This is an optimization exercise on Yosys and OpenROAD, whose aim is small area and a short achievable clock period, not a production implementation.
At most, simulation tests tie the RTL to the original design; equivalence was not proved.
The series may have gaps, and a smaller design here may also do less where the tests do not look.
Only the layout flow was run in runs 4 and 5; the RTL was not checked for function there.

==> flow/design.v <==
module simple_ram
#(parameter DATA_WIDTH = 32, parameter ADDR_WIDTH = 9)
(
	input [(DATA_WIDTH-1):0] data,
	input [(ADDR_WIDTH-1):0] r_w_addr,
	input we, clk,
	output reg [(DATA_WIDTH-1):0] q
);
	reg [DATA_WIDTH-1:0] ram[2**ADDR_WIDTH-1:0];
	always @ (posedge clk)
	begin
		if (we)
			ram[r_w_addr] <= data;
		q <= ram[r_w_addr];
	end
endmodule
module gen_pack_TSE (
input clk_i,
input srst_i,
input [9:0]gen_address_AvMM_S_i,
input gen_write_AvMM_S_i,
input [31:0]gen_writedata_AvMM_S_i,
input gen_read_AvMM_S_i,
output [31:0]gen_readdata_AvMM_S_o,
output gen_readdatavalid_AvMM_S_o,
output gen_waitrequest_AvMM_S_o,
input [31:0]gen_readdata_AvMM_M_i,
input gen_waitrequest_AvMM_M_i,
output [7:0]gen_address_AvMM_M_o,
output gen_write_AvMM_M_o,
output [31:0]gen_writedata_AvMM_M_o,
output gen_read_AvMM_M_o,
input  gen_ready_i,
output [7:0]gen_data_o,
output gen_valid_o,
output gen_startofpacket_o,
output gen_endofpacket_o
);
struct packed{
  logic [31:0]control;
  logic [31:0]count_pack_work;
  logic [31:0]time_work;
  logic [31:0]rand_val_speed;
  } gen_reg;
parameter ADDR_REG      = 10'h3;
parameter ADDR_RAM_1    = 10'h10;
parameter ADDR_RAM_2    = 10'h17D;
parameter ADDR_TSE_1    = 10'h200;
parameter ADDR_TSE_2    = 10'h2E3;
parameter VAL_NOT_FOUND = 32'h404;
parameter INIT_BIT      = 24;
parameter START_S_BIT   = 0;
parameter SIZE_PACK_BIT = 1;
parameter PACK_OR_SEC   = 2;
parameter DATA_WIDTH    = 32;
parameter ADDR_WIDTH    = 6;  
parameter TSE_REG_ADR_COMCONF   = 8'h2;
parameter TSE_REG_VAL_RESET     = 32'h2008;       
parameter TSE_REG_VAL_RESET_COR = 32'h8;          
parameter TSE_REG_VAL_2_COMCONF = 32'h900001b;    
parameter GEN_VAL_PART_OF_SEC   = 32'h30d4;       
parameter RANGE_1024  = 11'h400;     
parameter RANGE_512   = 11'h200;     
parameter RANGE_256   = 11'h100;     
parameter RANGE_128   = 11'h80;      
parameter RANGE_64    = 11'h40;      
parameter RANGE_32    = 11'h20;      
parameter RANGE_16    = 11'h10;      
parameter RANGE_8     = 11'h8;       
parameter RANGE_4     = 11'h4;       
parameter RANGE_2     = 11'h2;       
parameter QUEUE_VAL_0 = 2'h0; 
parameter QUEUE_VAL_1 = 2'h1;
parameter QUEUE_VAL_2 = 2'h2;
parameter QUEUE_VAL_3 = 2'h3;
logic [31:0]gen_readdata_AvMM_S_o_tv;
logic gen_readdatavalid_AvMM_S_o_tv;
logic gen_waitrequest_AvMM_S_o_tv;
logic [7:0]gen_address_AvMM_M_o_tv;
logic gen_write_AvMM_M_o_tv;
logic [31:0]gen_writedata_AvMM_M_o_tv;
logic gen_read_AvMM_M_o_tv;
logic we_tv;
logic [(ADDR_WIDTH-1):0] r_w_addr_tv;
logic [(ADDR_WIDTH-1):0] r_w_addr_tv_ST;
logic [(DATA_WIDTH-1):0] q_tv;
logic [(ADDR_WIDTH-1):0] ram_offset;
assign ram_offset = gen_address_AvMM_S_i[(ADDR_WIDTH-1):0] - ADDR_RAM_1[(ADDR_WIDTH-1):0];
simple_ram     #(
            .DATA_WIDTH (DATA_WIDTH),
            .ADDR_WIDTH (ADDR_WIDTH)
        )     simple_ram_ex (
                .clk        (clk_i),
                .we         (we_tv),
                .data       (gen_writedata_AvMM_S_i),
                .r_w_addr   ((gen_reg.control[START_S_BIT] == 1) ? r_w_addr_tv_ST : r_w_addr_tv ),
                .q          (q_tv)
                );
typedef enum logic [2:0] {IDLE         = 3'b000,
                          WORK_REG     = 3'b001,
                          WORK_RAM     = 3'b010,
                          TSE_RW       = 3'b011,
                          INIT_TSE_ST  = 3'b100,
                          INIT_TSE_RD  = 3'b101,
                          INIT_TSE_WR  = 3'b110,
                          INIT_TSE_CHK = 3'b111    } state_e_MM;                    
state_e_MM state_MM, next_MM;
always_ff @( posedge clk_i )
  begin
    if(srst_i)
      state_MM <= IDLE;
    else
      state_MM <= next_MM;
  end
logic flag_set_control_0_bit;
always_comb
  begin
    next_MM = IDLE;
    case (state_MM)
      IDLE:         if( gen_reg.control[INIT_BIT] == 1 )
                      next_MM = INIT_TSE_ST;
                    else if(( gen_address_AvMM_S_i <= ADDR_REG )&&((gen_write_AvMM_S_i == 1)||(gen_read_AvMM_S_i == 1)))
                      next_MM = WORK_REG;
                    else if((( ADDR_RAM_1 <= gen_address_AvMM_S_i )&&(gen_address_AvMM_S_i <= ADDR_RAM_2))&&((gen_write_AvMM_S_i == 1)||(gen_read_AvMM_S_i == 1)))
                      next_MM = WORK_RAM;
                    else if((( ADDR_TSE_1 <= gen_address_AvMM_S_i )&&( gen_address_AvMM_S_i <= ADDR_TSE_2 ))&&((gen_write_AvMM_S_i == 1)||(gen_read_AvMM_S_i == 1)))
                      next_MM = TSE_RW;
                    else
                      next_MM = IDLE;
      WORK_REG:     if( gen_waitrequest_AvMM_S_o_tv == 0 )
                      next_MM = IDLE;
                    else
                      next_MM = WORK_REG;
      WORK_RAM:     if( gen_waitrequest_AvMM_S_o_tv == 0 )
                      next_MM = IDLE;
                    else
                      next_MM = WORK_RAM;
      TSE_RW  :     if( gen_waitrequest_AvMM_S_o_tv == 0 )
                      next_MM = IDLE;
                    else
                      next_MM = TSE_RW;
      INIT_TSE_ST : if( gen_waitrequest_AvMM_M_i == 0 )
                      next_MM = INIT_TSE_RD;
                    else
                      next_MM = INIT_TSE_ST;
      INIT_TSE_RD : if( gen_waitrequest_AvMM_M_i == 0 )
                      if( gen_readdata_AvMM_M_i == TSE_REG_VAL_RESET_COR )
                        next_MM = INIT_TSE_WR;
                      else
                        next_MM = INIT_TSE_RD;
                    else
                      next_MM = INIT_TSE_RD;
      INIT_TSE_WR : if( gen_waitrequest_AvMM_M_i == 0 )
                      next_MM = INIT_TSE_CHK;
                    else
                      next_MM = INIT_TSE_WR;
      INIT_TSE_CHK: if( gen_waitrequest_AvMM_M_i == 0 )
                      next_MM = IDLE;
                    else
                      next_MM = INIT_TSE_CHK;
      default:    next_MM = IDLE;
    endcase
  end
always_ff @(posedge clk_i)
  begin
    if(srst_i)
      begin
        gen_readdata_AvMM_S_o_tv      <= 0;
        gen_readdatavalid_AvMM_S_o_tv <= 0; 
        gen_waitrequest_AvMM_S_o_tv   <= 1;
        gen_reg.control               <= 0;
        gen_reg.count_pack_work       <= 0;
        gen_reg.time_work             <= 0;
        gen_reg.rand_val_speed        <= 0;
        we_tv                         <= 0;
        r_w_addr_tv                   <= 0;
      end
    else
      begin
        gen_readdatavalid_AvMM_S_o_tv <= 0; 
        gen_waitrequest_AvMM_S_o_tv   <= 1;
        gen_readdata_AvMM_S_o_tv      <= 0;
        we_tv                         <= 0;
        gen_write_AvMM_M_o_tv         <= 0;
        gen_read_AvMM_M_o_tv          <= 0;
        if(flag_set_control_0_bit == 1)
          gen_reg.control[START_S_BIT] <= 0;
        case (next_MM)
          IDLE:     begin
                      if( gen_reg.control[INIT_BIT] == 0 )
                        begin
                          if(( gen_write_AvMM_S_i == 1 ) && (gen_waitrequest_AvMM_S_o_tv != 0))
                            begin
                              gen_waitrequest_AvMM_S_o_tv <= 0;
                            end
                          if(( gen_read_AvMM_S_i == 1 )&&( gen_readdatavalid_AvMM_S_o_tv != 1 ))
                            begin
                              gen_waitrequest_AvMM_S_o_tv   <= 0;
                              gen_readdata_AvMM_S_o_tv      <= VAL_NOT_FOUND;
                              gen_readdatavalid_AvMM_S_o_tv <= 1;
                            end
                        end
                      if( gen_waitrequest_AvMM_M_i == 0 )
                        begin
                          gen_read_AvMM_M_o_tv      <= 0;
                          if( gen_readdata_AvMM_M_i == TSE_REG_VAL_2_COMCONF )
                            gen_reg.control[INIT_BIT] <= 0;
                        end
                    end
          WORK_REG: begin
                      if( gen_write_AvMM_S_i == 1 )
                        begin
                          gen_waitrequest_AvMM_S_o_tv <= 0;
                          if( gen_address_AvMM_S_i == 0 )
                            gen_reg.control         <= gen_writedata_AvMM_S_i;
                          else if( gen_address_AvMM_S_i == 10'h1 )
                            gen_reg.count_pack_work <= gen_writedata_AvMM_S_i;
                          else if( gen_address_AvMM_S_i == 10'h2 )
                            gen_reg.time_work       <= gen_writedata_AvMM_S_i;
                          else if( gen_address_AvMM_S_i == 10'h3 )
                            gen_reg.rand_val_speed  <= gen_writedata_AvMM_S_i;
                        end
                      if( gen_read_AvMM_S_i == 1 )
                        begin
                          gen_waitrequest_AvMM_S_o_tv <= 0;
                          if( gen_address_AvMM_S_i == 0 )
                            begin
                              gen_readdata_AvMM_S_o_tv      <= gen_reg.control;
                              gen_readdatavalid_AvMM_S_o_tv <= 1;
                            end
                          else if( gen_address_AvMM_S_i == 10'h1 )
                            begin
                              gen_readdata_AvMM_S_o_tv      <= gen_reg.count_pack_work;
                              gen_readdatavalid_AvMM_S_o_tv <= 1;
                            end
                          else if( gen_address_AvMM_S_i == 10'h2 )
                            begin
                              gen_readdata_AvMM_S_o_tv      <= gen_reg.time_work;
                              gen_readdatavalid_AvMM_S_o_tv <= 1;
                            end
                          else if( gen_address_AvMM_S_i == 10'h3 )
                            begin
                              gen_readdata_AvMM_S_o_tv      <= gen_reg.rand_val_speed;
                              gen_readdatavalid_AvMM_S_o_tv <= 1;
                            end
                        end
                    end
          WORK_RAM: begin
                      if( gen_reg.control[START_S_BIT] == 0 )
                        begin
                          if( gen_write_AvMM_S_i == 1 )
                            begin
                              gen_waitrequest_AvMM_S_o_tv <= 0;
                              r_w_addr_tv                 <= ram_offset;
                              we_tv                       <= 1;
                            end
                          if( gen_read_AvMM_S_i == 1 )
                            begin
                              r_w_addr_tv <= ram_offset;
                              if(r_w_addr_tv == ram_offset)
                                begin
                                  gen_waitrequest_AvMM_S_o_tv   <= 0;
                                  gen_readdata_AvMM_S_o_tv      <= q_tv;
                                  gen_readdatavalid_AvMM_S_o_tv <= 1;
                                end
                            end
                        end
                      else
                        gen_waitrequest_AvMM_S_o_tv <= 1;
                    end
          TSE_RW  : begin
                      if( gen_read_AvMM_S_i == 1 )
                        begin
                          gen_address_AvMM_M_o_tv <= ( gen_address_AvMM_S_i[7:0] - ADDR_TSE_1[7:0]);
                          gen_read_AvMM_M_o_tv    <= 1;
                          if( gen_waitrequest_AvMM_M_i == 0 )
                            begin
                              gen_waitrequest_AvMM_S_o_tv   <= 0;
                              gen_readdata_AvMM_S_o_tv      <= gen_readdata_AvMM_M_i;
                              gen_readdatavalid_AvMM_S_o_tv <= 1;
                              gen_read_AvMM_M_o_tv          <= 0;
                            end
                        end
                      if( gen_write_AvMM_S_i == 1 )
                        begin
                          gen_address_AvMM_M_o_tv   <= ( gen_address_AvMM_S_i[7:0] - ADDR_TSE_1[7:0]);
                          gen_writedata_AvMM_M_o_tv <= gen_writedata_AvMM_S_i;
                          gen_write_AvMM_M_o_tv     <= 1;
                          if( gen_waitrequest_AvMM_M_i == 0 )
                            begin
                              gen_waitrequest_AvMM_S_o_tv <= 0;
                              gen_write_AvMM_M_o_tv       <= 0;
                            end
                        end
                    end
        INIT_TSE_ST:begin
                      gen_address_AvMM_M_o_tv   <= TSE_REG_ADR_COMCONF;
                      gen_writedata_AvMM_M_o_tv <= TSE_REG_VAL_RESET;   
                      gen_write_AvMM_M_o_tv     <= 1;
                    end
        INIT_TSE_RD:begin
                      gen_address_AvMM_M_o_tv   <= TSE_REG_ADR_COMCONF;
                      gen_read_AvMM_M_o_tv      <= 1;
                    end
        INIT_TSE_WR:begin
                      gen_address_AvMM_M_o_tv   <= TSE_REG_ADR_COMCONF;
                      gen_writedata_AvMM_M_o_tv <= TSE_REG_VAL_2_COMCONF;    
                      gen_write_AvMM_M_o_tv     <= 1;
                    end
      INIT_TSE_CHK: begin
                      gen_address_AvMM_M_o_tv   <= TSE_REG_ADR_COMCONF;
                      gen_read_AvMM_M_o_tv      <= 1;
                    end
       default:     begin
                    end
        endcase
      end  
  end
logic [7:0]gen_data_o_tv;
logic gen_valid_o_tv;
logic gen_startofpacket_o_tv;
logic gen_endofpacket_o_tv;
logic [31:0]temp_val_data_tx;
logic [1:0]count_32to8;
logic [8:0]size_tv;
logic [10:0]count_end_tx;
logic [10:0]size_pack;
logic [31:0]count_pack_work;
logic flag_startwork_tx;
logic [13:0] cout_one_sec;    
logic [31:0] count_time_work;
logic [9:0]work_speed;
logic [9:0]wait_speed;
logic [9:0]wait_speed_const;
logic [10:0]count_work_speed;
logic [10:0]rand_range;
logic flag_range_1_ready;
logic flag_range_2_ready;
logic flag_range_3_ready;
logic [10:0]rand_range_1;
logic [10:0]rand_range_2;
logic [10:0]rand_range_3;
logic flag_next_rand_size;
logic [10:0]rand_range_1_count;
logic [9:0]rand_range_2_count;
logic [9:0]rand_range_3_count;
logic [1:0]range_queue;
logic [10:0]value_rnd_1;
logic [9:0]value_rnd_2;
logic [9:0]value_rnd_3;
typedef enum logic [1:0] {IDLE_ST = 2'b00,
                          SOP     = 2'b01,
                          SEND    = 2'b10,
                          EOP     = 2'b11    } state_e_ST;
state_e_ST state_ST, next_ST;
always_ff @( posedge clk_i )
  begin
    if(srst_i)
      state_ST <= IDLE_ST;
    else
      state_ST <= next_ST;
  end
always_comb
  begin
    next_ST = IDLE_ST;
    case (state_ST)
      IDLE_ST:      if((gen_reg.control[START_S_BIT] == 1 )&&(count_work_speed == 0))
                      next_ST = SOP;
                    else
                      next_ST = IDLE_ST;
      SOP:          if(( gen_ready_i == 1 )&&(gen_startofpacket_o_tv == 1)&&(gen_reg.control[START_S_BIT] != 0))
                      next_ST = SEND;
                    else if(r_w_addr_tv_ST == 5)
                      next_ST = IDLE_ST;
                    else
                      next_ST = SOP;
      SEND:         if(( gen_ready_i == 1 )&&((count_end_tx + 1 ) == size_pack))
                      next_ST = EOP;
                    else
                      next_ST = SEND;
      EOP:          if((count_work_speed > 0)&&((gen_ready_i == 1)))
                      next_ST = IDLE_ST;
                    else if((flag_startwork_tx == 1)&&( gen_ready_i == 1 ))
                      next_ST = SOP;
                    else if( gen_ready_i == 1 )
                      next_ST = IDLE_ST;
                    else
                      next_ST = EOP;
      default:    next_ST = IDLE_ST;
    endcase
  end
always_ff @(posedge clk_i)
  begin
    if(srst_i)
      begin
        gen_data_o_tv          <= 0;
        gen_valid_o_tv         <= 0;
        gen_startofpacket_o_tv <= 0;
        gen_endofpacket_o_tv   <= 0;
        r_w_addr_tv_ST   <= 0;
        count_32to8      <= 0;
        temp_val_data_tx <= 0;
        size_tv          <= 0;
        count_end_tx     <= 0;
        count_pack_work  <= 0;
        flag_startwork_tx <= 0;
        flag_set_control_0_bit <= 0;
      end
    else
      begin
        gen_startofpacket_o_tv <= 0;
        flag_set_control_0_bit <= 0;
        case (next_ST)
          IDLE_ST:  begin
                      if(flag_startwork_tx == 0)
                        r_w_addr_tv_ST       <= 1;
                      else
                        r_w_addr_tv_ST       <= 0;
                      gen_data_o_tv          <= 0;
                      gen_valid_o_tv         <= 0;
                      gen_endofpacket_o_tv   <= 0;
                      count_32to8          <= 0;
                      size_tv              <= 0;
                      count_end_tx         <= 0;
                      if(gen_reg.control[START_S_BIT] == 0)
                        count_pack_work      <= 0;
                    end
          SOP:      begin
                      if( gen_reg.control[START_S_BIT] == 1 )
                        r_w_addr_tv_ST <= 0;
                      else
                        r_w_addr_tv_ST <= 5;
                      if(r_w_addr_tv_ST == 0)
                        count_end_tx <= 1;
                      if(count_end_tx == 1)
                        begin
                          temp_val_data_tx       <= q_tv;
                          gen_data_o_tv          <= q_tv[7:0];
                          gen_valid_o_tv         <= 1;
                          gen_startofpacket_o_tv <= 1;
                          count_32to8            <= 1;
                          size_tv                <= 0;
                        end
                      else if(gen_reg.control[START_S_BIT] == 0)
                        flag_startwork_tx <= 0;
                      else if(flag_startwork_tx == 1)
                        begin
                          count_end_tx           <= 1;
                          temp_val_data_tx       <= q_tv;
                          gen_data_o_tv          <= q_tv[7:0];
                          gen_valid_o_tv         <= 1;
                          gen_startofpacket_o_tv <= 1;
                          count_32to8            <= 1;
                          size_tv                <= 0;
                        end
                      gen_endofpacket_o_tv   <= 0;
                    end
          SEND:     begin
                      gen_valid_o_tv <= 1;
                      if(gen_ready_i == 1)
                        begin
                          if( count_32to8 == 0)
                            gen_data_o_tv <= temp_val_data_tx[7:0];
                          else if( count_32to8 == 1)
                            begin
                              gen_data_o_tv <= temp_val_data_tx[15:8];
                              r_w_addr_tv_ST   <= size_tv + 9'h1;
                            end
                          else if( count_32to8 == 2)
                            gen_data_o_tv <= temp_val_data_tx[23:16];
                          else if( count_32to8 == 3)
                            gen_data_o_tv <= temp_val_data_tx[31:24];
                          count_end_tx <= count_end_tx + 11'h1;
                          count_32to8  <= count_32to8 + 2'h1;
                          if( count_32to8 == 3 )
                            begin
                              size_tv          <= size_tv + 9'h1;
                              temp_val_data_tx <= q_tv;
                            end
                          if(( count_end_tx + 2 ) == size_pack )
                            r_w_addr_tv_ST   <= 0;
                        end
                      if(gen_ready_i == 1)                    
                        if(( count_end_tx + 2 ) == size_pack )
                            begin
                              if( gen_reg.control[PACK_OR_SEC] == 0 )
                                begin
                                  count_pack_work <= count_pack_work + 1;
                                  if((count_pack_work + 1) >= gen_reg.count_pack_work)
                                    begin
                                      flag_set_control_0_bit <= 1;
                                    end
                                end
                              else if(( count_time_work >= gen_reg.time_work) && ( gen_reg.control[PACK_OR_SEC] == 1 ))
                                begin
                                  flag_set_control_0_bit <= 1;
                                end
                            end
                    end
          EOP:      begin
                      gen_valid_o_tv <= 1;
                      if(gen_ready_i == 1)
                        begin
                          if( count_32to8 == 0)
                            gen_data_o_tv <= temp_val_data_tx[7:0];
                          else if( count_32to8 == 1)
                            begin
                              gen_data_o_tv <= temp_val_data_tx[15:8];
                            end
                          else if( count_32to8 == 2)
                            gen_data_o_tv <= temp_val_data_tx[23:16];
                          else if( count_32to8 == 3)
                            gen_data_o_tv <= temp_val_data_tx[31:24];
                          count_end_tx <= count_end_tx + 11'h1;
                          count_32to8  <= count_32to8 + 2'h1;
                          if( count_32to8 == 3 )
                            begin
                              size_tv          <= size_tv + 9'h1;
                              temp_val_data_tx <= q_tv;
                            end
                          r_w_addr_tv_ST   <= 0;
                          if((count_end_tx + 1 )  == size_pack)
                            gen_endofpacket_o_tv <= 1;
                          flag_startwork_tx <= 1;
                        end
                    end
        endcase
      end  
  end
always_ff @( posedge clk_i )
  begin
    if(srst_i)
      begin
        cout_one_sec    <= 0;
        count_time_work <= 0;
      end
    else
      begin
        if( gen_reg.control[START_S_BIT] == 0 )
          begin
            cout_one_sec    <= 0;
            count_time_work <= 0;
          end
        else if( cout_one_sec >= GEN_VAL_PART_OF_SEC )
          begin
            cout_one_sec    <= 0;
            count_time_work <= count_time_work + 1;
          end
        else if( gen_reg.control[START_S_BIT] == 1 )
          begin
            cout_one_sec <= cout_one_sec + 14'h1;
          end
      end
  end                             
always_ff @( posedge clk_i )
  begin
    if(srst_i)
      begin
        work_speed       <= 0;
        wait_speed       <= 0;
        wait_speed_const <= 0;
        count_work_speed <= 0;
      end
    else
      begin
        wait_speed_const <= 10'h000 - gen_reg.rand_val_speed[31:22];
        if(gen_reg.control[START_S_BIT] == 1)
          begin
            if(gen_valid_o_tv == 1)
              begin
                if( (work_speed + 1) < gen_reg.rand_val_speed[31:22] )
                  work_speed <= work_speed + 10'h1;
                else if( gen_reg.rand_val_speed[31:22] < 1000 )
                  begin
                    work_speed       <= 0;
                    count_work_speed <= count_work_speed + 11'h1;
                  end
              end
            else if((gen_valid_o_tv == 0)&&(gen_reg.control[START_S_BIT] == 1)&&(count_work_speed > 0))
              begin
                if((wait_speed + 1) < wait_speed_const)
                  wait_speed <= wait_speed + 10'h1;
                else 
                  begin
                    count_work_speed <= count_work_speed - 11'h1;
                    wait_speed       <= 0;
                  end
              end
          end
        else
          begin
            work_speed       <= 0;
            count_work_speed <= 0;
            wait_speed       <= 0;
          end
      end
  end
always_ff @( posedge clk_i )
  begin
    if(srst_i)
      begin
        size_pack           <= 62;
        flag_next_rand_size <= 0;
        range_queue         <= 0;
        rand_range_1_count  <= 0;
        rand_range_2_count  <= 0;
        rand_range_3_count  <= 0;
        value_rnd_1         <= 0;
        value_rnd_2         <= 0;
        value_rnd_3         <= 0;
      end
    else
      begin
        if( gen_reg.control[SIZE_PACK_BIT] == 0 )
          if( gen_reg.control[13:3] >= 62 )
            size_pack <= gen_reg.control[13:3];              
          else
            size_pack <= 62;
        else if((rand_range == 0)&&(gen_reg.control[SIZE_PACK_BIT] == 1))
          size_pack <= 62;
        if((flag_range_1_ready == 1)&&(flag_range_2_ready == 1)&&(flag_range_3_ready == 1)&&(flag_next_rand_size == 0)&&(next_ST != EOP))
          begin
            range_queue         <= range_queue + 2'h1;
            flag_next_rand_size <= 1;
            if(( ((range_queue == QUEUE_VAL_3)||(range_queue == QUEUE_VAL_1))|| 
                 ((range_queue == QUEUE_VAL_2)&&(rand_range_2_count >= rand_range_2))||
                 ((range_queue == QUEUE_VAL_0)&&(rand_range_3_count >= rand_range_3)) 
                ) &&(rand_range_1_count < rand_range_1))
              begin
                rand_range_1_count <= rand_range_1_count + 11'h1;
                value_rnd_1        <= (value_rnd_1 << 2) + value_rnd_1 + 11'h1;   
                size_pack          <= value_rnd_1 + gen_reg.rand_val_speed[10:0];
              end
            else if(( ( range_queue == QUEUE_VAL_2 )||
                      ((range_queue == QUEUE_VAL_3)||(range_queue == QUEUE_VAL_1))||
                      ((range_queue == QUEUE_VAL_0)&&(rand_range_3_count >= rand_range_3))
                     ) &&(rand_range_2_count < rand_range_2))
              begin
                rand_range_2_count <= rand_range_2_count + 10'h1;
                value_rnd_2        <= (value_rnd_2 << 2) + value_rnd_2 + 10'h1;
                size_pack          <= value_rnd_2 + gen_reg.rand_val_speed[10:0] + rand_range_1;
              end
            else if(rand_range_3_count < rand_range_3)
              begin
                rand_range_3_count <= rand_range_3_count + 10'h1;
                value_rnd_3        <= value_rnd_3 + 10'h1;
                size_pack          <= value_rnd_3 + gen_reg.rand_val_speed[10:0] + rand_range_1 + rand_range_2;
              end
          end
        if((flag_next_rand_size == 1)&&(next_ST == EOP))
          begin
            flag_next_rand_size <= 0;
            if((rand_range_1_count >= rand_range_1)&&
               (rand_range_2_count >= rand_range_2)&&
               (rand_range_3_count >= rand_range_3)   )
              begin
                  rand_range_1_count  <= 0;
                  rand_range_2_count  <= 0;
                  rand_range_3_count  <= 0;
                  value_rnd_1         <= 0;
                  value_rnd_2         <= 0;
                  value_rnd_3         <= 0;
              end
            if     (rand_range_1 == RANGE_1024)     
              value_rnd_1 <= value_rnd_1[9:0];
            else if(rand_range_1 == RANGE_512)     
              value_rnd_1 <= value_rnd_1[8:0];
            else if(rand_range_1 == RANGE_256)     
              value_rnd_1 <= value_rnd_1[7:0];
            else if(rand_range_1 == RANGE_128)     
              value_rnd_1 <= value_rnd_1[6:0];
            else if(rand_range_1 == RANGE_64)      
              value_rnd_1 <= value_rnd_1[5:0];
            else if(rand_range_1 == RANGE_32)      
              value_rnd_1 <= value_rnd_1[4:0];
            else if(rand_range_1 == RANGE_16)      
              value_rnd_1 <= value_rnd_1[3:0];
            else if(rand_range_1 == RANGE_8)       
              value_rnd_1 <= value_rnd_1[2:0];
            else if(rand_range_1 == RANGE_4)       
              value_rnd_1 <= value_rnd_1[1:0];
            else if(rand_range_1 == RANGE_2)       
              value_rnd_1 <= value_rnd_1[0];
            if     (rand_range_2 == RANGE_512)     
              value_rnd_2 <= value_rnd_2[8:0];
            else if(rand_range_2 == RANGE_256)     
              value_rnd_2 <= value_rnd_2[7:0];
            else if(rand_range_2 == RANGE_128)     
              value_rnd_2 <= value_rnd_2[6:0];
            else if(rand_range_2 == RANGE_64)      
              value_rnd_2 <= value_rnd_2[5:0];
            else if(rand_range_2 == RANGE_32)      
              value_rnd_2 <= value_rnd_2[4:0];
            else if(rand_range_2 == RANGE_16)      
              value_rnd_2 <= value_rnd_2[3:0];
            else if(rand_range_2 == RANGE_8)       
             value_rnd_2 <= value_rnd_2[2:0];
            else if(rand_range_2 == RANGE_4)       
              value_rnd_2 <= value_rnd_2[1:0];
            else if(rand_range_2 == RANGE_2)       
              value_rnd_2 <= value_rnd_2[0];
          end
      end
  end
always_ff @( posedge clk_i )
  begin
    if(srst_i)
      begin
        flag_range_1_ready <= 0;
        flag_range_2_ready <= 0;
        flag_range_3_ready <= 0;
        rand_range_1       <= 0;
        rand_range_2       <= 0;
        rand_range_3       <= 0;
        rand_range         <= 0;
      end
    else
      begin
        if((gen_reg.control[START_S_BIT] == 1)&&(gen_reg.control[SIZE_PACK_BIT] == 1))
          rand_range <= gen_reg.rand_val_speed[21:11] - gen_reg.rand_val_speed[10:0] + 11'h1;
        else
          begin
            flag_range_1_ready <= 0;
            flag_range_2_ready <= 0;
            flag_range_3_ready <= 0;
            rand_range         <= 0;
          end
        if(rand_range != 0)
          begin
            if(flag_range_1_ready == 0)
              begin
                if(rand_range > RANGE_1024)     
                  begin
                    rand_range_1        <= RANGE_1024;
                    flag_range_1_ready  <= 1;
                  end
                else if(rand_range > RANGE_512)     
                  begin
                    rand_range_1        <= RANGE_512;
                    flag_range_1_ready  <= 1;
                  end
                else if(rand_range > RANGE_256)     
                  begin
                    rand_range_1        <= RANGE_256;
                    flag_range_1_ready  <= 1;
                  end
                else if(rand_range > RANGE_128)     
                  begin
                    rand_range_1        <= RANGE_128;
                    flag_range_1_ready  <= 1;
                  end
                else if(rand_range > RANGE_64)     
                  begin
                    rand_range_1        <= RANGE_64;
                    flag_range_1_ready  <= 1;
                  end
                else if(rand_range > RANGE_32)     
                  begin
                    rand_range_1        <= RANGE_32;
                    flag_range_1_ready  <= 1;
                  end
                else if(rand_range > RANGE_16)     
                  begin
                    rand_range_1        <= RANGE_16;
                    flag_range_1_ready  <= 1;
                  end
                else if(rand_range > RANGE_8)     
                  begin
                    rand_range_1        <= RANGE_8;
                    flag_range_1_ready  <= 1;
                  end
                else if(rand_range > RANGE_4)     
                  begin
                    rand_range_1        <= RANGE_4;
                    flag_range_1_ready  <= 1;
                  end
                else if(rand_range > RANGE_2)     
                  begin
                    rand_range_1        <= RANGE_2;
                    flag_range_1_ready  <= 1;
                  end
                else
                  begin
                    rand_range_1        <= 0;
                    flag_range_1_ready  <= 1;
                  end
              end
            else if(flag_range_2_ready == 0)
              begin
                if((rand_range - rand_range_1) > RANGE_512)     
                  begin
                    rand_range_2       <= RANGE_512;
                    flag_range_2_ready <= 1;
                  end
                else if((rand_range - rand_range_1) > RANGE_256)     
                  begin
                    rand_range_2       <= RANGE_256;
                    flag_range_2_ready <= 1;
                  end
                else if((rand_range - rand_range_1) > RANGE_128)     
                  begin
                    rand_range_2       <= RANGE_128;
                    flag_range_2_ready <= 1;
                  end
                else if((rand_range - rand_range_1) > RANGE_64)     
                  begin
                    rand_range_2       <= RANGE_64;
                    flag_range_2_ready <= 1;
                  end
                else if((rand_range - rand_range_1) > RANGE_32)     
                  begin
                    rand_range_2       <= RANGE_32;
                    flag_range_2_ready <= 1;
                  end
                else if((rand_range - rand_range_1) > RANGE_16)     
                  begin
                    rand_range_2       <= RANGE_16;
                    flag_range_2_ready <= 1;
                  end
                else if((rand_range - rand_range_1) > RANGE_8)     
                  begin
                    rand_range_2       <= RANGE_8;
                    flag_range_2_ready <= 1;
                  end
                else if((rand_range - rand_range_1) > RANGE_4)     
                  begin
                    rand_range_2       <= RANGE_4;
                    flag_range_2_ready <= 1;
                  end
                else if((rand_range - rand_range_1) > RANGE_2)     
                  begin
                    rand_range_2       <= RANGE_2;
                    flag_range_2_ready <= 1;
                  end
                else
                  begin
                    rand_range_2        <= 0;
                    flag_range_2_ready  <= 1;
                  end
              end
            else if(flag_range_3_ready == 0)             
              begin
                rand_range_3        <= rand_range - rand_range_1 - rand_range_2;
                flag_range_3_ready  <= 1;
              end
          end                      
      end
  end
assign gen_readdata_AvMM_S_o      = gen_readdata_AvMM_S_o_tv;
assign gen_readdatavalid_AvMM_S_o = gen_readdatavalid_AvMM_S_o_tv;
assign gen_waitrequest_AvMM_S_o   = gen_waitrequest_AvMM_S_o_tv;
assign gen_address_AvMM_M_o   = gen_address_AvMM_M_o_tv;
assign gen_write_AvMM_M_o     = gen_write_AvMM_M_o_tv;
assign gen_writedata_AvMM_M_o = gen_writedata_AvMM_M_o_tv;
assign gen_read_AvMM_M_o      = gen_read_AvMM_M_o_tv;
assign gen_data_o          = gen_data_o_tv;
assign gen_valid_o         = gen_valid_o_tv;
assign gen_startofpacket_o = gen_startofpacket_o_tv;
assign gen_endofpacket_o   = gen_endofpacket_o_tv;
endmodule
==> flow/run.sh <==
#!/bin/bash
# synth_recipe.tcl (not shown) runs the flow's synth.tcl, then flattens the netlist and writes it again
# the make line also repeats each setting of config.mk as NAME=value (left out here)
make -C /OpenROAD-flow-scripts/flow DESIGN_CONFIG=/design/flow/config.mk WORK_HOME=/design/flow/orfs CLKGATE_MAP_FILE= SYNTH_SCRIPT=/design/flow/synth_recipe.tcl finish
==> flow/config.mk <==
export PLATFORM = sky130hd
export DESIGN_NAME = gen_pack_TSE
export DESIGN_NICKNAME = gen_pack_TSE
export VERILOG_FILES = /design/flow/design.v
export SDC_FILE = /design/flow/constraint.sdc
export NUM_CORES = 4
export LEC_CHECK = 0
export CAP_MARGIN = 20
export CORE_MARGIN = 2
export CORE_UTILIZATION = 45
export PLACE_DENSITY = 0.6
export SLEW_MARGIN = 20
==> flow/constraint.sdc <==
create_clock -name core_clock -period 8.0 [get_ports {clk_i}]
set_input_delay 1.6000 -clock core_clock [delete_from_list [all_inputs] [get_ports {clk_i}]]
set_output_delay 1.6000 -clock core_clock [all_outputs]
set_load 0.01 [all_outputs]
==> impl_results.md, run 1 <==
* Unrepaired setup endpoints after global routing: false
* Critical path class: flip-flop to flip-flop
* Most common cell after layout, fill and taps aside: edfxtp_1
* Synthesized area at 106000 µm²
* Final Cycle Share at ~66%
* Final setup fails at 0
* Cells after synthesis at around 7800
* CP top delay family: compound AO/OA/AOI/OAI gates
* CP required at around 8600 ps
* Gp weighted congestion at about 0.94
* Post-synth net total at about 8100
* CTS tree: done
* Min Tclk post-route at 5320 ps
* IO Count at roughly 170
* Critical path, cell by cell: buf_4 -> mux2i_4 -> buf_12 -> nor2_4 -> buf_4 -> a222oi_1 -> a31oi_1 -> nor2_1 -> o21ai_0 -> nor4_1 -> o21ai_0
* Placed Cells at about 11000
* Post-CTS Hold Fix Bufs at 0
* Worst slack, placed at between 2000 and 2500 ps
* Design Area, Final at about 120000 µm²
* Max reg flops at roughly 2000
* Reg clk slew, reported paths at 60 ps
* Slew Limit Fails at 0
* Reg2reg end: simple_ram_ex.q[18]$_DFF_P_
* R2R Setup Slk at between 2000 and 3000 ps
* Largest cells by area after synthesis: edfxtp_1 59%, dfxtp_1 9.7%, a22oi_1 5.4%
* GRT Total Usage at 28.8%
* Synthesis-stage register bit count at around 2600
* Synth top area share at between 50% and 60%
* DR pass1 iterations at 7
* Multi-input gate area at just over 30000 µm²
* Non-clk invs at about 240
* Row count at between 150 and 200
* Crit-path max FO at 82
* Routed vias at about 72000
* Initial DRC count at between 10000 and 15000
* NonClk Buf Share at 2.78%
* Multi-input combinational area share at 25.6%
* Area Overhead vs Synth at 14.2%
* Fmax at approximately 190 MHz
* Die Wd at 489 µm
* Total gr overflow at 0
* Reg-to-reg startpoint: gen_reg[96]$_SDFF_PP0_
* Number of routed nets with antenna violations at 0
* Setup Fix Bufs, Post-CTS at 0
* WL final at between 300 and 400 mm
* Hold path startpoint: count_pack_work[22]$_SDFFE_PP0P_
* Share of synthesized registers carrying an async set or reset at 0%
* Mean post-synth cell area at between 10 and 15 µm²
* Post-layout util at approximately half
* Initial Utilization at a little under half
* Initial antenna violation count at 24
* Number of synthesized flops with an enable pin at 2090
* Top FF cell, synth: edfxtp_1
* Setup ws final at 2680 ps
* # DRC at 0
* Buf/Inv on CP at 3
* Vias per cell at between 6 and 7
* Worst hold path type: flip-flop to flip-flop
* Worst Setup End Kind: flip-flop
* Max cap viols at 0
* Worst hold stages at 2
* Commonest non-fill, non-tap cells in the layout: 2090 x edfxtp_1, 758 x a22oi_1, 610 x nand2_1
* Final hold vios at 0
* Skew final at 75.9 ps
* NumNets Final at about 8300
* Clock latency at the later pin of the worst-skew pair at approximately 950 ps
* Post-synthesis cell type count at 90
* WP data arrival at around 6000 ps
* Die Ht at 489 µm
* Status: finished clean
* Multi-input gates at about 4500
* PostCTS Resize Cnt at 0
* Warnings, synthesis at 2
* Tap cells at 3150
* Reg2reg path depth at 11
* Number of clock buffer instances in the layout at between 300 and 400
* Critical path depth at 11
* Non-Clock Buffer Count at just under 400
* Pin count of the biggest net entering global routing at 96
* Worst hold endpoint: count_pack_work[22]$_SDFFE_PP0P_
* WHS at about 450 ps
* Fill count at 19696
* Synth area leader: edfxtp_1
* Layout cell share with drive strength beyond 1 at 10.0%
* Total Neg Setup Slack at 0 ps
* IO buf count at ~170
* Number of global-route vias before repair at around 68000
* Core Area at around 230000 µm²
* Total area of sequential cells at 73100 µm²
* Max-slew headroom at a little under a quarter
* Sequential fraction of the synthesis area at between 60 and 70%
* Dpl cell area at around 110000 µm²
* Slowest cell delay on critical path at roughly 750 ps
* Root Driver: clkbuf_16
* First-pass GRT wire length at about 500 mm
* Wire length per cell at a little over 30 µm
* Final clock-cell share at 7.26%
* Startpoint types: flip-flop
* CTS max path bufs at 4
* Post-Layout Cell Count at 11346
* Measured slew at the worst slew-check pin at between 1000 and 1500 ps
* Slowest cell on the critical path: nor4_1
* Dominant kind of cell: flip-flops and latches
* Fraction of area in registers at between 60% and 70%
* Top-count cell post-synth: edfxtp_1
* Most frequent cells after synthesis: 2090 x edfxtp_1, 758 x a22oi_1, 615 x nand2_1
* Full die area at roughly 240000 µm²
* Post-DP HPWL at between 200 and 250 mm
* Antenna diodes at 4
-- run 1: layer usage --
layer  vias up  global-route usage (%)  wire (µm)
met1     36435                    40.3     141000
met3       679                    5.17      37200
li1      30867                       -          -
met4         0                    12.2      16600
met2      4159                    44.4     159000
met5         -                       0          0
-- run 1: how the worst max path moves through the flow --
stage | start | end | slack [ps]
5_1_grt | gen_reg[96]$_SDFF_PP0_ | simple_ram_ex.q[18]$_DFF_P_ | 2740
3_3_place_gp | gen_ready_i | count_pack_work[15]$_SDFFE_PP0P_ | 2400
3_5_place_dp | gen_ready_i | count_pack_work[27]$_SDFFE_PP0P_ | 2240
6_report | gen_reg[96]$_SDFF_PP0_ | simple_ram_ex.q[18]$_DFF_P_ | 2680
2_1_floorplan | gen_address_AvMM_S_i[4] | gen_writedata_AvMM_M_o_tv[0]$_DFFE_PP_ | 2730
4_1_cts | gen_reg[96]$_SDFF_PP0_ | simple_ram_ex.q[7]$_DFF_P_ | 2920
-- run 1: logic make-up after synthesis --
group / Yosys count / share of synthesized area (%)
simple gates: 1711 / 7.56
xor+xnor: 217 / 1.81
compound gates: 2191 / 14.6
mux: 89 / 1.22
flops: 2605 / 68.9
buf+inv: 700 / 2.54
fa+ha+maj: 264 / 3.36
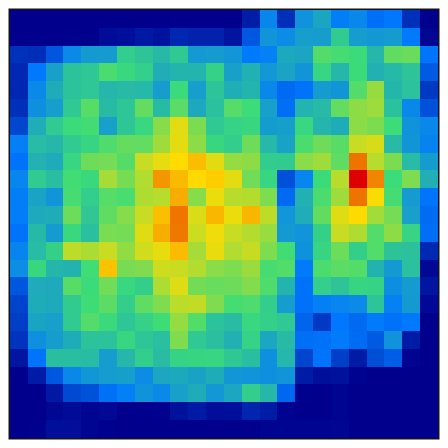
Figure 1: run 1, signal metal coverage by tile.
24 x 24 tiles, from dark blue (low) to red (high), scaled to the fullest tile. Values are wire area over tile area, all layers added.
The mean over all tiles is 0.25. The emptiest ninth of the die: bottom right. The fullest tile reaches 0.68. 28% of the tiles are over half the peak. 14% of the tiles are nearly empty. The densest ninth of the die: middle.

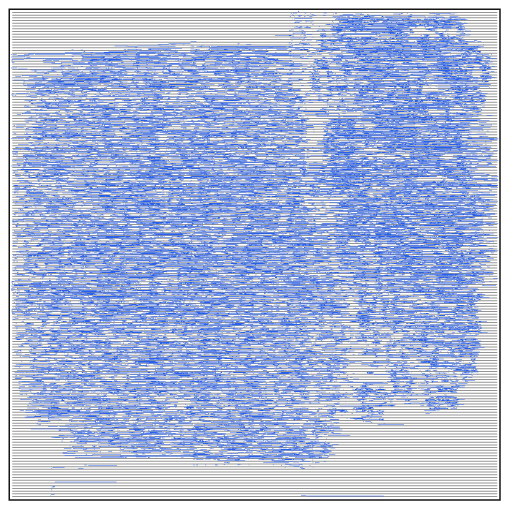
Figure 2: run 1, M1 wires.
Scale: 1 px per µm. Supply wires on this layer in grey.
The longest straight run is 194 µm. The layer holds 40% of the routed length.

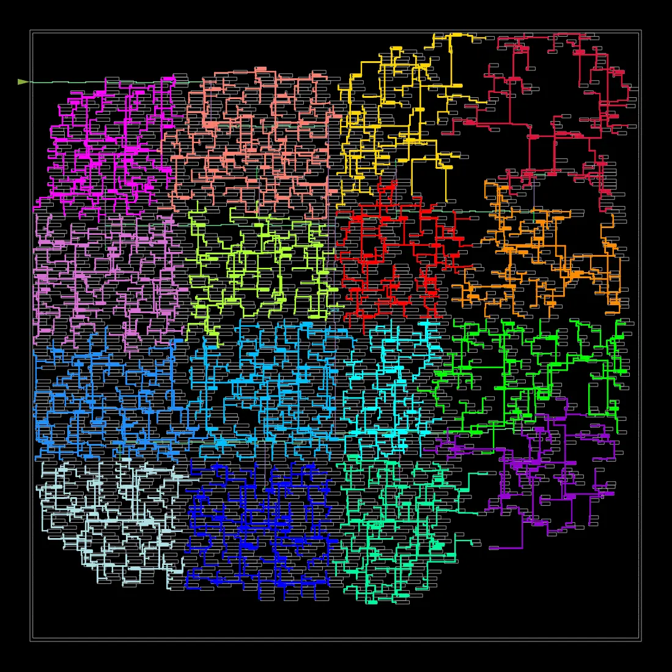
Figure 3: run 1, the clock tree on the layout.
CTS buffer count: 286
CTS sink cnt: 2605
Seq cells: 2605
number of H-tree levels: 5

Figure 4. Metal 2 (run 1).
Scale: 1 px per µm.
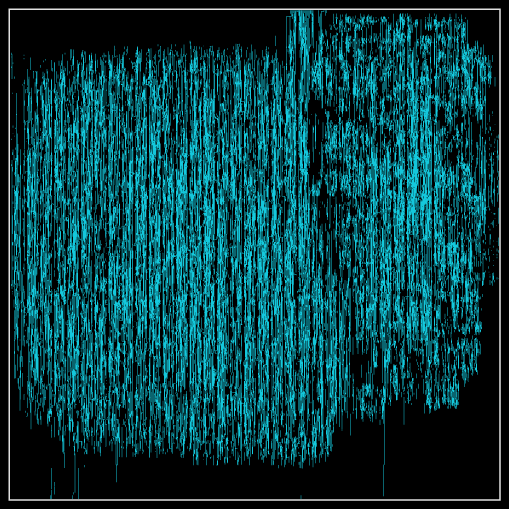

## Run 2: what changed since run 1
--- a/flow/config.mk
+++ b/flow/config.mk
@@ -6,7 +6,10 @@
 export NUM_CORES = 4
 export LEC_CHECK = 0
+export ABC_CLOCK_PERIOD_IN_PS = 4000
 export CAP_MARGIN = 20
 export CORE_MARGIN = 2
 export CORE_UTILIZATION = 45
 export PLACE_DENSITY = 0.6
+export SETUP_SLACK_MARGIN = 4
 export SLEW_MARGIN = 20
+export TNS_END_PERCENT = 100
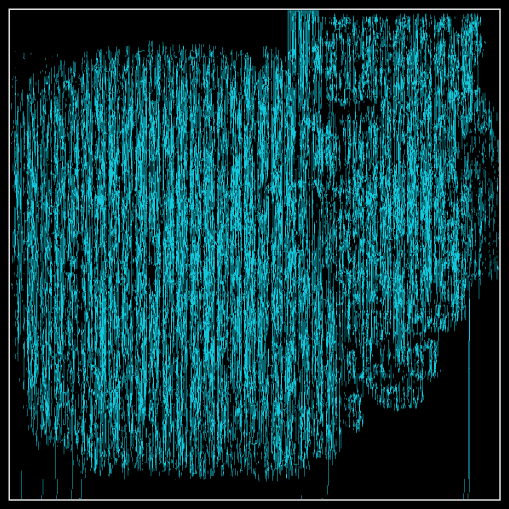
Figure 5: run 2, metal 2.
Scale: 1 px per µm.
6831 nets have wire on it. The wires run mostly vertical.

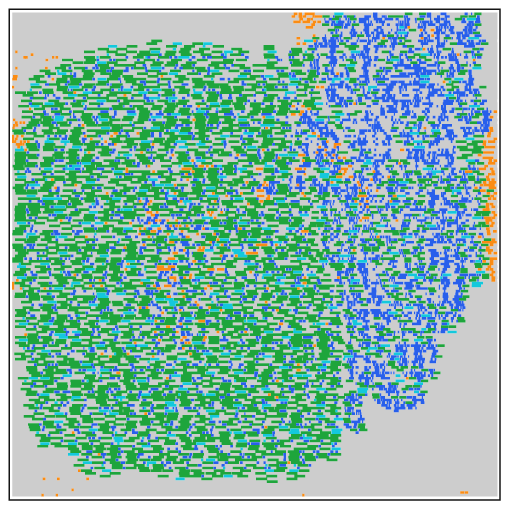
Figure 6: run 2, placement by cell class.
Scale: 1 px per µm. Fill, decap, tap and diode cells in grey.
clock drivers and dummy loads: marked cyan, cells 495, share of their area 7.7%. remaining buffers and delay cells: marked orange, cells 450, share of their area 3.4%. sequential cells: marked green, cells 2605, share of their area 61%. combinational and other logic: marked blue, cells 4724, share of their area 27%.

==> run 2 against run 1 <==
- still clean on timing, DRC and antenna
- synthesized cell count did not move
- sequential cell count did not move
- die area did not move
- final cell count rose by 0.72%
- first-iteration DRC count fell by 1.8%
- non-clock buffer count rose by 64
- sequential share of layout area fell by 0.86 points
- highest routed layer is now met5
==> impl_results.md, run 2 <==
* Status: finished clean (unchanged)
* Setup ws final at 3900 ps (was 2680 ps)
* Slew Limit Fails at 0 (unchanged)
* # DRC at 0 (unchanged)
* Simple-gate share of the synthesized area at 7.56% (unchanged)
* Max-slew headroom at 21.0% (was 22.5%)
* Largest family of logic cells by synthesized area: compound AO/OA/AOI/OAI gates (unchanged)
* Worst hold stages at 1 (was 2)
* Vias per cell at 6.40 (was 6.36)
* CTS tree: done (unchanged)
* Worst hold path type: flip-flop to flip-flop (unchanged)
* Startpoint types: flip-flop (unchanged)
* Wire length per cell at 31.9 µm (was 31.2 µm)
* IO buf count at 166 (unchanged)
* M1 wire length at 142 mm (was 141 mm)
* Number of synthesized flops with an enable pin at 2090 (unchanged)
* Root Driver: clkbuf_16 (unchanged)
* Initial antenna violation count at 19 (was 24)
* Full die area at 239000 µm² (unchanged)
* Crit path from: gen_reg[96]$_SDFF_PP0_ (unchanged)
* WP data arrival at 4860 ps (was 5870 ps)
* CP top delay family: compound AO/OA/AOI/OAI gates (unchanged)
* Routed vias at 73134 (was 72140)
* Wire length on met3 at 39.2 mm (was 37.2 mm)
* Max reg flops at 2048 (unchanged)
* Fill count at 19569 (was 19696)
* Critical path, cell by cell: mux2i_4 -> buf_6 -> nor2_4 -> buf_4 -> buf_4 -> a22oi_1 -> nand4_1 -> a21oi_1 -> nor2_1 -> nor3_1 -> o221ai_1 (was buf_4 -> mux2i_4 -> buf_12 -> nor2_4 -> buf_4 -> a222oi_1 -> a31oi_1 -> nor2_1 -> o21ai_0 -> nor4_1 -> o21ai_0)
* Skew final at 102 ps (was 75.9 ps)
* Most frequent cells after synthesis: 2090 x edfxtp_1, 758 x a22oi_1, 615 x nand2_1 (unchanged)
* Clock latency at the later pin of the worst-skew pair at 960 ps (was 950 ps)
* Critical path depth at 11 (unchanged)
* Synthesis-stage register bit count at 2605 (unchanged)
* Share of synthesized registers carrying an async set or reset at 0% (unchanged)
* Total gr overflow at 0 (unchanged)
* Post-synth net total at 8121 (unchanged)
* Xor and xnor area share after synthesis at 1.81% (unchanged)
* IO Count at 167 (unchanged)
* GRT met1 Usage at 40.6% (was 40.3%)
* Area Overhead vs Synth at 15.9% (was 14.2%)
* Commonest non-fill, non-tap cells in the layout: 2090 x edfxtp_1, 758 x a22oi_1, 602 x nand2_1 (was 2090 x edfxtp_1, 758 x a22oi_1, 610 x nand2_1)
* Pin count of the biggest net entering global routing at 98 (was 96)
* Max cap viols at 0 (unchanged)
* Mean post-synth cell area at 13.6 µm² (unchanged)
* Top FF cell, synth: edfxtp_1 (unchanged)
* CTS buffer count at 290 (was 286)
* Die Wd at 489 µm (unchanged)
* Core Area at 235000 µm² (unchanged)
* Layout cell share with drive strength beyond 1 at 12.1% (was 10.0%)
* Top-count cell post-synth: edfxtp_1 (unchanged)
* Mux cell area share after synthesis at 1.22% (unchanged)
* Cells after synthesis at 7777 (unchanged)
* Placed Cells at 10858 (was 10853)
* Synthesized area at 106000 µm² (unchanged)
* Uppermost routed layer: met5 (was met4)
* Unrepaired setup endpoints after global routing: true (was false)
* NumNets Final at 8415 (was 8337)
* Worst hold endpoint: gen_reg[96]$_SDFF_PP0_ (was count_pack_work[22]$_SDFFE_PP0P_)
* Row count at 178 (unchanged)
* Initial Utilization at 45.1% (unchanged)
* Gr busiest metal: met2 (unchanged)
* Largest cells by area after synthesis: edfxtp_1 59%, dfxtp_1 9.7%, a22oi_1 5.4% (unchanged)
* GRT Total Usage at 29.6% (was 28.8%)
* Adder-cell share of the synthesized area at 3.36% (unchanged)
* Die Ht at 489 µm (unchanged)
* Post-layout util at 52.3% (was 51.6%)
* Final hold vios at 0 (unchanged)
* First-pass GRT wire length at 510 mm (was 498 mm)
* Synth top area share at 59.2% (unchanged)
* Worst Setup End Kind: flip-flop (unchanged)
* DR pass1 iterations at 9 (was 7)
* Slowest cell delay on critical path at 700 ps (was 750 ps)
* Post-Layout Cell Count at 11428 (was 11346)
* Post-DP HPWL at 216 mm (was 210 mm)
* WHS at 388 ps (was 453 ps)
* Most common cell after layout, fill and taps aside: edfxtp_1 (unchanged)
* Final Cycle Share at 51.3% (was 66.5%)
* Hold path startpoint: flag_set_control_0_bit$_SDFF_PP0_ (was count_pack_work[22]$_SDFFE_PP0P_)
* Worst slack, placed at 1760 ps (was 2240 ps)
* Post-CTS Hold Fix Bufs at 0 (unchanged)
* Total Neg Setup Slack at 0 ps (unchanged)
* R2R Setup Slk at 3900 ps (was 2680 ps)
* Number of routed nets with antenna violations at 0 (unchanged)
* GR met2 Demand/Resource at 45.9% (was 44.4%)
==> run 2: cell counts after synthesis <==
No cell type changed its count.
==> run 2: cells by family after synthesis <==
family                     Yosys count
DFF                               2605
AOI/OAI and AO/OA                 2191
and+or+nand+nor                   1711
buffers and inverters              700
adders and majority gates          264
xor gates and xnor gates           217
muxes                               89
==> run 2: cell type report <==
cell class              instances  area [µm²]  area share (%)
diodes                          4        10.0         0.00815
clock buffers                 363        7860            6.40
clock inverters               132        1290            1.05
inverters                     242         913           0.743
multi-input cells            4482       31700            25.8
flip-flops and latches       2605       73100            59.5
well taps                    3150        3940            3.21
repair buffers                450        4080            3.32
==> run 2: timing repair <==
| item | CTS | global route |
|---|---|---|
| setup buffers | 32 | 25 |
| resized for setup | 129 | 50 |
| pin swaps | 25 | 13 |
| endpoints found under the setup margin | 1952 | 354 |
| gates cloned | 9 | 5 |
Figure 7. Signal metal coverage by tile (run 2).
24 x 24 tiles, from dark blue (low) to red (high), scaled to the fullest tile. Values are wire area over tile area, all layers added.
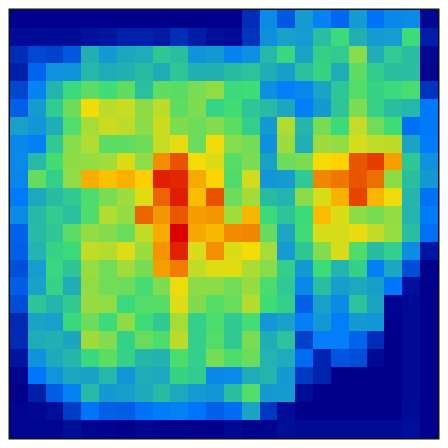

## Run 3: what changed since run 2
--- a/flow/config.mk
+++ b/flow/config.mk
@@ -6,10 +6,10 @@
 export NUM_CORES = 4
 export LEC_CHECK = 0
-export ABC_CLOCK_PERIOD_IN_PS = 4000
+export ABC_CLOCK_PERIOD_IN_PS = 5000
 export CAP_MARGIN = 20
 export CORE_MARGIN = 2
 export CORE_UTILIZATION = 45
 export PLACE_DENSITY = 0.6
-export SETUP_SLACK_MARGIN = 4
+export SETUP_SLACK_MARGIN = 3
 export SLEW_MARGIN = 20
 export TNS_END_PERCENT = 100
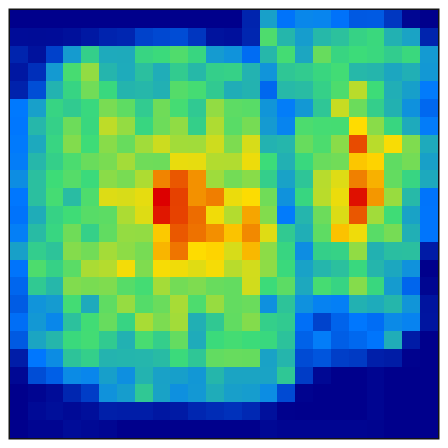
Figure 8: run 3, signal metal coverage by tile.
24 x 24 tiles, from dark blue (low) to red (high), scaled to the fullest tile. Values are wire area over tile area, all layers added.
12% of the tiles are nearly empty. The mean over all tiles is 0.25. The emptiest ninth of the die: bottom right.

==> run 3 against run 2 <==
- still clean
- final cell count decreased by 0.62%
- synthesized cell count unchanged
- setup slack got worse by 940 ps
- routed wire length decreased by 1.7%
==> impl_results.md, run 3 <==
* Top FF cell, synth: edfxtp_1 (unchanged)
* Worst slack, placed at 2300 ps (was 1760 ps)
* Hold path startpoint: flag_set_control_0_bit$_SDFF_PP0_ (unchanged)
* Mean post-synth cell area at 13.6 µm² (unchanged)
* Uppermost routed layer: met5 (unchanged)
* Buf/Inv on CP at 2 (was 3)
* Top-count cell post-synth: edfxtp_1 (unchanged)
* Placed Cells at 10859 (was 10858)
* Slowest cell on the critical path: nor2_4 (was a21oi_1)
* Core Area at 235000 µm² (unchanged)
* Most common cell after layout, fill and taps aside: edfxtp_1 (unchanged)
* Commonest non-fill, non-tap cells in the layout: 2090 x edfxtp_1, 758 x a22oi_1, 609 x nand2_1 (was 2090 x edfxtp_1, 758 x a22oi_1, 602 x nand2_1)
* Die Wd at 489 µm (unchanged)
* Row count at 178 (unchanged)
* Metal2 WL at 160 mm (was 164 mm)
* Critical path class: flip-flop to flip-flop (unchanged)
* Fraction of area in registers at 60.4% (was 59.5%)
* Post-synth net total at 8121 (unchanged)
* Skew final at 66.8 ps (was 102 ps)
* GRT Total Usage at 29.2% (was 29.6%)
* Total gr overflow at 0 (unchanged)
* Post-Layout Cell Count at 11357 (was 11428)
* Synth top area share at 59.2% (unchanged)
* Number of routed nets with antenna violations at 0 (unchanged)
* Total area of sequential cells at 73100 µm² (about the same)
* Pin count of the biggest net entering global routing at 180 (was 98)
* Fill count at 19662 (was 19569)
* Synthesized area at 106000 µm² (unchanged)
* Initial antenna violation count at 30 (was 19)
* Seq cells at 2605 (unchanged)
* Startpoint types: flip-flop (unchanged)
* Reg2reg end: simple_ram_ex.ram[7][14]$_DFFE_PP_ (was simple_ram_ex.q[3]$_DFF_P_)
* NumNets Final at 8349 (was 8415)
* First-pass GRT wire length at 504 mm (was 510 mm)
* Non-clk invs at 242 (unchanged)
* WHS at 404 ps (was 388 ps)
* Sequential fraction of the synthesis area at 68.9% (unchanged)
* CP required at 8540 ps (was 8760 ps)
* R2R Setup Slk at 2960 ps (was 3900 ps)
* Crit-path max FO at 23 (was 40)
* Design Area, Final at 121000 µm² (was 123000 µm²)
* Min Tclk post-route at 5040 ps (was 4100 ps)
* Warnings, synthesis at 2 (unchanged)
* Initial Utilization at 45.1% (unchanged)
* Multi-input gate area at 31000 µm² (was 31700 µm²)
* Unrepaired setup endpoints after global routing: false (was true)
* Max cap viols at 0 (unchanged)
* Clock latency at the later pin of the worst-skew pair at 950 ps (was 960 ps)
* Vias per cell at 6.37 (was 6.40)
* Final Cycle Share at 63.0% (was 51.3%)
* Multi-input gates at 4473 (was 4482)
* Worst hold stages at 1 (unchanged)
* Final hold vios at 0 (unchanged)
* M1 wire length at 143 mm (was 142 mm)
* Worst Setup End Kind: flip-flop (unchanged)
* IO Count at 167 (unchanged)
* Slowest cell delay on critical path at 880 ps (was 700 ps)
* Number of global-route vias before repair at 68279 (was 68925)
* Wire length on met3 at 38.4 mm (was 39.2 mm)
* Largest cells by area after synthesis: edfxtp_1 59%, dfxtp_1 9.7%, a22oi_1 5.4% (unchanged)
* Critical path depth at 7 (was 11)
* GR Util met3 at 5.84% (was 5.73%)
* Post-DP HPWL at 214 mm (was 216 mm)
* Slew Limit Fails at 0 (unchanged)
* Post-synthesis cell type count at 90 (unchanged)
* Wire length per cell at 31.5 µm (was 31.9 µm)
* Status: finished clean (unchanged)
* Share of synthesized registers carrying an async set or reset at 0% (unchanged)
* Critical path, cell by cell: nand3_1 -> o21a_1 -> nor2_4 -> buf_4 -> nand2_1 -> nor2_4 -> buf_4 (was mux2i_4 -> buf_6 -> nor2_4 -> buf_4 -> buf_4 -> a22oi_1 -> nand4_1 -> a21oi_1 -> nor2_1 -> nor3_1 -> o221ai_1)
* NonClk Buf Share at 2.85% (was 3.32%)
* # DRC at 0 (unchanged)
* Measured slew at the worst slew-check pin at 1190 ps (was 1180 ps)
* Final clock-cell share at 7.08% (was 7.45%)
* Dominant kind of cell: flip-flops and latches (unchanged)
* IO buf count at 166 (unchanged)
* Gp weighted congestion at 0.932 (was 0.925)
* Tap cells at 3150 (unchanged)
* Number of clock buffer instances in the layout at 374 (was 363)
* Max reg flops at 2048 (unchanged)
* Routed vias at 72363 (was 73134)
* Reg clk slew, reported paths at 60 ps (about the same)
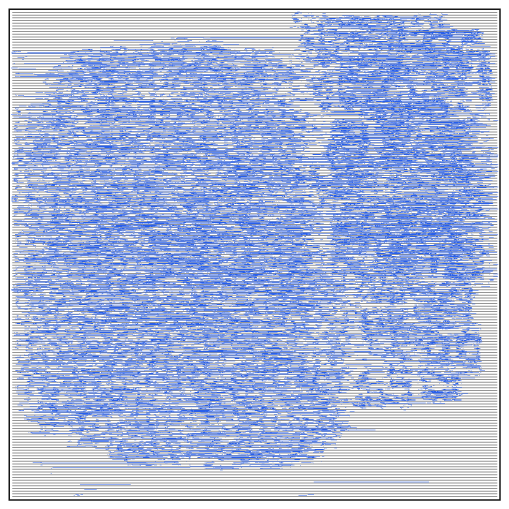
Figure 9: run 3, M1 wires.
Scale: 1 px per µm. Supply wires on this layer in grey.
The wires run mostly horizontal. The layer carries 143 mm of wire. The longest straight run is 130 µm. 7928 nets have wire on it.

## run 3: repair_timing
| item | CTS | global route |
|---|---|---|
| pin swaps | 1 | 1 |
| buffers inserted | 1 | 6 |
| hold buffers | 0 | 0 |
| gates cloned | 0 | 1 |
| setup endpoints to repair | 2 | 112 |
| resized for setup | 0 | 6 |
## run 3: logic make-up after synthesis
logic type               share of synthesized area (%)
AO/OA/AOI/OAI                                     14.6
XOR/XNOR                                          1.81
adder cells (fa/ha/maj)                           3.36
buffers and inverters                             2.54
flip-flops                                        68.9
multiplexers                                      1.22
AND/OR/NAND/NOR                                   7.56
Figure 10. Metal 2 (run 3).
Scale: 1 px per µm.
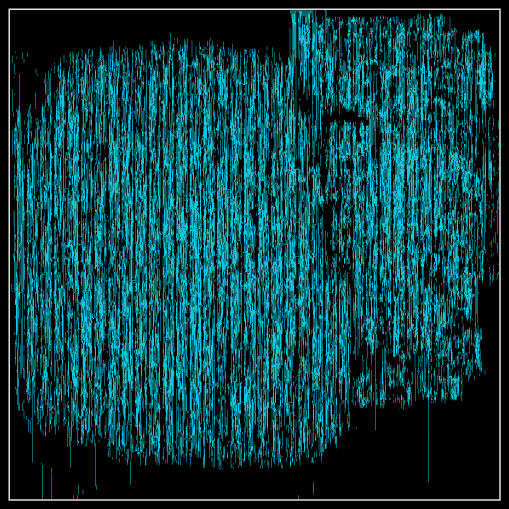

--- run 4 (changed files replaced; the others as in run 3) ---
==> flow/design.v <==
module simple_ram
#(parameter DATA_WIDTH = 32, parameter ADDR_WIDTH = 9)
(
	input [(DATA_WIDTH-1):0] data,
	input [(ADDR_WIDTH-1):0] r_w_addr,
	input we, clk,
	output reg [(DATA_WIDTH-1):0] q
);
	reg [DATA_WIDTH-1:0] ram[2**ADDR_WIDTH-1:0];
	always @ (posedge clk)
	begin
		if (we)
			ram[r_w_addr] <= data;
		q <= ram[r_w_addr];
	end
endmodule
module gen_pack_TSE (
input clk_i,
input srst_i,
input [9:0]gen_address_AvMM_S_i,
input gen_write_AvMM_S_i,
input [31:0]gen_writedata_AvMM_S_i,
input gen_read_AvMM_S_i,
output [31:0]gen_readdata_AvMM_S_o,
output gen_readdatavalid_AvMM_S_o,
output gen_waitrequest_AvMM_S_o,
input [31:0]gen_readdata_AvMM_M_i,
input gen_waitrequest_AvMM_M_i,
output [7:0]gen_address_AvMM_M_o,
output gen_write_AvMM_M_o,
output [31:0]gen_writedata_AvMM_M_o,
output gen_read_AvMM_M_o,
input  gen_ready_i,
output [7:0]gen_data_o,
output gen_valid_o,
output gen_startofpacket_o,
output gen_endofpacket_o
);
localparam [31:0] VAL_NOT_FOUND         = 32'h404;
localparam [31:0] TSE_REG_VAL_RESET     = 32'h2008;
localparam [31:0] TSE_REG_VAL_RESET_COR = 32'h8;
localparam [31:0] TSE_REG_VAL_2_COMCONF = 32'h900001b;
localparam [13:0] GEN_VAL_PART_OF_SEC   = 14'h30d4;
localparam [2:0] IDLE         = 3'b000,
                 WORK_REG     = 3'b001,
                 WORK_RAM     = 3'b010,
                 TSE_RW       = 3'b011,
                 INIT_TSE_ST  = 3'b100,
                 INIT_TSE_RD  = 3'b101,
                 INIT_TSE_WR  = 3'b110,
                 INIT_TSE_CHK = 3'b111;
localparam [1:0] IDLE_ST = 2'b00,
                 SOP     = 2'b01,
                 SEND    = 2'b10,
                 EOP     = 2'b11;
logic [31:0] control, count_pack_reg, time_work, rand_val_speed;
logic [31:0] rdata_s;
logic        rvalid_s;
logic        waitreq_s;
logic [7:0]  addr_m;
logic        write_m;
logic [31:0] wdata_m;
logic        read_m;
logic        we_tv;
logic [5:0]  r_w_addr_tv;
logic [5:0]  r_w_addr_tv_ST;
logic [5:0]  ram_addr;
logic [31:0] q_tv;
logic [2:0]  state_MM;
logic [1:0]  state_ST;
logic [7:0]  data_o;
logic        valid_o;
logic        sop_o;
logic        eop_o;
logic [31:0] temp_val_data_tx;
logic [1:0]  count_32to8;
logic [8:0]  size_tv;
logic [10:0] count_end_tx;
logic [10:0] size_pack;
logic [31:0] count_pack_work;
logic        flag_startwork_tx;
logic        flag_set_control_0_bit;
logic [13:0] cout_one_sec;
logic [31:0] count_time_work;
logic [9:0]  work_speed;
logic [9:0]  wait_speed;
logic [9:0]  wait_speed_const;
logic [10:0] count_work_speed;
logic [10:0] rand_range;
logic        flag_range_1_ready;
logic        flag_range_2_ready;
logic        flag_range_3_ready;
logic [10:0] rand_range_1;
logic [10:0] rand_range_2;
logic [10:0] rand_range_3;
logic        flag_next_rand_size;
logic [10:0] rand_range_1_count;
logic [9:0]  rand_range_2_count;
logic [9:0]  rand_range_3_count;
logic [1:0]  range_queue;
logic [10:0] value_rnd_1;
logic [9:0]  value_rnd_2;
logic [9:0]  value_rnd_3;
simple_ram #(.DATA_WIDTH(32), .ADDR_WIDTH(6)) simple_ram_ex (
  .clk      (clk_i),
  .we       (we_tv),
  .data     (gen_writedata_AvMM_S_i),
  .r_w_addr (ram_addr),
  .q        (q_tv)
);
wire [9:0] a_s   = gen_address_AvMM_S_i;
wire       req_s = gen_write_AvMM_S_i | gen_read_AvMM_S_i;
wire [5:0] ram_offset = a_s[5:0] - 6'h10;
wire       m_ok  = ~gen_waitrequest_AvMM_M_i;
logic [2:0] next_MM;
always_comb begin
  next_MM = IDLE;
  case (state_MM)
    IDLE:         if (control[24])
                    next_MM = INIT_TSE_ST;
                  else if (a_s <= 10'h3 && req_s)
                    next_MM = WORK_REG;
                  else if (a_s >= 10'h10 && a_s <= 10'h17D && req_s)
                    next_MM = WORK_RAM;
                  else if (a_s >= 10'h200 && a_s <= 10'h2E3 && req_s)
                    next_MM = TSE_RW;
                  else
                    next_MM = IDLE;
    WORK_REG,
    WORK_RAM,
    TSE_RW:       next_MM = waitreq_s ? state_MM : IDLE;
    INIT_TSE_ST:  next_MM = m_ok ? INIT_TSE_RD : INIT_TSE_ST;
    INIT_TSE_RD:  next_MM = (m_ok && gen_readdata_AvMM_M_i == TSE_REG_VAL_RESET_COR) ? INIT_TSE_WR : INIT_TSE_RD;
    INIT_TSE_WR:  next_MM = m_ok ? INIT_TSE_CHK : INIT_TSE_WR;
    INIT_TSE_CHK: next_MM = m_ok ? IDLE : INIT_TSE_CHK;
    default:      next_MM = IDLE;
  endcase
end
logic [31:0] control_mm_n, count_pack_reg_n, time_work_n, rand_val_speed_n;
logic [31:0] rdata_s_n;
logic        rvalid_s_n, waitreq_s_n;
logic [7:0]  addr_m_n;
logic        write_m_n, read_m_n;
logic [31:0] wdata_m_n;
logic        we_tv_n;
logic [5:0]  r_w_addr_tv_n;
always_comb begin
  rvalid_s_n       = 1'b0;
  waitreq_s_n      = 1'b1;
  rdata_s_n        = 32'h0;
  we_tv_n          = 1'b0;
  write_m_n        = 1'b0;
  read_m_n         = 1'b0;
  addr_m_n         = addr_m;
  wdata_m_n        = wdata_m;
  r_w_addr_tv_n    = r_w_addr_tv;
  control_mm_n     = control;
  count_pack_reg_n = count_pack_reg;
  time_work_n      = time_work;
  rand_val_speed_n = rand_val_speed;
  if (flag_set_control_0_bit)
    control_mm_n[0] = 1'b0;
  case (next_MM)
    IDLE: begin
      if (!control[24]) begin
        if (gen_write_AvMM_S_i && waitreq_s)
          waitreq_s_n = 1'b0;
        if (gen_read_AvMM_S_i && !rvalid_s) begin
          waitreq_s_n = 1'b0;
          rdata_s_n   = VAL_NOT_FOUND;
          rvalid_s_n  = 1'b1;
        end
      end
      if (m_ok && gen_readdata_AvMM_M_i == TSE_REG_VAL_2_COMCONF)
        control_mm_n[24] = 1'b0;
    end
    WORK_REG: begin
      if (gen_write_AvMM_S_i) begin
        waitreq_s_n = 1'b0;
        if (a_s == 10'h0)      control_mm_n     = gen_writedata_AvMM_S_i;
        else if (a_s == 10'h1) count_pack_reg_n = gen_writedata_AvMM_S_i;
        else if (a_s == 10'h2) time_work_n      = gen_writedata_AvMM_S_i;
        else if (a_s == 10'h3) rand_val_speed_n = gen_writedata_AvMM_S_i;
      end
      if (gen_read_AvMM_S_i) begin
        waitreq_s_n = 1'b0;
        if (a_s[9:2] == 8'h0) begin
          rvalid_s_n = 1'b1;
          case (a_s[1:0])
            2'd0: rdata_s_n = control;
            2'd1: rdata_s_n = count_pack_reg;
            2'd2: rdata_s_n = time_work;
            2'd3: rdata_s_n = rand_val_speed;
          endcase
        end
      end
    end
    WORK_RAM: begin
      if (!control[0]) begin
        if (gen_write_AvMM_S_i) begin
          waitreq_s_n   = 1'b0;
          r_w_addr_tv_n = ram_offset;
          we_tv_n       = 1'b1;
        end
        if (gen_read_AvMM_S_i) begin
          r_w_addr_tv_n = ram_offset;
          if (r_w_addr_tv == ram_offset) begin
            waitreq_s_n = 1'b0;
            rdata_s_n   = q_tv;
            rvalid_s_n  = 1'b1;
          end
        end
      end
    end
    TSE_RW: begin
      if (gen_read_AvMM_S_i) begin
        addr_m_n = a_s[7:0];
        read_m_n = 1'b1;
        if (m_ok) begin
          waitreq_s_n = 1'b0;
          rdata_s_n   = gen_readdata_AvMM_M_i;
          rvalid_s_n  = 1'b1;
          read_m_n    = 1'b0;
        end
      end
      if (gen_write_AvMM_S_i) begin
        addr_m_n  = a_s[7:0];
        wdata_m_n = gen_writedata_AvMM_S_i;
        write_m_n = 1'b1;
        if (m_ok) begin
          waitreq_s_n = 1'b0;
          write_m_n   = 1'b0;
        end
      end
    end
    INIT_TSE_ST: begin
      addr_m_n  = 8'h2;
      wdata_m_n = TSE_REG_VAL_RESET;
      write_m_n = 1'b1;
    end
    INIT_TSE_RD: begin
      addr_m_n = 8'h2;
      read_m_n = 1'b1;
    end
    INIT_TSE_WR: begin
      addr_m_n  = 8'h2;
      wdata_m_n = TSE_REG_VAL_2_COMCONF;
      write_m_n = 1'b1;
    end
    INIT_TSE_CHK: begin
      addr_m_n = 8'h2;
      read_m_n = 1'b1;
    end
    default: ;
  endcase
end
logic [1:0] next_ST;
wire [10:0] cnt_p1 = count_end_tx + 11'h1;
wire        last1  = ({1'b0, count_end_tx} + 12'h1 == {1'b0, size_pack});
wire        last2  = ({1'b0, count_end_tx} + 12'h2 == {1'b0, size_pack});
always_comb begin
  next_ST = IDLE_ST;
  case (state_ST)
    IDLE_ST: next_ST = (control[0] && count_work_speed == 11'h0) ? SOP : IDLE_ST;
    SOP:     if (gen_ready_i && sop_o && control[0])
               next_ST = SEND;
             else if (r_w_addr_tv_ST == 6'd5)
               next_ST = IDLE_ST;
             else
               next_ST = SOP;
    SEND:    next_ST = (gen_ready_i && last1) ? EOP : SEND;
    EOP:     if (count_work_speed != 11'h0 && gen_ready_i)
               next_ST = IDLE_ST;
             else if (flag_startwork_tx && gen_ready_i)
               next_ST = SOP;
             else if (gen_ready_i)
               next_ST = IDLE_ST;
             else
               next_ST = EOP;
    default: next_ST = IDLE_ST;
  endcase
end
logic [7:0]  data_o_n;
logic        valid_o_n, sop_o_n, eop_o_n;
logic [5:0]  r_w_addr_tv_ST_n;
logic [1:0]  count_32to8_n;
logic [31:0] temp_val_data_tx_n;
logic [8:0]  size_tv_n;
logic [10:0] count_end_tx_n;
logic [31:0] count_pack_work_n;
logic        flag_startwork_tx_n;
logic        flag_set_n;
logic [7:0] byte_sel;
always_comb begin
  case (count_32to8)
    2'd0: byte_sel = temp_val_data_tx[7:0];
    2'd1: byte_sel = temp_val_data_tx[15:8];
    2'd2: byte_sel = temp_val_data_tx[23:16];
    2'd3: byte_sel = temp_val_data_tx[31:24];
  endcase
end
wire [31:0] cpw_p1 = count_pack_work + 32'h1;
always_comb begin
  data_o_n            = data_o;
  valid_o_n           = valid_o;
  sop_o_n             = 1'b0;
  eop_o_n             = eop_o;
  r_w_addr_tv_ST_n    = r_w_addr_tv_ST;
  count_32to8_n       = count_32to8;
  temp_val_data_tx_n  = temp_val_data_tx;
  size_tv_n           = size_tv;
  count_end_tx_n      = count_end_tx;
  count_pack_work_n   = count_pack_work;
  flag_startwork_tx_n = flag_startwork_tx;
  flag_set_n          = 1'b0;
  case (next_ST)
    IDLE_ST: begin
      r_w_addr_tv_ST_n = flag_startwork_tx ? 6'd0 : 6'd1;
      data_o_n       = 8'h0;
      valid_o_n      = 1'b0;
      eop_o_n        = 1'b0;
      count_32to8_n  = 2'd0;
      size_tv_n      = 9'd0;
      count_end_tx_n = 11'd0;
      if (!control[0])
        count_pack_work_n = 32'h0;
    end
    SOP: begin
      r_w_addr_tv_ST_n = control[0] ? 6'd0 : 6'd5;
      if (r_w_addr_tv_ST == 6'd0)
        count_end_tx_n = 11'd1;
      if (count_end_tx == 11'd1) begin
        temp_val_data_tx_n = q_tv;
        data_o_n           = q_tv[7:0];
        valid_o_n          = 1'b1;
        sop_o_n            = 1'b1;
        count_32to8_n      = 2'd1;
        size_tv_n          = 9'd0;
      end
      else if (!control[0])
        flag_startwork_tx_n = 1'b0;
      else if (flag_startwork_tx) begin
        count_end_tx_n     = 11'd1;
        temp_val_data_tx_n = q_tv;
        data_o_n           = q_tv[7:0];
        valid_o_n          = 1'b1;
        sop_o_n            = 1'b1;
        count_32to8_n      = 2'd1;
        size_tv_n          = 9'd0;
      end
      eop_o_n = 1'b0;
    end
    SEND: begin
      valid_o_n = 1'b1;
      if (gen_ready_i) begin
        data_o_n = byte_sel;
        if (count_32to8 == 2'd1)
          r_w_addr_tv_ST_n = size_tv[5:0] + 6'h1;
        count_end_tx_n = cnt_p1;
        count_32to8_n  = count_32to8 + 2'h1;
        if (count_32to8 == 2'd3) begin
          size_tv_n          = size_tv + 9'h1;
          temp_val_data_tx_n = q_tv;
        end
        if (last2) begin
          r_w_addr_tv_ST_n = 6'd0;
          if (!control[2]) begin
            count_pack_work_n = cpw_p1;
            if (cpw_p1 >= count_pack_reg)
              flag_set_n = 1'b1;
          end
          else if (count_time_work >= time_work)
            flag_set_n = 1'b1;
        end
      end
    end
    EOP: begin
      valid_o_n = 1'b1;
      if (gen_ready_i) begin
        data_o_n       = byte_sel;
        count_end_tx_n = cnt_p1;
        count_32to8_n  = count_32to8 + 2'h1;
        if (count_32to8 == 2'd3) begin
          size_tv_n          = size_tv + 9'h1;
          temp_val_data_tx_n = q_tv;
        end
        r_w_addr_tv_ST_n = 6'd0;
        if (last1)
          eop_o_n = 1'b1;
        flag_startwork_tx_n = 1'b1;
      end
    end
  endcase
end
always_ff @(posedge clk_i) begin
  if (srst_i) begin
    state_MM       <= IDLE;
    rdata_s        <= 32'h0;
    rvalid_s       <= 1'b0;
    waitreq_s      <= 1'b1;
    control        <= 32'h0;
    count_pack_reg <= 32'h0;
    time_work      <= 32'h0;
    rand_val_speed <= 32'h0;
    we_tv          <= 1'b0;
    r_w_addr_tv    <= 6'h0;
    ram_addr       <= 6'h0;
    state_ST          <= IDLE_ST;
    data_o            <= 8'h0;
    valid_o           <= 1'b0;
    sop_o             <= 1'b0;
    eop_o             <= 1'b0;
    r_w_addr_tv_ST    <= 6'h0;
    count_32to8       <= 2'h0;
    temp_val_data_tx  <= 32'h0;
    size_tv           <= 9'h0;
    count_end_tx      <= 11'h0;
    count_pack_work   <= 32'h0;
    flag_startwork_tx <= 1'b0;
    flag_set_control_0_bit <= 1'b0;
  end
  else begin
    state_MM       <= next_MM;
    rdata_s        <= rdata_s_n;
    rvalid_s       <= rvalid_s_n;
    waitreq_s      <= waitreq_s_n;
    control        <= control_mm_n;
    count_pack_reg <= count_pack_reg_n;
    time_work      <= time_work_n;
    rand_val_speed <= rand_val_speed_n;
    we_tv          <= we_tv_n;
    r_w_addr_tv    <= r_w_addr_tv_n;
    ram_addr       <= control_mm_n[0] ? r_w_addr_tv_ST_n : r_w_addr_tv_n;
    state_ST          <= next_ST;
    data_o            <= data_o_n;
    valid_o           <= valid_o_n;
    sop_o             <= sop_o_n;
    eop_o             <= eop_o_n;
    r_w_addr_tv_ST    <= r_w_addr_tv_ST_n;
    count_32to8       <= count_32to8_n;
    temp_val_data_tx  <= temp_val_data_tx_n;
    size_tv           <= size_tv_n;
    count_end_tx      <= count_end_tx_n;
    count_pack_work   <= count_pack_work_n;
    flag_startwork_tx <= flag_startwork_tx_n;
    flag_set_control_0_bit <= flag_set_n;
  end
end
always_ff @(posedge clk_i) begin
  write_m <= write_m_n;
  read_m  <= read_m_n;
  addr_m  <= addr_m_n;
  wdata_m <= wdata_m_n;
end
always_ff @(posedge clk_i) begin
  if (srst_i) begin
    cout_one_sec    <= 14'h0;
    count_time_work <= 32'h0;
  end
  else if (!control[0]) begin
    cout_one_sec    <= 14'h0;
    count_time_work <= 32'h0;
  end
  else if (cout_one_sec >= GEN_VAL_PART_OF_SEC) begin
    cout_one_sec    <= 14'h0;
    count_time_work <= count_time_work + 32'h1;
  end
  else
    cout_one_sec <= cout_one_sec + 14'h1;
end
wire [9:0] spd = rand_val_speed[31:22];
always_ff @(posedge clk_i) begin
  if (srst_i) begin
    work_speed       <= 10'h0;
    wait_speed       <= 10'h0;
    wait_speed_const <= 10'h0;
    count_work_speed <= 11'h0;
  end
  else begin
    wait_speed_const <= 10'h000 - spd;
    if (control[0]) begin
      if (valid_o) begin
        if ({1'b0, work_speed} + 11'h1 < {1'b0, spd})
          work_speed <= work_speed + 10'h1;
        else if (spd < 10'd1000) begin
          work_speed       <= 10'h0;
          count_work_speed <= count_work_speed + 11'h1;
        end
      end
      else if (count_work_speed != 11'h0) begin
        if ({1'b0, wait_speed} + 11'h1 < {1'b0, wait_speed_const})
          wait_speed <= wait_speed + 10'h1;
        else begin
          count_work_speed <= count_work_speed - 11'h1;
          wait_speed       <= 10'h0;
        end
      end
    end
    else begin
      work_speed       <= 10'h0;
      count_work_speed <= 11'h0;
      wait_speed       <= 10'h0;
    end
  end
end
wire [10:0] rmin = rand_val_speed[10:0];
wire        next_is_eop = (next_ST == EOP);
always_ff @(posedge clk_i) begin
  if (srst_i) begin
    size_pack           <= 11'd62;
    flag_next_rand_size <= 1'b0;
    range_queue         <= 2'h0;
    rand_range_1_count  <= 11'h0;
    rand_range_2_count  <= 10'h0;
    rand_range_3_count  <= 10'h0;
    value_rnd_1         <= 11'h0;
    value_rnd_2         <= 10'h0;
    value_rnd_3         <= 10'h0;
  end
  else begin
    if (!control[1])
      size_pack <= (control[13:3] >= 11'd62) ? control[13:3] : 11'd62;
    else if (rand_range == 11'h0)
      size_pack <= 11'd62;
    if (flag_range_1_ready && flag_range_2_ready && flag_range_3_ready && !flag_next_rand_size && !next_is_eop) begin
      range_queue         <= range_queue + 2'h1;
      flag_next_rand_size <= 1'b1;
      if ((range_queue[0] ||
           (range_queue == 2'd2 && {1'b0, rand_range_2_count} >= rand_range_2) ||
           (range_queue == 2'd0 && {1'b0, rand_range_3_count} >= rand_range_3)) &&
          rand_range_1_count < rand_range_1) begin
        rand_range_1_count <= rand_range_1_count + 11'h1;
        value_rnd_1        <= (value_rnd_1 << 2) + value_rnd_1 + 11'h1;
        size_pack          <= value_rnd_1 + rmin;
      end
      else if ((range_queue != 2'd0 ||
                {1'b0, rand_range_3_count} >= rand_range_3) &&
               {1'b0, rand_range_2_count} < rand_range_2) begin
        rand_range_2_count <= rand_range_2_count + 10'h1;
        value_rnd_2        <= (value_rnd_2 << 2) + value_rnd_2 + 10'h1;
        size_pack          <= {1'b0, value_rnd_2} + rmin + rand_range_1;
      end
      else if ({1'b0, rand_range_3_count} < rand_range_3) begin
        rand_range_3_count <= rand_range_3_count + 10'h1;
        value_rnd_3        <= value_rnd_3 + 10'h1;
        size_pack          <= {1'b0, value_rnd_3} + rmin + rand_range_1 + rand_range_2;
      end
    end
    if (flag_next_rand_size && next_is_eop) begin
      flag_next_rand_size <= 1'b0;
      if (rand_range_1_count >= rand_range_1 &&
          {1'b0, rand_range_2_count} >= rand_range_2 &&
          {1'b0, rand_range_3_count} >= rand_range_3) begin
        rand_range_1_count <= 11'h0;
        rand_range_2_count <= 10'h0;
        rand_range_3_count <= 10'h0;
        value_rnd_1        <= 11'h0;
        value_rnd_2        <= 10'h0;
        value_rnd_3        <= 10'h0;
      end
      if      (rand_range_1 == 11'h400) value_rnd_1 <= {1'b0, value_rnd_1[9:0]};
      else if (rand_range_1 == 11'h200) value_rnd_1 <= {2'b0, value_rnd_1[8:0]};
      else if (rand_range_1 == 11'h100) value_rnd_1 <= {3'b0, value_rnd_1[7:0]};
      else if (rand_range_1 == 11'h080) value_rnd_1 <= {4'b0, value_rnd_1[6:0]};
      else if (rand_range_1 == 11'h040) value_rnd_1 <= {5'b0, value_rnd_1[5:0]};
      else if (rand_range_1 == 11'h020) value_rnd_1 <= {6'b0, value_rnd_1[4:0]};
      else if (rand_range_1 == 11'h010) value_rnd_1 <= {7'b0, value_rnd_1[3:0]};
      else if (rand_range_1 == 11'h008) value_rnd_1 <= {8'b0, value_rnd_1[2:0]};
      else if (rand_range_1 == 11'h004) value_rnd_1 <= {9'b0, value_rnd_1[1:0]};
      else if (rand_range_1 == 11'h002) value_rnd_1 <= {10'b0, value_rnd_1[0]};
      if      (rand_range_2 == 11'h200) value_rnd_2 <= {1'b0, value_rnd_2[8:0]};
      else if (rand_range_2 == 11'h100) value_rnd_2 <= {2'b0, value_rnd_2[7:0]};
      else if (rand_range_2 == 11'h080) value_rnd_2 <= {3'b0, value_rnd_2[6:0]};
      else if (rand_range_2 == 11'h040) value_rnd_2 <= {4'b0, value_rnd_2[5:0]};
      else if (rand_range_2 == 11'h020) value_rnd_2 <= {5'b0, value_rnd_2[4:0]};
      else if (rand_range_2 == 11'h010) value_rnd_2 <= {6'b0, value_rnd_2[3:0]};
      else if (rand_range_2 == 11'h008) value_rnd_2 <= {7'b0, value_rnd_2[2:0]};
      else if (rand_range_2 == 11'h004) value_rnd_2 <= {8'b0, value_rnd_2[1:0]};
      else if (rand_range_2 == 11'h002) value_rnd_2 <= {9'b0, value_rnd_2[0]};
    end
  end
end
function automatic [10:0] pow2_below(input [10:0] r, input bit top1024);
  if (top1024 && r > 11'h400) pow2_below = 11'h400;
  else if (r > 11'h200) pow2_below = 11'h200;
  else if (r > 11'h100) pow2_below = 11'h100;
  else if (r > 11'h080) pow2_below = 11'h080;
  else if (r > 11'h040) pow2_below = 11'h040;
  else if (r > 11'h020) pow2_below = 11'h020;
  else if (r > 11'h010) pow2_below = 11'h010;
  else if (r > 11'h008) pow2_below = 11'h008;
  else if (r > 11'h004) pow2_below = 11'h004;
  else if (r > 11'h002) pow2_below = 11'h002;
  else pow2_below = 11'h000;
endfunction
wire [10:0] rr_left = rand_range - rand_range_1;
always_ff @(posedge clk_i) begin
  if (srst_i) begin
    flag_range_1_ready <= 1'b0;
    flag_range_2_ready <= 1'b0;
    flag_range_3_ready <= 1'b0;
    rand_range_1       <= 11'h0;
    rand_range_2       <= 11'h0;
    rand_range_3       <= 11'h0;
    rand_range         <= 11'h0;
  end
  else begin
    if (control[0] && control[1])
      rand_range <= rand_val_speed[21:11] - rand_val_speed[10:0] + 11'h1;
    else begin
      flag_range_1_ready <= 1'b0;
      flag_range_2_ready <= 1'b0;
      flag_range_3_ready <= 1'b0;
      rand_range         <= 11'h0;
    end
    if (rand_range != 11'h0) begin
      if (!flag_range_1_ready) begin
        rand_range_1       <= pow2_below(rand_range, 1'b1);
        flag_range_1_ready <= 1'b1;
      end
      else if (!flag_range_2_ready) begin
        rand_range_2       <= pow2_below(rr_left, 1'b0);
        flag_range_2_ready <= 1'b1;
      end
      else if (!flag_range_3_ready) begin
        rand_range_3       <= rr_left - rand_range_2;
        flag_range_3_ready <= 1'b1;
      end
    end
  end
end
assign gen_readdata_AvMM_S_o      = rdata_s;
assign gen_readdatavalid_AvMM_S_o = rvalid_s;
assign gen_waitrequest_AvMM_S_o   = waitreq_s;
assign gen_address_AvMM_M_o   = addr_m;
assign gen_write_AvMM_M_o     = write_m;
assign gen_writedata_AvMM_M_o = wdata_m;
assign gen_read_AvMM_M_o      = read_m;
assign gen_data_o          = data_o;
assign gen_valid_o         = valid_o;
assign gen_startofpacket_o = sop_o;
assign gen_endofpacket_o   = eop_o;
endmodule
==> flow/config.mk <==
export PLATFORM = sky130hd
export DESIGN_NAME = gen_pack_TSE
export DESIGN_NICKNAME = gen_pack_TSE
export VERILOG_FILES = /design/flow/design.v
export SDC_FILE = /design/flow/constraint.sdc
export NUM_CORES = 4
export LEC_CHECK = 0
export CAP_MARGIN = 20
export CORE_MARGIN = 2
export CORE_UTILIZATION = 45
export PLACE_DENSITY = 0.6
export SETUP_SLACK_MARGIN = 5
export SLEW_MARGIN = 20
export TNS_END_PERCENT = 100
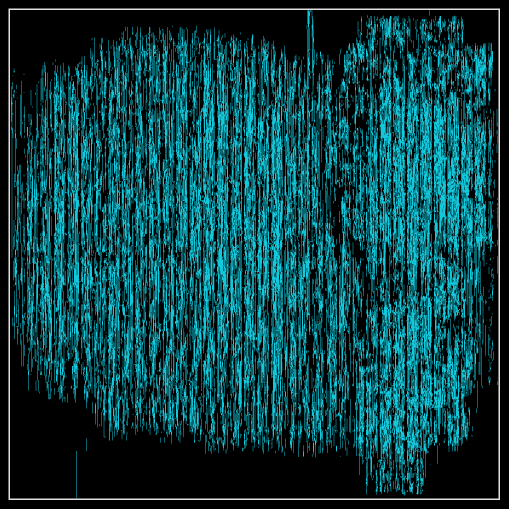
Figure 11: run 4, metal 2.
Scale: 1 px per µm.
The layer holds 45% of the routed length. The longest straight run is 202 µm. The layer carries 165 mm of wire. The wires run mostly vertical. 7243 nets have wire on it.

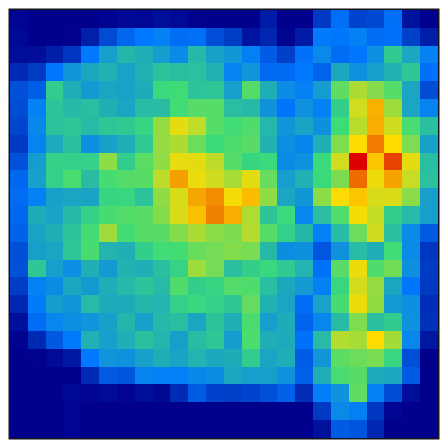
Figure 12: run 4, signal metal coverage by tile.
24 x 24 tiles, from dark blue (low) to red (high), scaled to the fullest tile. Values are wire area over tile area, all layers added.
23% of the tiles are over half the peak. 14% of the tiles are nearly empty. The mean over all tiles is 0.26. The emptiest ninth of the die: bottom left.

==> run 4 against run 3 <==
- synthesized cell count down 1.9%
- global-route usage down 0.19 points
- cell area up 7.7%
- sequential cell count up 6
- area after synthesis down 0.28%
- via count up 2.1%
- non-clock buffer count up 350
- critical path depth up 9
- setup slack better by 1600 ps
- first-iteration DRC count down 1.1%
==> impl_results.md, run 4 <==
* CTS sink cnt at 2611 (was 2605)
* First-pass GRT wire length at 501 mm (was 504 mm)
* Post-CTS Hold Fix Bufs at 0 (unchanged)
* Critical path, cell by cell: ha_4 -> nand3_4 -> nor2_4 -> and3_4 -> nand3_4 -> nor2_4 -> buf_6 -> buf_6 -> nand4_1 -> xnor2_2 -> ha_2 -> nand4_1 -> o211ai_1 -> buf_4 -> o2111ai_2 -> a211oi_4 (was nand3_1 -> o21a_1 -> nor2_4 -> buf_4 -> nand2_1 -> nor2_4 -> buf_4)
* GRT Total Usage at 29.0% (was 29.2%)
* Placed Cells at 10643 (was 10859)
* Row count at 177 (was 178)
* Number of H-tree levels at 5 (unchanged)
* WHS at 458 ps (was 404 ps)
* Commonest non-fill, non-tap cells in the layout: 2088 x edfxtp_1, 688 x a22oi_1, 425 x dfxtp_1 (was 2090 x edfxtp_1, 758 x a22oi_1, 609 x nand2_1)
* Dpl cell area at 112000 µm² (about the same)
* Number of synthesized flops with an enable pin at 2088 (was 2090)
* Post-Layout Cell Count at 11587 (was 11357)
* Synthesis-stage register bit count at 2611 (was 2605)
* Compound-Gate Fraction of Synth Area at 14.2% (was 14.6%)
* CTS max path bufs at 4 (unchanged)
* Gp weighted congestion at 0.935 (was 0.932)
* Crit path from: count_pack_work[0]$_SDFFE_PP0P_ (was gen_reg[96]$_SDFF_PP0_)
* Pin count of the biggest net entering global routing at 110 (was 180)
* NumNets Final at 8590 (was 8349)
* Clock latency at the later pin of the worst-skew pair at 940 ps (was 950 ps)
* Final setup fails at 0 (unchanged)
* Synthesized area at 106000 µm² (about the same)
* Most frequent cells after synthesis: 2088 x edfxtp_1, 721 x a22oi_1, 523 x dfxtp_1 (was 2090 x edfxtp_1, 758 x a22oi_1, 615 x nand2_1)
* Slowest cell on the critical path: a211oi_4 (was nor2_4)
* Critical path class: flip-flop to flip-flop (unchanged)
* Layout cell share with drive strength beyond 1 at 25.2% (was 10.1%)
* Crit path to: flag_set_control_0_bit$_SDFF_PP0_ (was simple_ram_ex.ram[7][14]$_DFFE_PP_)
* Synth top area share at 59.3% (was 59.2%)
* DR pass1 iterations at 6 (was 8)
* Top FF cell, synth: edfxtp_1 (unchanged)
* CP top delay family: simple AND/OR/NAND/NOR gates (unchanged)
* Most common cell after layout, fill and taps aside: edfxtp_1 (unchanged)
* Final hold vios at 0 (unchanged)
* Core Area at 233000 µm² (was 235000 µm²)
* Mux cell area share after synthesis at 1.19% (was 1.22%)
* Slew Limit Fails at 0 (unchanged)
* Measured slew at the worst slew-check pin at 1280 ps (was 1190 ps)
* Worst slack, placed at 2460 ps (was 2300 ps)
* Simple-gate share of the synthesized area at 7.68% (was 7.56%)
* Full die area at 239000 µm² (about the same)
* Mean post-synth cell area at 13.9 µm² (was 13.6 µm²)
* Design Area, Final at 130000 µm² (was 121000 µm²)
* Largest cells by area after synthesis: edfxtp_1 59%, dfxtp_1 9.9%, a22oi_1 5.1% (was edfxtp_1 59%, dfxtp_1 9.7%, a22oi_1 5.4%)
* Cells after synthesis at 7628 (was 7777)
* Unrepaired setup endpoints after global routing: true (was false)
* Fmax at 288 MHz (was 199 MHz)
* Warnings, synthesis at 2 (unchanged)
* Reg2reg path depth at 16 (was 7)
* WP data arrival at 4270 ps (was 5580 ps)
* Number of routed nets with antenna violations at 0 (unchanged)
* Worst hold path type: flip-flop to flip-flop (unchanged)
* Post-layout util at 55.9% (was 51.5%)
* Post-DP HPWL at 196 mm (was 214 mm)
* Max cap viols at 0 (unchanged)
* IO buf count at 166 (unchanged)
* Wire length per cell at 31.6 µm (was 31.5 µm)
* Worst Setup End Kind: flip-flop (unchanged)
* Reg2reg end: flag_set_control_0_bit$_SDFF_PP0_ (was simple_ram_ex.ram[7][14]$_DFFE_PP_)
* Slowest cell delay on critical path at 420 ps (was 880 ps)
* Critical path depth at 16 (was 7)
* Routed vias at 73850 (was 72363)
* R2R Setup Slk at 4520 ps (was 2960 ps)
* Max-slew headroom at 14.5% (was 20.6%)
* Adder-cell share of the synthesized area at 3.34% (was 3.36%)
* CTS buffer count at 296 (was 286)
* Reg clk slew, reported paths at 60 ps (about the same)
* Status: finished clean (unchanged)
* Buf/Inv on CP at 3 (was 2)
* CTS tree: done (unchanged)
* Die Wd at 489 µm (about the same)
* Initial DRC count at 10232 (was 10349)
* Post-synth net total at 7970 (was 8121)
* Crit-path max FO at 4 (was 23)
* Final Cycle Share at 43.5% (was 63.0%)
* Startpoint types: flip-flop (unchanged)
* Total Neg Setup Slack at 0 ps (unchanged)
* Skew final at 54.5 ps (was 66.8 ps)
* Share of synthesized registers carrying an async set or reset at 0% (unchanged)
* Max reg flops at 2048 (unchanged)
* IO Count at 167 (unchanged)
* Top-count cell post-synth: edfxtp_1 (unchanged)
* Setup ws final at 4520 ps (was 2960 ps)
* Reg-to-reg startpoint: count_pack_work[0]$_SDFFE_PP0P_ (was gen_reg[96]$_SDFF_PP0_)
==> run 4: per-layer routing <==
layer	share of wire, %	track usage [%]	vias up
met4	5.2	13.2	0
met5	0	0	-
met2	45	44.8	4518
li1	-	-	31307
met3	11	6.47	811
met1	38	39.2	37214
==> run 4: cell type report <==
class	count	area (µm²)
flip-flops and latches	2611	73400
well taps	3132	3920
diodes	8	20.0
fillers	18479	103000
repair buffers	747	7810
clock inverters	118	1050
multi-input cells	4397	35400
inverters	195	785
clock buffers	379	7900
==> run 4: worst min-delay path, stage by stage, from the launching register on <==
cell and delay (ps):
dfxtp_1 310, nand2_1 50, a21oi_1 50
==> run 4: timing repair <==
| item | 4_1_cts | 5_1_grt |
|---|---|---|
| buffers inserted | 237 | 133 |
| setup endpoints to repair | 2504 | 1014 |
| pin swaps | 294 | 315 |
| resized for setup | 1147 | 663 |
| cloned | 46 | 23 |
Figure 13. M1 wires (run 4).
Scale: 1 px per µm. Supply wires on this layer in grey.
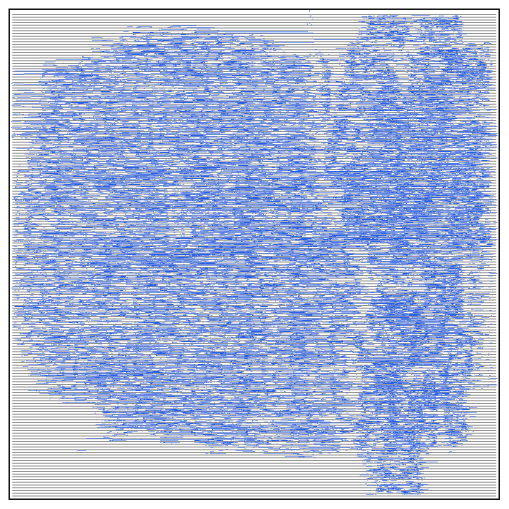

## Run 5: what changed since run 4
--- a/flow/config.mk
+++ b/flow/config.mk
@@ -8,7 +8,7 @@
 export CAP_MARGIN = 20
 export CORE_MARGIN = 2
-export CORE_UTILIZATION = 45
-export PLACE_DENSITY = 0.6
-export SETUP_SLACK_MARGIN = 5
+export CORE_UTILIZATION = 55
+export PLACE_DENSITY = 0.65
+export SETUP_SLACK_MARGIN = 4.5
 export SLEW_MARGIN = 20
 export TNS_END_PERCENT = 100
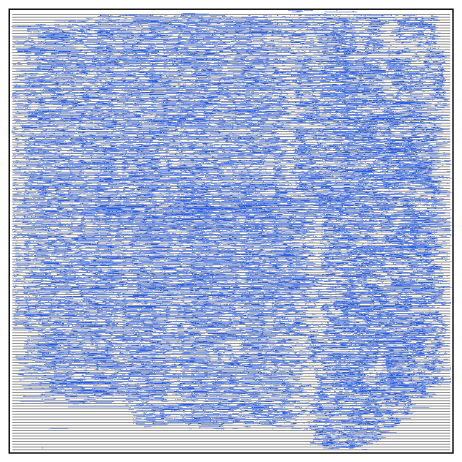
Figure 14: run 5, M1 wires.
Scale: 1 px per µm. Supply wires on this layer in grey.
The layer carries 128 mm of wire. The wires run mostly horizontal.

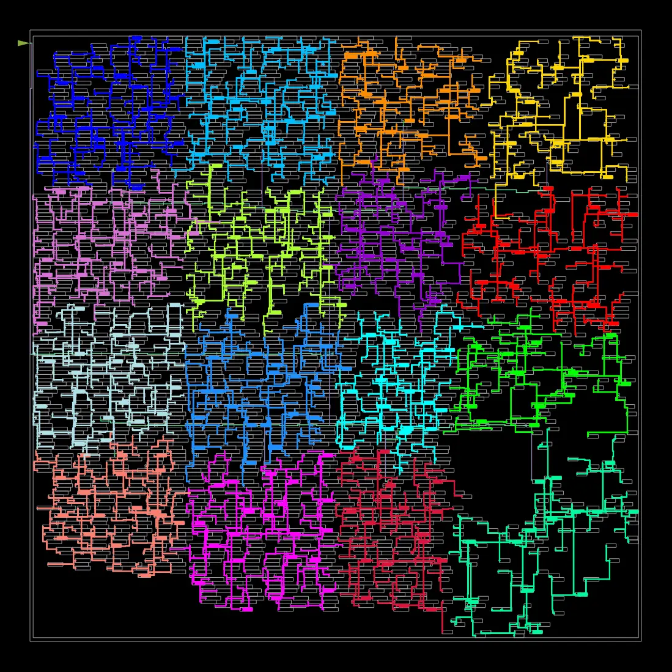
Figure 15: run 5, the clock tree on the layout.
CTS buffer count: 285
Root Driver: clkbuf_16

==> run 5 against run 4 <==
- register-to-register slack worse by 150 ps
- critical endpoint unchanged
- clock-buffer cell count down 12
- core utilization up 8.1 points
- area after synthesis unchanged
==> impl_results.md, run 5 <==
* Setup ws final at 4370 ps (was 4520 ps)
* Dpl cell area at 111000 µm² (was 112000 µm²)
* Layout cell share with drive strength beyond 1 at 14.0% (was 25.2%)
* Skew final at 59.3 ps (was 54.5 ps)
* Measured slew at the worst slew-check pin at 1200 ps (was 1280 ps)
* Slew Limit Fails at 0 (unchanged)
* Warnings, synthesis at 2 (unchanged)
* Total Neg Setup Slack at 0 ps (unchanged)
* Fill count at 13926 (was 18479)
* Most common cell after layout, fill and taps aside: edfxtp_1 (unchanged)
* CTS sink cnt at 2611 (unchanged)
* Commonest non-fill, non-tap cells in the layout: 2088 x edfxtp_1, 721 x a22oi_1, 478 x dfxtp_1 (was 2088 x edfxtp_1, 688 x a22oi_1, 425 x dfxtp_1)
* Routed vias at 70991 (was 73850)
* Crit path from: count_pack_work[1]$_SDFFE_PP0P_ (was count_pack_work[0]$_SDFFE_PP0P_)
* R2R Setup Slk at 4370 ps (was 4520 ps)
* Placed Cells at 10035 (was 10643)
* Design Area, Final at 122000 µm² (was 130000 µm²)
* Worst hold path type: flip-flop to flip-flop (unchanged)
* Hold path startpoint: temp_val_data_tx[1]$_SDFFE_PP0P_ (was temp_val_data_tx[0]$_SDFFE_PP0P_)
* Crit path to: flag_set_control_0_bit$_SDFF_PP0_ (unchanged)
* Adder-cell share of the synthesized area at 3.34% (unchanged)
* Xor and xnor area share after synthesis at 1.97% (unchanged)
* Gp weighted congestion at 0.935 (about the same)
* Compound-Gate Fraction of Synth Area at 14.2% (unchanged)
* Reg clk slew, reported paths at 60 ps (about the same)
* Total area of sequential cells at 73300 µm² (was 73400 µm²)
* Final setup fails at 0 (unchanged)
* Multi-input gates at 4373 (was 4397)
* Synthesized area at 106000 µm² (unchanged)
* Synth top area share at 59.3% (unchanged)
* WP data arrival at 4320 ps (was 4270 ps)
* # DRC at 0 (unchanged)
* Initial antenna violation count at 14 (was 19)
* Fmax at 276 MHz (was 288 MHz)
* Top-count cell post-synth: edfxtp_1 (unchanged)
* Full die area at 196000 µm² (was 239000 µm²)
* Share of synthesized registers carrying an async set or reset at 0% (unchanged)
* Slowest cell on the critical path: dfxtp_4 (was a211oi_4)
* WL final at 330 mm (was 366 mm)
* Top FF cell, synth: edfxtp_1 (unchanged)
* Max-slew headroom at 20.0% (was 14.5%)
* CP required at 8700 ps (was 8790 ps)
* IO buf count at 166 (unchanged)
* Tap cells at 2511 (was 3132)
* Post-DP HPWL at 190 mm (was 196 mm)
* NumNets Final at 8262 (was 8590)
* Reg2reg end: flag_set_control_0_bit$_SDFF_PP0_ (unchanged)
* Min Tclk post-route at 3630 ps (was 3480 ps)
* Pin count of the biggest net entering global routing at 108 (was 110)
* Post-layout util at 64.0% (was 55.9%)
* Reg2reg path depth at 18 (was 16)
* Biggest register: simple_ram_ex.ram (unchanged)
* Initial Utilization at 55.5% (was 45.4%)
* Post-synthesis cell type count at 97 (unchanged)
* Worst hold stages at 2 (unchanged)
* Clock latency at the later pin of the worst-skew pair at 930 ps (was 940 ps)
* Initial DRC count at 9357 (was 10232)
* Total gr overflow at 0 (unchanged)
* DR pass1 iterations at 6 (unchanged)
* Die Ht at 442 µm (was 489 µm)
* Synthesis-stage register bit count at 2611 (unchanged)
* Startpoint types: flip-flop (unchanged)
* Number of global-route vias before repair at 66094 (was 69747)
* Cells after synthesis at 7628 (unchanged)
* Status: finished clean (unchanged)
* Final clock-cell share at 7.18% (was 6.87%)
* Post-Layout Cell Count at 10632 (was 11587)
* Fraction of area in registers at 60.0% (was 56.3%)
* Vias per cell at 6.68 (was 6.37)
* Post-synth net total at 7970 (unchanged)
* Core Area at 191000 µm² (was 233000 µm²)
* Unrepaired setup endpoints after global routing: true (unchanged)
* Crit-path max FO at 5 (was 4)
* Largest family of logic cells by synthesized area: compound AO/OA/AOI/OAI gates (unchanged)
* Number of H-tree levels at 5 (unchanged)
* First-pass GRT wire length at 468 mm (was 501 mm)
* Critical path, cell by cell: ha_4 -> nand3_4 -> nor2_4 -> and3_4 -> nand3_4 -> nor2_4 -> and4_4 -> nand3_2 -> xnor2_2 -> ha_1 -> nor2b_1 -> o21ai_0 -> o211ai_1 -> buf_4 -> buf_4 -> or3_1 -> a21oi_2 -> a211oi_2 (was ha_4 -> nand3_4 -> nor2_4 -> and3_4 -> nand3_4 -> nor2_4 -> buf_6 -> buf_6 -> nand4_1 -> xnor2_2 -> ha_2 -> nand4_1 -> o211ai_1 -> buf_4 -> o2111ai_2 -> a211oi_4)
* Most frequent cells after synthesis: 2088 x edfxtp_1, 721 x a22oi_1, 523 x dfxtp_1 (unchanged)
* Sequential fraction of the synthesis area at 69.2% (unchanged)
* Non-clk invs at 195 (unchanged)
* WHS at 452 ps (was 458 ps)
* Die Wd at 442 µm (was 489 µm)
* Largest cells by area after synthesis: edfxtp_1 59%, dfxtp_1 9.9%, a22oi_1 5.1% (unchanged)
* Worst slack, placed at 2370 ps (was 2460 ps)
* Multi-input gate area at 31800 µm² (was 35400 µm²)
* Number of routed nets with antenna violations at 0 (unchanged)
* Antenna diodes at 4 (was 8)
* Mux cell area share after synthesis at 1.19% (unchanged)
* Worst Setup End Kind: flip-flop (unchanged)
* Critical path class: flip-flop to flip-flop (unchanged)
* Multi-input combinational area share at 26.0% (was 27.2%)
* Synth area leader: edfxtp_1 (unchanged)
* Row count at 160 (was 177)
* Reg-to-reg startpoint: count_pack_work[1]$_SDFFE_PP0P_ (was count_pack_work[0]$_SDFFE_PP0P_)
* Dominant kind of cell: flip-flops and latches (unchanged)
* Final Cycle Share at 45.3% (was 43.5%)
* Final hold vios at 0 (unchanged)
* NonClk Buf Share at 3.57% (was 6.00%)
* Worst hold endpoint: temp_val_data_tx[1]$_SDFFE_PP0P_ (was temp_val_data_tx[0]$_SDFFE_PP0P_)
* CTS tree: done (unchanged)
* Area Overhead vs Synth at 15.5% (was 23.3%)
* Seq cells at 2611 (unchanged)
* Non-Clock Buffer Count at 454 (was 747)
* Max cap viols at 0 (unchanged)
* Post-CTS Hold Fix Bufs at 0 (unchanged)
* GRT Total Usage at 32.8% (was 29.0%)
* Mean post-synth cell area at 13.9 µm² (unchanged)
* Slowest cell delay on critical path at 380 ps (was 420 ps)
* IO Count at 167 (unchanged)
* CTS max path bufs at 4 (unchanged)
* Simple-gate share of the synthesized area at 7.68% (unchanged)
* Max reg flops at 2048 (unchanged)
* Wire length per cell at 31.0 µm (was 31.6 µm)
* Number of synthesized flops with an enable pin at 2088 (unchanged)
* Number of clock buffer instances in the layout at 367 (was 379)
## run 5: cell counts after synthesis
Identical to the previous run, type by type.
## run 5: metal layers
metal	vias up	track usage [%]	part of all wire (%)
li1	30545	-	-
met1	35769	45.1	39
met2	3930	50.1	45
met3	739	5.97	9.9
met4	8	17.1	6.0
met5	-	0	0.013
## run 5: worst max-delay path, delay by kind of cell (launching register included)
family / cells / cell delay [ps]
fa+ha+maj: 2 / 460
simple gates: 9 / 1600
compound gates: 4 / 460
buf+inv: 2 / 330
xor+xnor: 1 / 170
flops: 1 / 380
## run 5: repair_timing
| action | in CTS | in global routing |
|---|---|---|
| pin swaps | 42 | 90 |
| endpoints found under the setup margin | 1432 | 562 |
| gates resized for setup | 249 | 243 |
| cloned | 12 | 5 |
| endpoints found under the hold margin | 0 | 0 |
| setup buffers | 47 | 43 |
Figure 16. Metal 2 (run 5).
Scale: 1 px per µm.
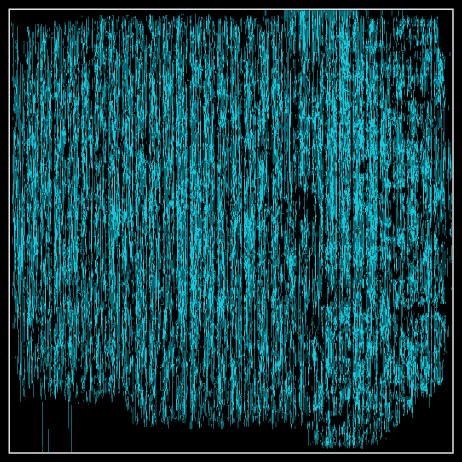

## Run 6: what changed since run 5
--- a/flow/design.v
+++ b/flow/design.v
@@ -67,5 +67,4 @@
 logic [5:0]  ram_addr;
 logic [31:0] q_tv;
-logic [2:0]  state_MM;
 logic [1:0]  state_ST;
 logic [7:0]  data_o;
@@ -78,5 +77,5 @@
 logic [10:0] count_end_tx;
 logic [10:0] size_pack;
-logic [31:0] count_pack_work;
+logic [31:0] count_pack_work1;    
 logic        flag_startwork_tx;
 logic        flag_set_control_0_bit;
@@ -113,28 +112,22 @@
 wire [5:0] ram_offset = a_s[5:0] - 6'h10;
 wire       m_ok  = ~gen_waitrequest_AvMM_M_i;
-logic [2:0] next_MM;
-always_comb begin
-  next_MM = IDLE;
-  case (state_MM)
-    IDLE:         if (control[24])
-                    next_MM = INIT_TSE_ST;
-                  else if (a_s <= 10'h3 && req_s)
-                    next_MM = WORK_REG;
-                  else if (a_s >= 10'h10 && a_s <= 10'h17D && req_s)
-                    next_MM = WORK_RAM;
-                  else if (a_s >= 10'h200 && a_s <= 10'h2E3 && req_s)
-                    next_MM = TSE_RW;
-                  else
-                    next_MM = IDLE;
-    WORK_REG,
-    WORK_RAM,
-    TSE_RW:       next_MM = waitreq_s ? state_MM : IDLE;
-    INIT_TSE_ST:  next_MM = m_ok ? INIT_TSE_RD : INIT_TSE_ST;
-    INIT_TSE_RD:  next_MM = (m_ok && gen_readdata_AvMM_M_i == TSE_REG_VAL_RESET_COR) ? INIT_TSE_WR : INIT_TSE_RD;
-    INIT_TSE_WR:  next_MM = m_ok ? INIT_TSE_CHK : INIT_TSE_WR;
-    INIT_TSE_CHK: next_MM = m_ok ? IDLE : INIT_TSE_CHK;
-    default:      next_MM = IDLE;
-  endcase
-end
+wire in_reg = (a_s[9:2] == 8'h0);                                    
+wire in_ram = ~a_s[9] & (a_s[8] ? (~a_s[7] & ~(&a_s[6:1]))           
+                                : (a_s[7:4] != 4'h0));               
+wire in_tse = a_s[9] & ~a_s[8] & ~((&a_s[7:5]) & (a_s[4:2] != 3'h0));  
+logic s_idle, s_reg, s_ram, s_tse, s_ist, s_ird, s_iwr, s_ichk;
+wire idle_ok = s_idle & ~control[24];
+wire rd_cor  = (gen_readdata_AvMM_M_i == TSE_REG_VAL_RESET_COR);
+wire rd_conf = (gen_readdata_AvMM_M_i == TSE_REG_VAL_2_COMCONF);
+wire n_reg  = (idle_ok & req_s & in_reg) | (s_reg & waitreq_s);
+wire n_ram  = (idle_ok & req_s & in_ram) | (s_ram & waitreq_s);
+wire n_tse  = (idle_ok & req_s & in_tse) | (s_tse & waitreq_s);
+wire n_ist  = (s_idle & control[24]) | (s_ist & ~m_ok);
+wire n_ird  = (s_ist & m_ok) | (s_ird & ~(m_ok & rd_cor));
+wire n_iwr  = (s_ird & m_ok & rd_cor) | (s_iwr & ~m_ok);
+wire n_ichk = (s_iwr & m_ok) | (s_ichk & ~m_ok);
+wire n_idle = (idle_ok & ~(req_s & (in_reg | in_ram | in_tse))) |
+              ((s_reg | s_ram | s_tse) & ~waitreq_s) |
+              (s_ichk & m_ok);
 logic [31:0] control_mm_n, count_pack_reg_n, time_work_n, rand_val_speed_n;
 logic [31:0] rdata_s_n;
@@ -145,14 +138,32 @@
 logic        we_tv_n;
 logic [5:0]  r_w_addr_tv_n;
+wire rd_s = gen_read_AvMM_S_i;
+wire wr_s = gen_write_AvMM_S_i;
+wire ack_404 = n_idle & ~control[24] & rd_s & ~rvalid_s;
+wire ack_reg = n_reg & rd_s & in_reg;
+wire ram_hit = (r_w_addr_tv == ram_offset);
+wire ack_ram = n_ram & ~control[0] & rd_s & ram_hit;
+wire ack_tse = n_tse & rd_s & m_ok;
+logic [31:0] reg_sel;
+always_comb
+  case (a_s[1:0])
+    2'd0: reg_sel = control;
+    2'd1: reg_sel = count_pack_reg;
+    2'd2: reg_sel = time_work;
+    2'd3: reg_sel = rand_val_speed;
+  endcase
+wire wr_reg = n_reg & wr_s & in_reg;
 always_comb begin
-  rvalid_s_n       = 1'b0;
-  waitreq_s_n      = 1'b1;
-  rdata_s_n        = 32'h0;
-  we_tv_n          = 1'b0;
-  write_m_n        = 1'b0;
-  read_m_n         = 1'b0;
-  addr_m_n         = addr_m;
-  wdata_m_n        = wdata_m;
-  r_w_addr_tv_n    = r_w_addr_tv;
+  rvalid_s_n  = ack_404 | ack_reg | ack_ram | ack_tse;
+  waitreq_s_n = ~((n_idle & ~control[24] & ((wr_s & waitreq_s) | (rd_s & ~rvalid_s))) |
+                  (n_reg & req_s) |
+                  (n_ram & ~control[0] & (wr_s | (rd_s & ram_hit))) |
+                  (n_tse & req_s & m_ok));
+  rdata_s_n   = ({32{ack_404}} & VAL_NOT_FOUND) |
+                ({32{ack_reg}} & reg_sel) |
+                ({32{ack_ram}} & q_tv) |
+                ({32{ack_tse}} & gen_readdata_AvMM_M_i);
+  we_tv_n       = n_ram & ~control[0] & wr_s;
+  r_w_addr_tv_n = (n_ram & ~control[0] & req_s) ? ram_offset : r_w_addr_tv;
   control_mm_n     = control;
   count_pack_reg_n = count_pack_reg;
@@ -161,97 +172,18 @@
   if (flag_set_control_0_bit)
     control_mm_n[0] = 1'b0;
-  case (next_MM)
-    IDLE: begin
-      if (!control[24]) begin
-        if (gen_write_AvMM_S_i && waitreq_s)
-          waitreq_s_n = 1'b0;
-        if (gen_read_AvMM_S_i && !rvalid_s) begin
-          waitreq_s_n = 1'b0;
-          rdata_s_n   = VAL_NOT_FOUND;
-          rvalid_s_n  = 1'b1;
-        end
-      end
-      if (m_ok && gen_readdata_AvMM_M_i == TSE_REG_VAL_2_COMCONF)
-        control_mm_n[24] = 1'b0;
-    end
-    WORK_REG: begin
-      if (gen_write_AvMM_S_i) begin
-        waitreq_s_n = 1'b0;
-        if (a_s == 10'h0)      control_mm_n     = gen_writedata_AvMM_S_i;
-        else if (a_s == 10'h1) count_pack_reg_n = gen_writedata_AvMM_S_i;
-        else if (a_s == 10'h2) time_work_n      = gen_writedata_AvMM_S_i;
-        else if (a_s == 10'h3) rand_val_speed_n = gen_writedata_AvMM_S_i;
-      end
-      if (gen_read_AvMM_S_i) begin
-        waitreq_s_n = 1'b0;
-        if (a_s[9:2] == 8'h0) begin
-          rvalid_s_n = 1'b1;
-          case (a_s[1:0])
-            2'd0: rdata_s_n = control;
-            2'd1: rdata_s_n = count_pack_reg;
-            2'd2: rdata_s_n = time_work;
-            2'd3: rdata_s_n = rand_val_speed;
-          endcase
-        end
-      end
-    end
-    WORK_RAM: begin
-      if (!control[0]) begin
-        if (gen_write_AvMM_S_i) begin
-          waitreq_s_n   = 1'b0;
-          r_w_addr_tv_n = ram_offset;
-          we_tv_n       = 1'b1;
-        end
-        if (gen_read_AvMM_S_i) begin
-          r_w_addr_tv_n = ram_offset;
-          if (r_w_addr_tv == ram_offset) begin
-            waitreq_s_n = 1'b0;
-            rdata_s_n   = q_tv;
-            rvalid_s_n  = 1'b1;
-          end
-        end
-      end
-    end
-    TSE_RW: begin
-      if (gen_read_AvMM_S_i) begin
-        addr_m_n = a_s[7:0];
-        read_m_n = 1'b1;
-        if (m_ok) begin
-          waitreq_s_n = 1'b0;
-          rdata_s_n   = gen_readdata_AvMM_M_i;
-          rvalid_s_n  = 1'b1;
-          read_m_n    = 1'b0;
-        end
-      end
-      if (gen_write_AvMM_S_i) begin
-        addr_m_n  = a_s[7:0];
-        wdata_m_n = gen_writedata_AvMM_S_i;
-        write_m_n = 1'b1;
-        if (m_ok) begin
-          waitreq_s_n = 1'b0;
-          write_m_n   = 1'b0;
-        end
-      end
-    end
-    INIT_TSE_ST: begin
-      addr_m_n  = 8'h2;
-      wdata_m_n = TSE_REG_VAL_RESET;
-      write_m_n = 1'b1;
-    end
-    INIT_TSE_RD: begin
-      addr_m_n = 8'h2;
-      read_m_n = 1'b1;
-    end
-    INIT_TSE_WR: begin
-      addr_m_n  = 8'h2;
-      wdata_m_n = TSE_REG_VAL_2_COMCONF;
-      write_m_n = 1'b1;
-    end
-    INIT_TSE_CHK: begin
-      addr_m_n = 8'h2;
-      read_m_n = 1'b1;
-    end
-    default: ;
-  endcase
+  if (n_idle & m_ok & rd_conf)
+    control_mm_n[24] = 1'b0;
+  if (wr_reg)
+    case (a_s[1:0])
+      2'd0: control_mm_n     = gen_writedata_AvMM_S_i;
+      2'd1: count_pack_reg_n = gen_writedata_AvMM_S_i;
+      2'd2: time_work_n      = gen_writedata_AvMM_S_i;
+      2'd3: rand_val_speed_n = gen_writedata_AvMM_S_i;
+    endcase
+  write_m_n = (n_tse & wr_s & ~m_ok) | n_ist | n_iwr;
+  read_m_n  = (n_tse & rd_s & ~m_ok) | n_ird | n_ichk;
+  addr_m_n  = n_tse ? a_s[7:0] : 8'h2;
+  wdata_m_n = n_ist ? TSE_REG_VAL_RESET :
+              n_iwr ? TSE_REG_VAL_2_COMCONF : gen_writedata_AvMM_S_i;
 end
 logic [1:0] next_ST;
@@ -288,5 +220,5 @@
 logic [8:0]  size_tv_n;
 logic [10:0] count_end_tx_n;
-logic [31:0] count_pack_work_n;
+logic [31:0] count_pack_work1_n;
 logic        flag_startwork_tx_n;
 logic        flag_set_n;
@@ -300,5 +232,4 @@
   endcase
 end
-wire [31:0] cpw_p1 = count_pack_work + 32'h1;
 always_comb begin
   data_o_n            = data_o;
@@ -311,5 +242,5 @@
   size_tv_n           = size_tv;
   count_end_tx_n      = count_end_tx;
-  count_pack_work_n   = count_pack_work;
+  count_pack_work1_n  = count_pack_work1;
   flag_startwork_tx_n = flag_startwork_tx;
   flag_set_n          = 1'b0;
@@ -324,5 +255,5 @@
       count_end_tx_n = 11'd0;
       if (!control[0])
-        count_pack_work_n = 32'h0;
+        count_pack_work1_n = 32'h1;
     end
     SOP: begin
@@ -366,6 +297,6 @@
           r_w_addr_tv_ST_n = 6'd0;
           if (!control[2]) begin
-            count_pack_work_n = cpw_p1;
-            if (cpw_p1 >= count_pack_reg)
+            count_pack_work1_n = count_pack_work1 + 32'h1;
+            if (count_pack_work1 >= count_pack_reg)
               flag_set_n = 1'b1;
           end
@@ -395,5 +326,6 @@
 always_ff @(posedge clk_i) begin
   if (srst_i) begin
-    state_MM       <= IDLE;
+    s_idle <= 1'b1; s_reg <= 1'b0; s_ram <= 1'b0; s_tse <= 1'b0;
+    s_ist  <= 1'b0; s_ird <= 1'b0; s_iwr <= 1'b0; s_ichk <= 1'b0;
     rdata_s        <= 32'h0;
     rvalid_s       <= 1'b0;
@@ -416,10 +348,11 @@
     size_tv           <= 9'h0;
     count_end_tx      <= 11'h0;
-    count_pack_work   <= 32'h0;
+    count_pack_work1  <= 32'h1;
     flag_startwork_tx <= 1'b0;
     flag_set_control_0_bit <= 1'b0;
   end
   else begin
-    state_MM       <= next_MM;
+    s_idle <= n_idle; s_reg <= n_reg; s_ram <= n_ram; s_tse <= n_tse;
+    s_ist  <= n_ist;  s_ird <= n_ird; s_iwr <= n_iwr; s_ichk <= n_ichk;
     rdata_s        <= rdata_s_n;
     rvalid_s       <= rvalid_s_n;
@@ -442,5 +375,5 @@
     size_tv           <= size_tv_n;
     count_end_tx      <= count_end_tx_n;
-    count_pack_work   <= count_pack_work_n;
+    count_pack_work1  <= count_pack_work1_n;
     flag_startwork_tx <= flag_startwork_tx_n;
     flag_set_control_0_bit <= flag_set_n;
--- a/flow/config.mk
+++ b/flow/config.mk
@@ -8,7 +8,7 @@
 export CAP_MARGIN = 20
 export CORE_MARGIN = 2
-export CORE_UTILIZATION = 55
-export PLACE_DENSITY = 0.65
-export SETUP_SLACK_MARGIN = 4.5
+export CORE_UTILIZATION = 45
+export PLACE_DENSITY = 0.6
+export SETUP_SLACK_MARGIN = 5
 export SLEW_MARGIN = 20
 export TNS_END_PERCENT = 100
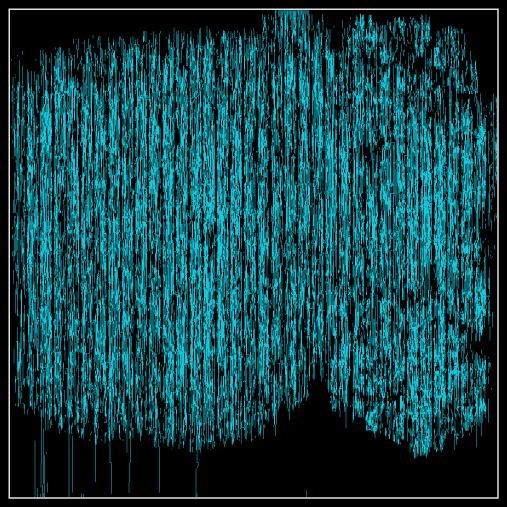
Figure 17: run 6, metal 2.
Scale: 1 px per µm.
7012 nets have wire on it. The layer holds 46% of the routed length.

==> run 6 against run 5 <==
- area after synthesis down 0.55%
- die area up 21%
- critical endpoint is now size_pack[10]$_SDFF_PP0_
- global-route usage down 3.5 points
- clock-buffer cell count down 3
- cell area up 4.4%
- still clean
==> impl_results.md, run 6 <==
* Setup ws final at 4580 ps (was 4370 ps)
* Max reg flops at 2048 (unchanged)
* Max-slew headroom at 25.8% (was 20.0%)
* # DRC at 0 (unchanged)
* Reg-to-reg startpoint: rand_range_1[2]$_SDFFE_PP0P_ (was count_pack_work[1]$_SDFFE_PP0P_)
* Startpoint types: flip-flop (unchanged)
* GRT Total Usage at 29.2% (was 32.8%)
* Sequential fraction of the synthesis area at 69.3% (was 69.2%)
* Metal2 WL at 172 mm (was 149 mm)
* Synthesized area at 105000 µm² (was 106000 µm²)
* Most frequent cells after synthesis: 2048 x edfxtp_1, 648 x a22oi_1, 568 x dfxtp_1 (was 2088 x edfxtp_1, 721 x a22oi_1, 523 x dfxtp_1)
* NonClk Buf Share at 5.82% (was 3.57%)
* IO buf count at 166 (unchanged)
* Post-CTS Hold Fix Bufs at 0 (unchanged)
* Design Area, Final at 127000 µm² (was 122000 µm²)
* CP required at 8760 ps (was 8700 ps)
* Final setup fails at 0 (unchanged)
* Slew Limit Fails at 0 (unchanged)
* Most common cell after layout, fill and taps aside: edfxtp_1 (unchanged)
* Cells after synthesis at 7577 (was 7628)
* Skew final at 54.7 ps (was 59.3 ps)
* Gr busiest metal: met2 (unchanged)
* DR pass1 iterations at 8 (was 6)
* Non-clk invs at 200 (was 195)
* WL final at 370 mm (was 330 mm)
* Total Neg Setup Slack at 0 ps (unchanged)
* Number of H-tree levels at 5 (unchanged)
* Vias per cell at 6.46 (was 6.68)
* Critical path class: flip-flop to flip-flop (unchanged)
* Measured slew at the worst slew-check pin at 1110 ps (was 1200 ps)
* GR met2 Demand/Resource at 46.7% (was 50.1%)
* Total area of sequential cells at 73100 µm² (was 73300 µm²)
* Pin count of the biggest net entering global routing at 114 (was 108)
* Worst slack, placed at 2240 ps (was 2370 ps)
* Reg clk slew, reported paths at 60 ps (about the same)
* Post-Layout Cell Count at 11394 (was 10632)
* Worst hold path type: flip-flop to flip-flop (unchanged)
* Warnings, synthesis at 2 (unchanged)
* Mean post-synth cell area at 13.9 µm² (about the same)
* Fraction of area in registers at 57.4% (was 60.0%)
* GRT met1 Usage at 40.4% (was 45.1%)
* Tap cells at 3043 (was 2511)
* Status: finished clean (unchanged)
* Post-synthesis cell type count at 99 (was 97)
* PostCTS Resize Cnt at 819 (was 249)
* Initial antenna violation count at 20 (was 14)
* Max cap viols at 0 (unchanged)
* Slowest cell delay on critical path at 520 ps (was 380 ps)
* Number of global-route vias before repair at 68582 (was 66094)
* Critical path, cell by cell: fa_1 -> fa_1 -> ha_2 -> inv_2 -> fa_2 -> nor2b_4 -> o2111ai_4 -> a31oi_2 -> or3_1 -> a311oi_2 -> a311o_1 -> a31oi_1 -> nor2_1 (was ha_4 -> nand3_4 -> nor2_4 -> and3_4 -> nand3_4 -> nor2_4 -> and4_4 -> nand3_2 -> xnor2_2 -> ha_1 -> nor2b_1 -> o21ai_0 -> o211ai_1 -> buf_4 -> buf_4 -> or3_1 -> a21oi_2 -> a211oi_2)
* Final clock-cell share at 6.71% (was 7.18%)
* CTS tree: done (unchanged)
* Biggest register: simple_ram_ex.ram (unchanged)
* Total gr overflow at 0 (unchanged)
* GR Util met3 at 4.75% (was 5.97%)
* Antenna diodes at 6 (was 4)
* Initial Utilization at 45.2% (was 55.5%)
* Full die area at 237000 µm² (was 196000 µm²)
* CTS max path bufs at 4 (unchanged)
* Wire length per cell at 32.5 µm (was 31.0 µm)
* Die Wd at 487 µm (was 442 µm)
* Final Cycle Share at 42.8% (was 45.3%)
* Post-synth net total at 7916 (was 7970)
* Uppermost routed layer: met5 (unchanged)
* Row count at 177 (was 160)
* Min Tclk post-route at 3420 ps (was 3630 ps)
* Top-count cell post-synth: edfxtp_1 (unchanged)
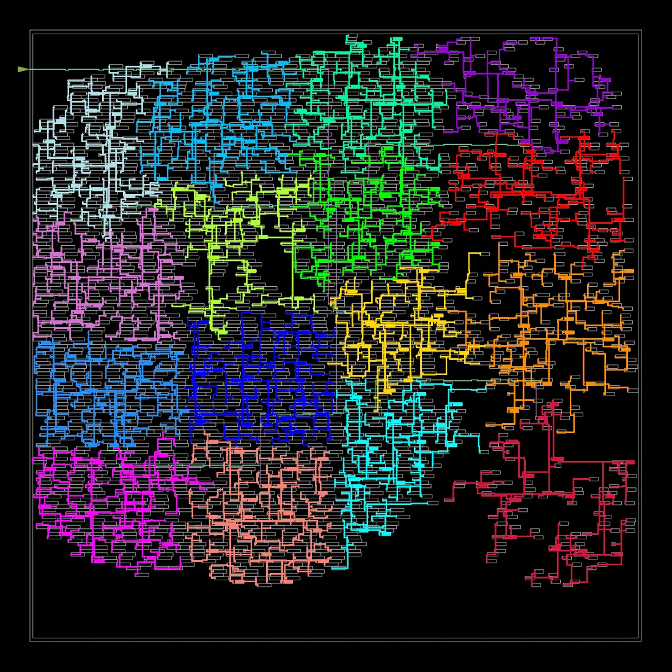
Figure 18: run 6, the clock tree on the layout.
CTS buffer count: 287
CTS sink cnt: 2616
Seq cells: 2616

==> run 6: cell types whose count changed after synthesis, sizes merged, moves of 31 or more <==
cell    delta
a222oi    +31
a22oi     -73
dfxtp     +45
xor2      -35
nand4     -49
a21oi     -39
edfxtp    -40
==> run 6: worst paths after layout <==
path / endpoint / slack [ps] / cells after the start
worst min-delay path: control[18]$_SDFFE_PP0P_ / 460 / 2
worst min register to register: control[18]$_SDFFE_PP0P_ / 460 / 2
worst max register to register: size_pack[10]$_SDFF_PP0_ / 4580 / 13
worst max-delay path: size_pack[10]$_SDFF_PP0_ / 4580 / 13
==> run 6: metrics by stage <==
stage               hold WS [ps]
finish                       455
global route                 476
CTS                          454
detailed placement           447
global placement             439
floorplan                    432
==> run 6: kinds of logic (layout without fill, tap and decap cells) <==
family                     count (synthesis)  in the layout  share of synthesized area, %
muxes                                     98             98                          1.32
and+or+nand+nor                         1659           1667                          7.66
xor gates and xnor gates                 193            193                          1.61
DFF                                     2616           2616                          69.3
buffers and inverters                    644           1400                          2.37
adders and majority gates                259            259                          3.33
other                                      0              6                             0
AOI/OAI and AO/OA                       2108           2112                          14.4

==> screenshots <==
Placement by cell class.
Scale: 1 px per µm. Fill, decap, tap and diode cells in grey.
panel A
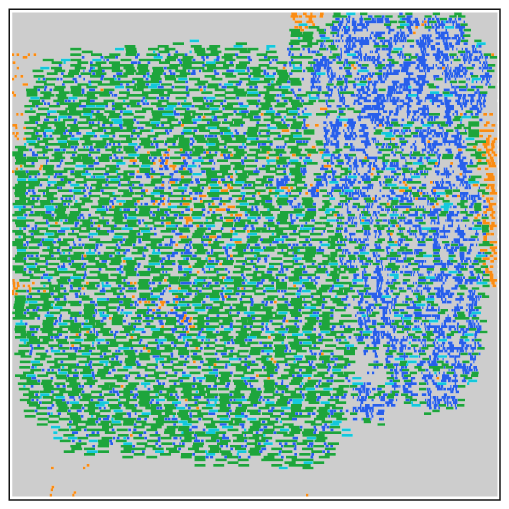
panel B
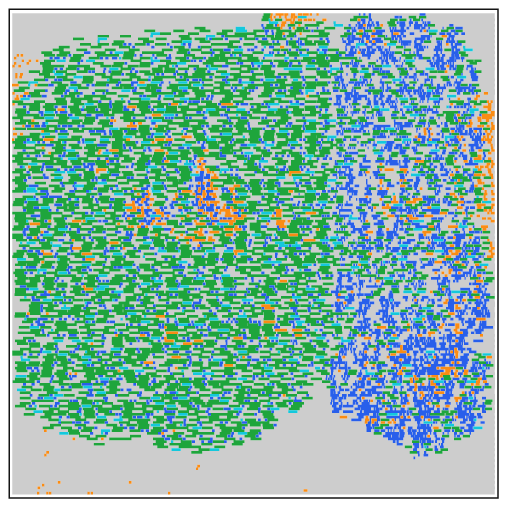
panel C
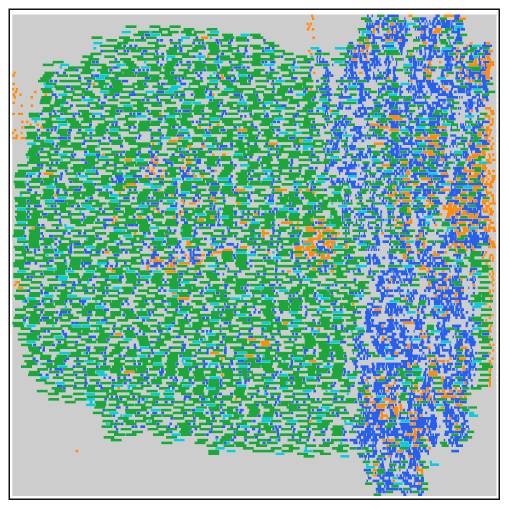
Panel C is run 4.
Panel A is run 1.
Panel B is run 6.

Key to panel A:
combinational and other logic: marked blue, cells 4714, share of their area 27%. clock drivers and dummy loads: marked cyan, cells 487, share of their area 7.5%. remaining buffers and delay cells: marked orange, cells 386, share of their area 2.9%. sequential cells: marked green, cells 2605, share of their area 62%.

-- separate check: timing with driven ports --
Ports are ideal in the flow. The routed layouts listed here were re-timed in OpenROAD. Step 1, drivers: a clkbuf_16 drives clk_i and a buf_2 each remaining input, both assumed. Step 2 adds t to the input delays and takes it off the output delays; t is the mean of the earliest and latest rising clock arrival at the registers after step 1. Input paths then give back, and output paths get back, about the clock's delay inside the block. Slacks: no drivers / after step 1 / after step 2; pairs: no drivers / after step 1.
| run | t, ns | setup slack, ns | hold WS [ns] |
|---|---|---|---|
| run 1 | 1.004 | 2.683 / 2.683 / 1.990 | 0.453 / 0.453 / 0.453 |
| run 2 | 1.003 | 3.900 / 3.900 / 3.064 | 0.388 / 0.388 / 0.388 |
| run 3 | 1.007 | 2.963 / 2.963 / 2.156 | 0.404 / 0.404 / 0.404 |
| run 4 | 1.014 | 4.523 / 4.523 / 3.588 | 0.458 / 0.458 / 0.458 |
| run 5 | 0.990 | 4.375 / 4.375 / 3.524 | 0.452 / 0.452 / 0.452 |
| run 6 | 0.986 | 4.580 / 4.580 / 3.947 | 0.455 / 0.455 / 0.455 |
After both steps every run listed still meets setup and hold. For run 4, which loses most, drivers alone change the setup slack by 0.000 ns; drivers and shift together by -0.935 ns.
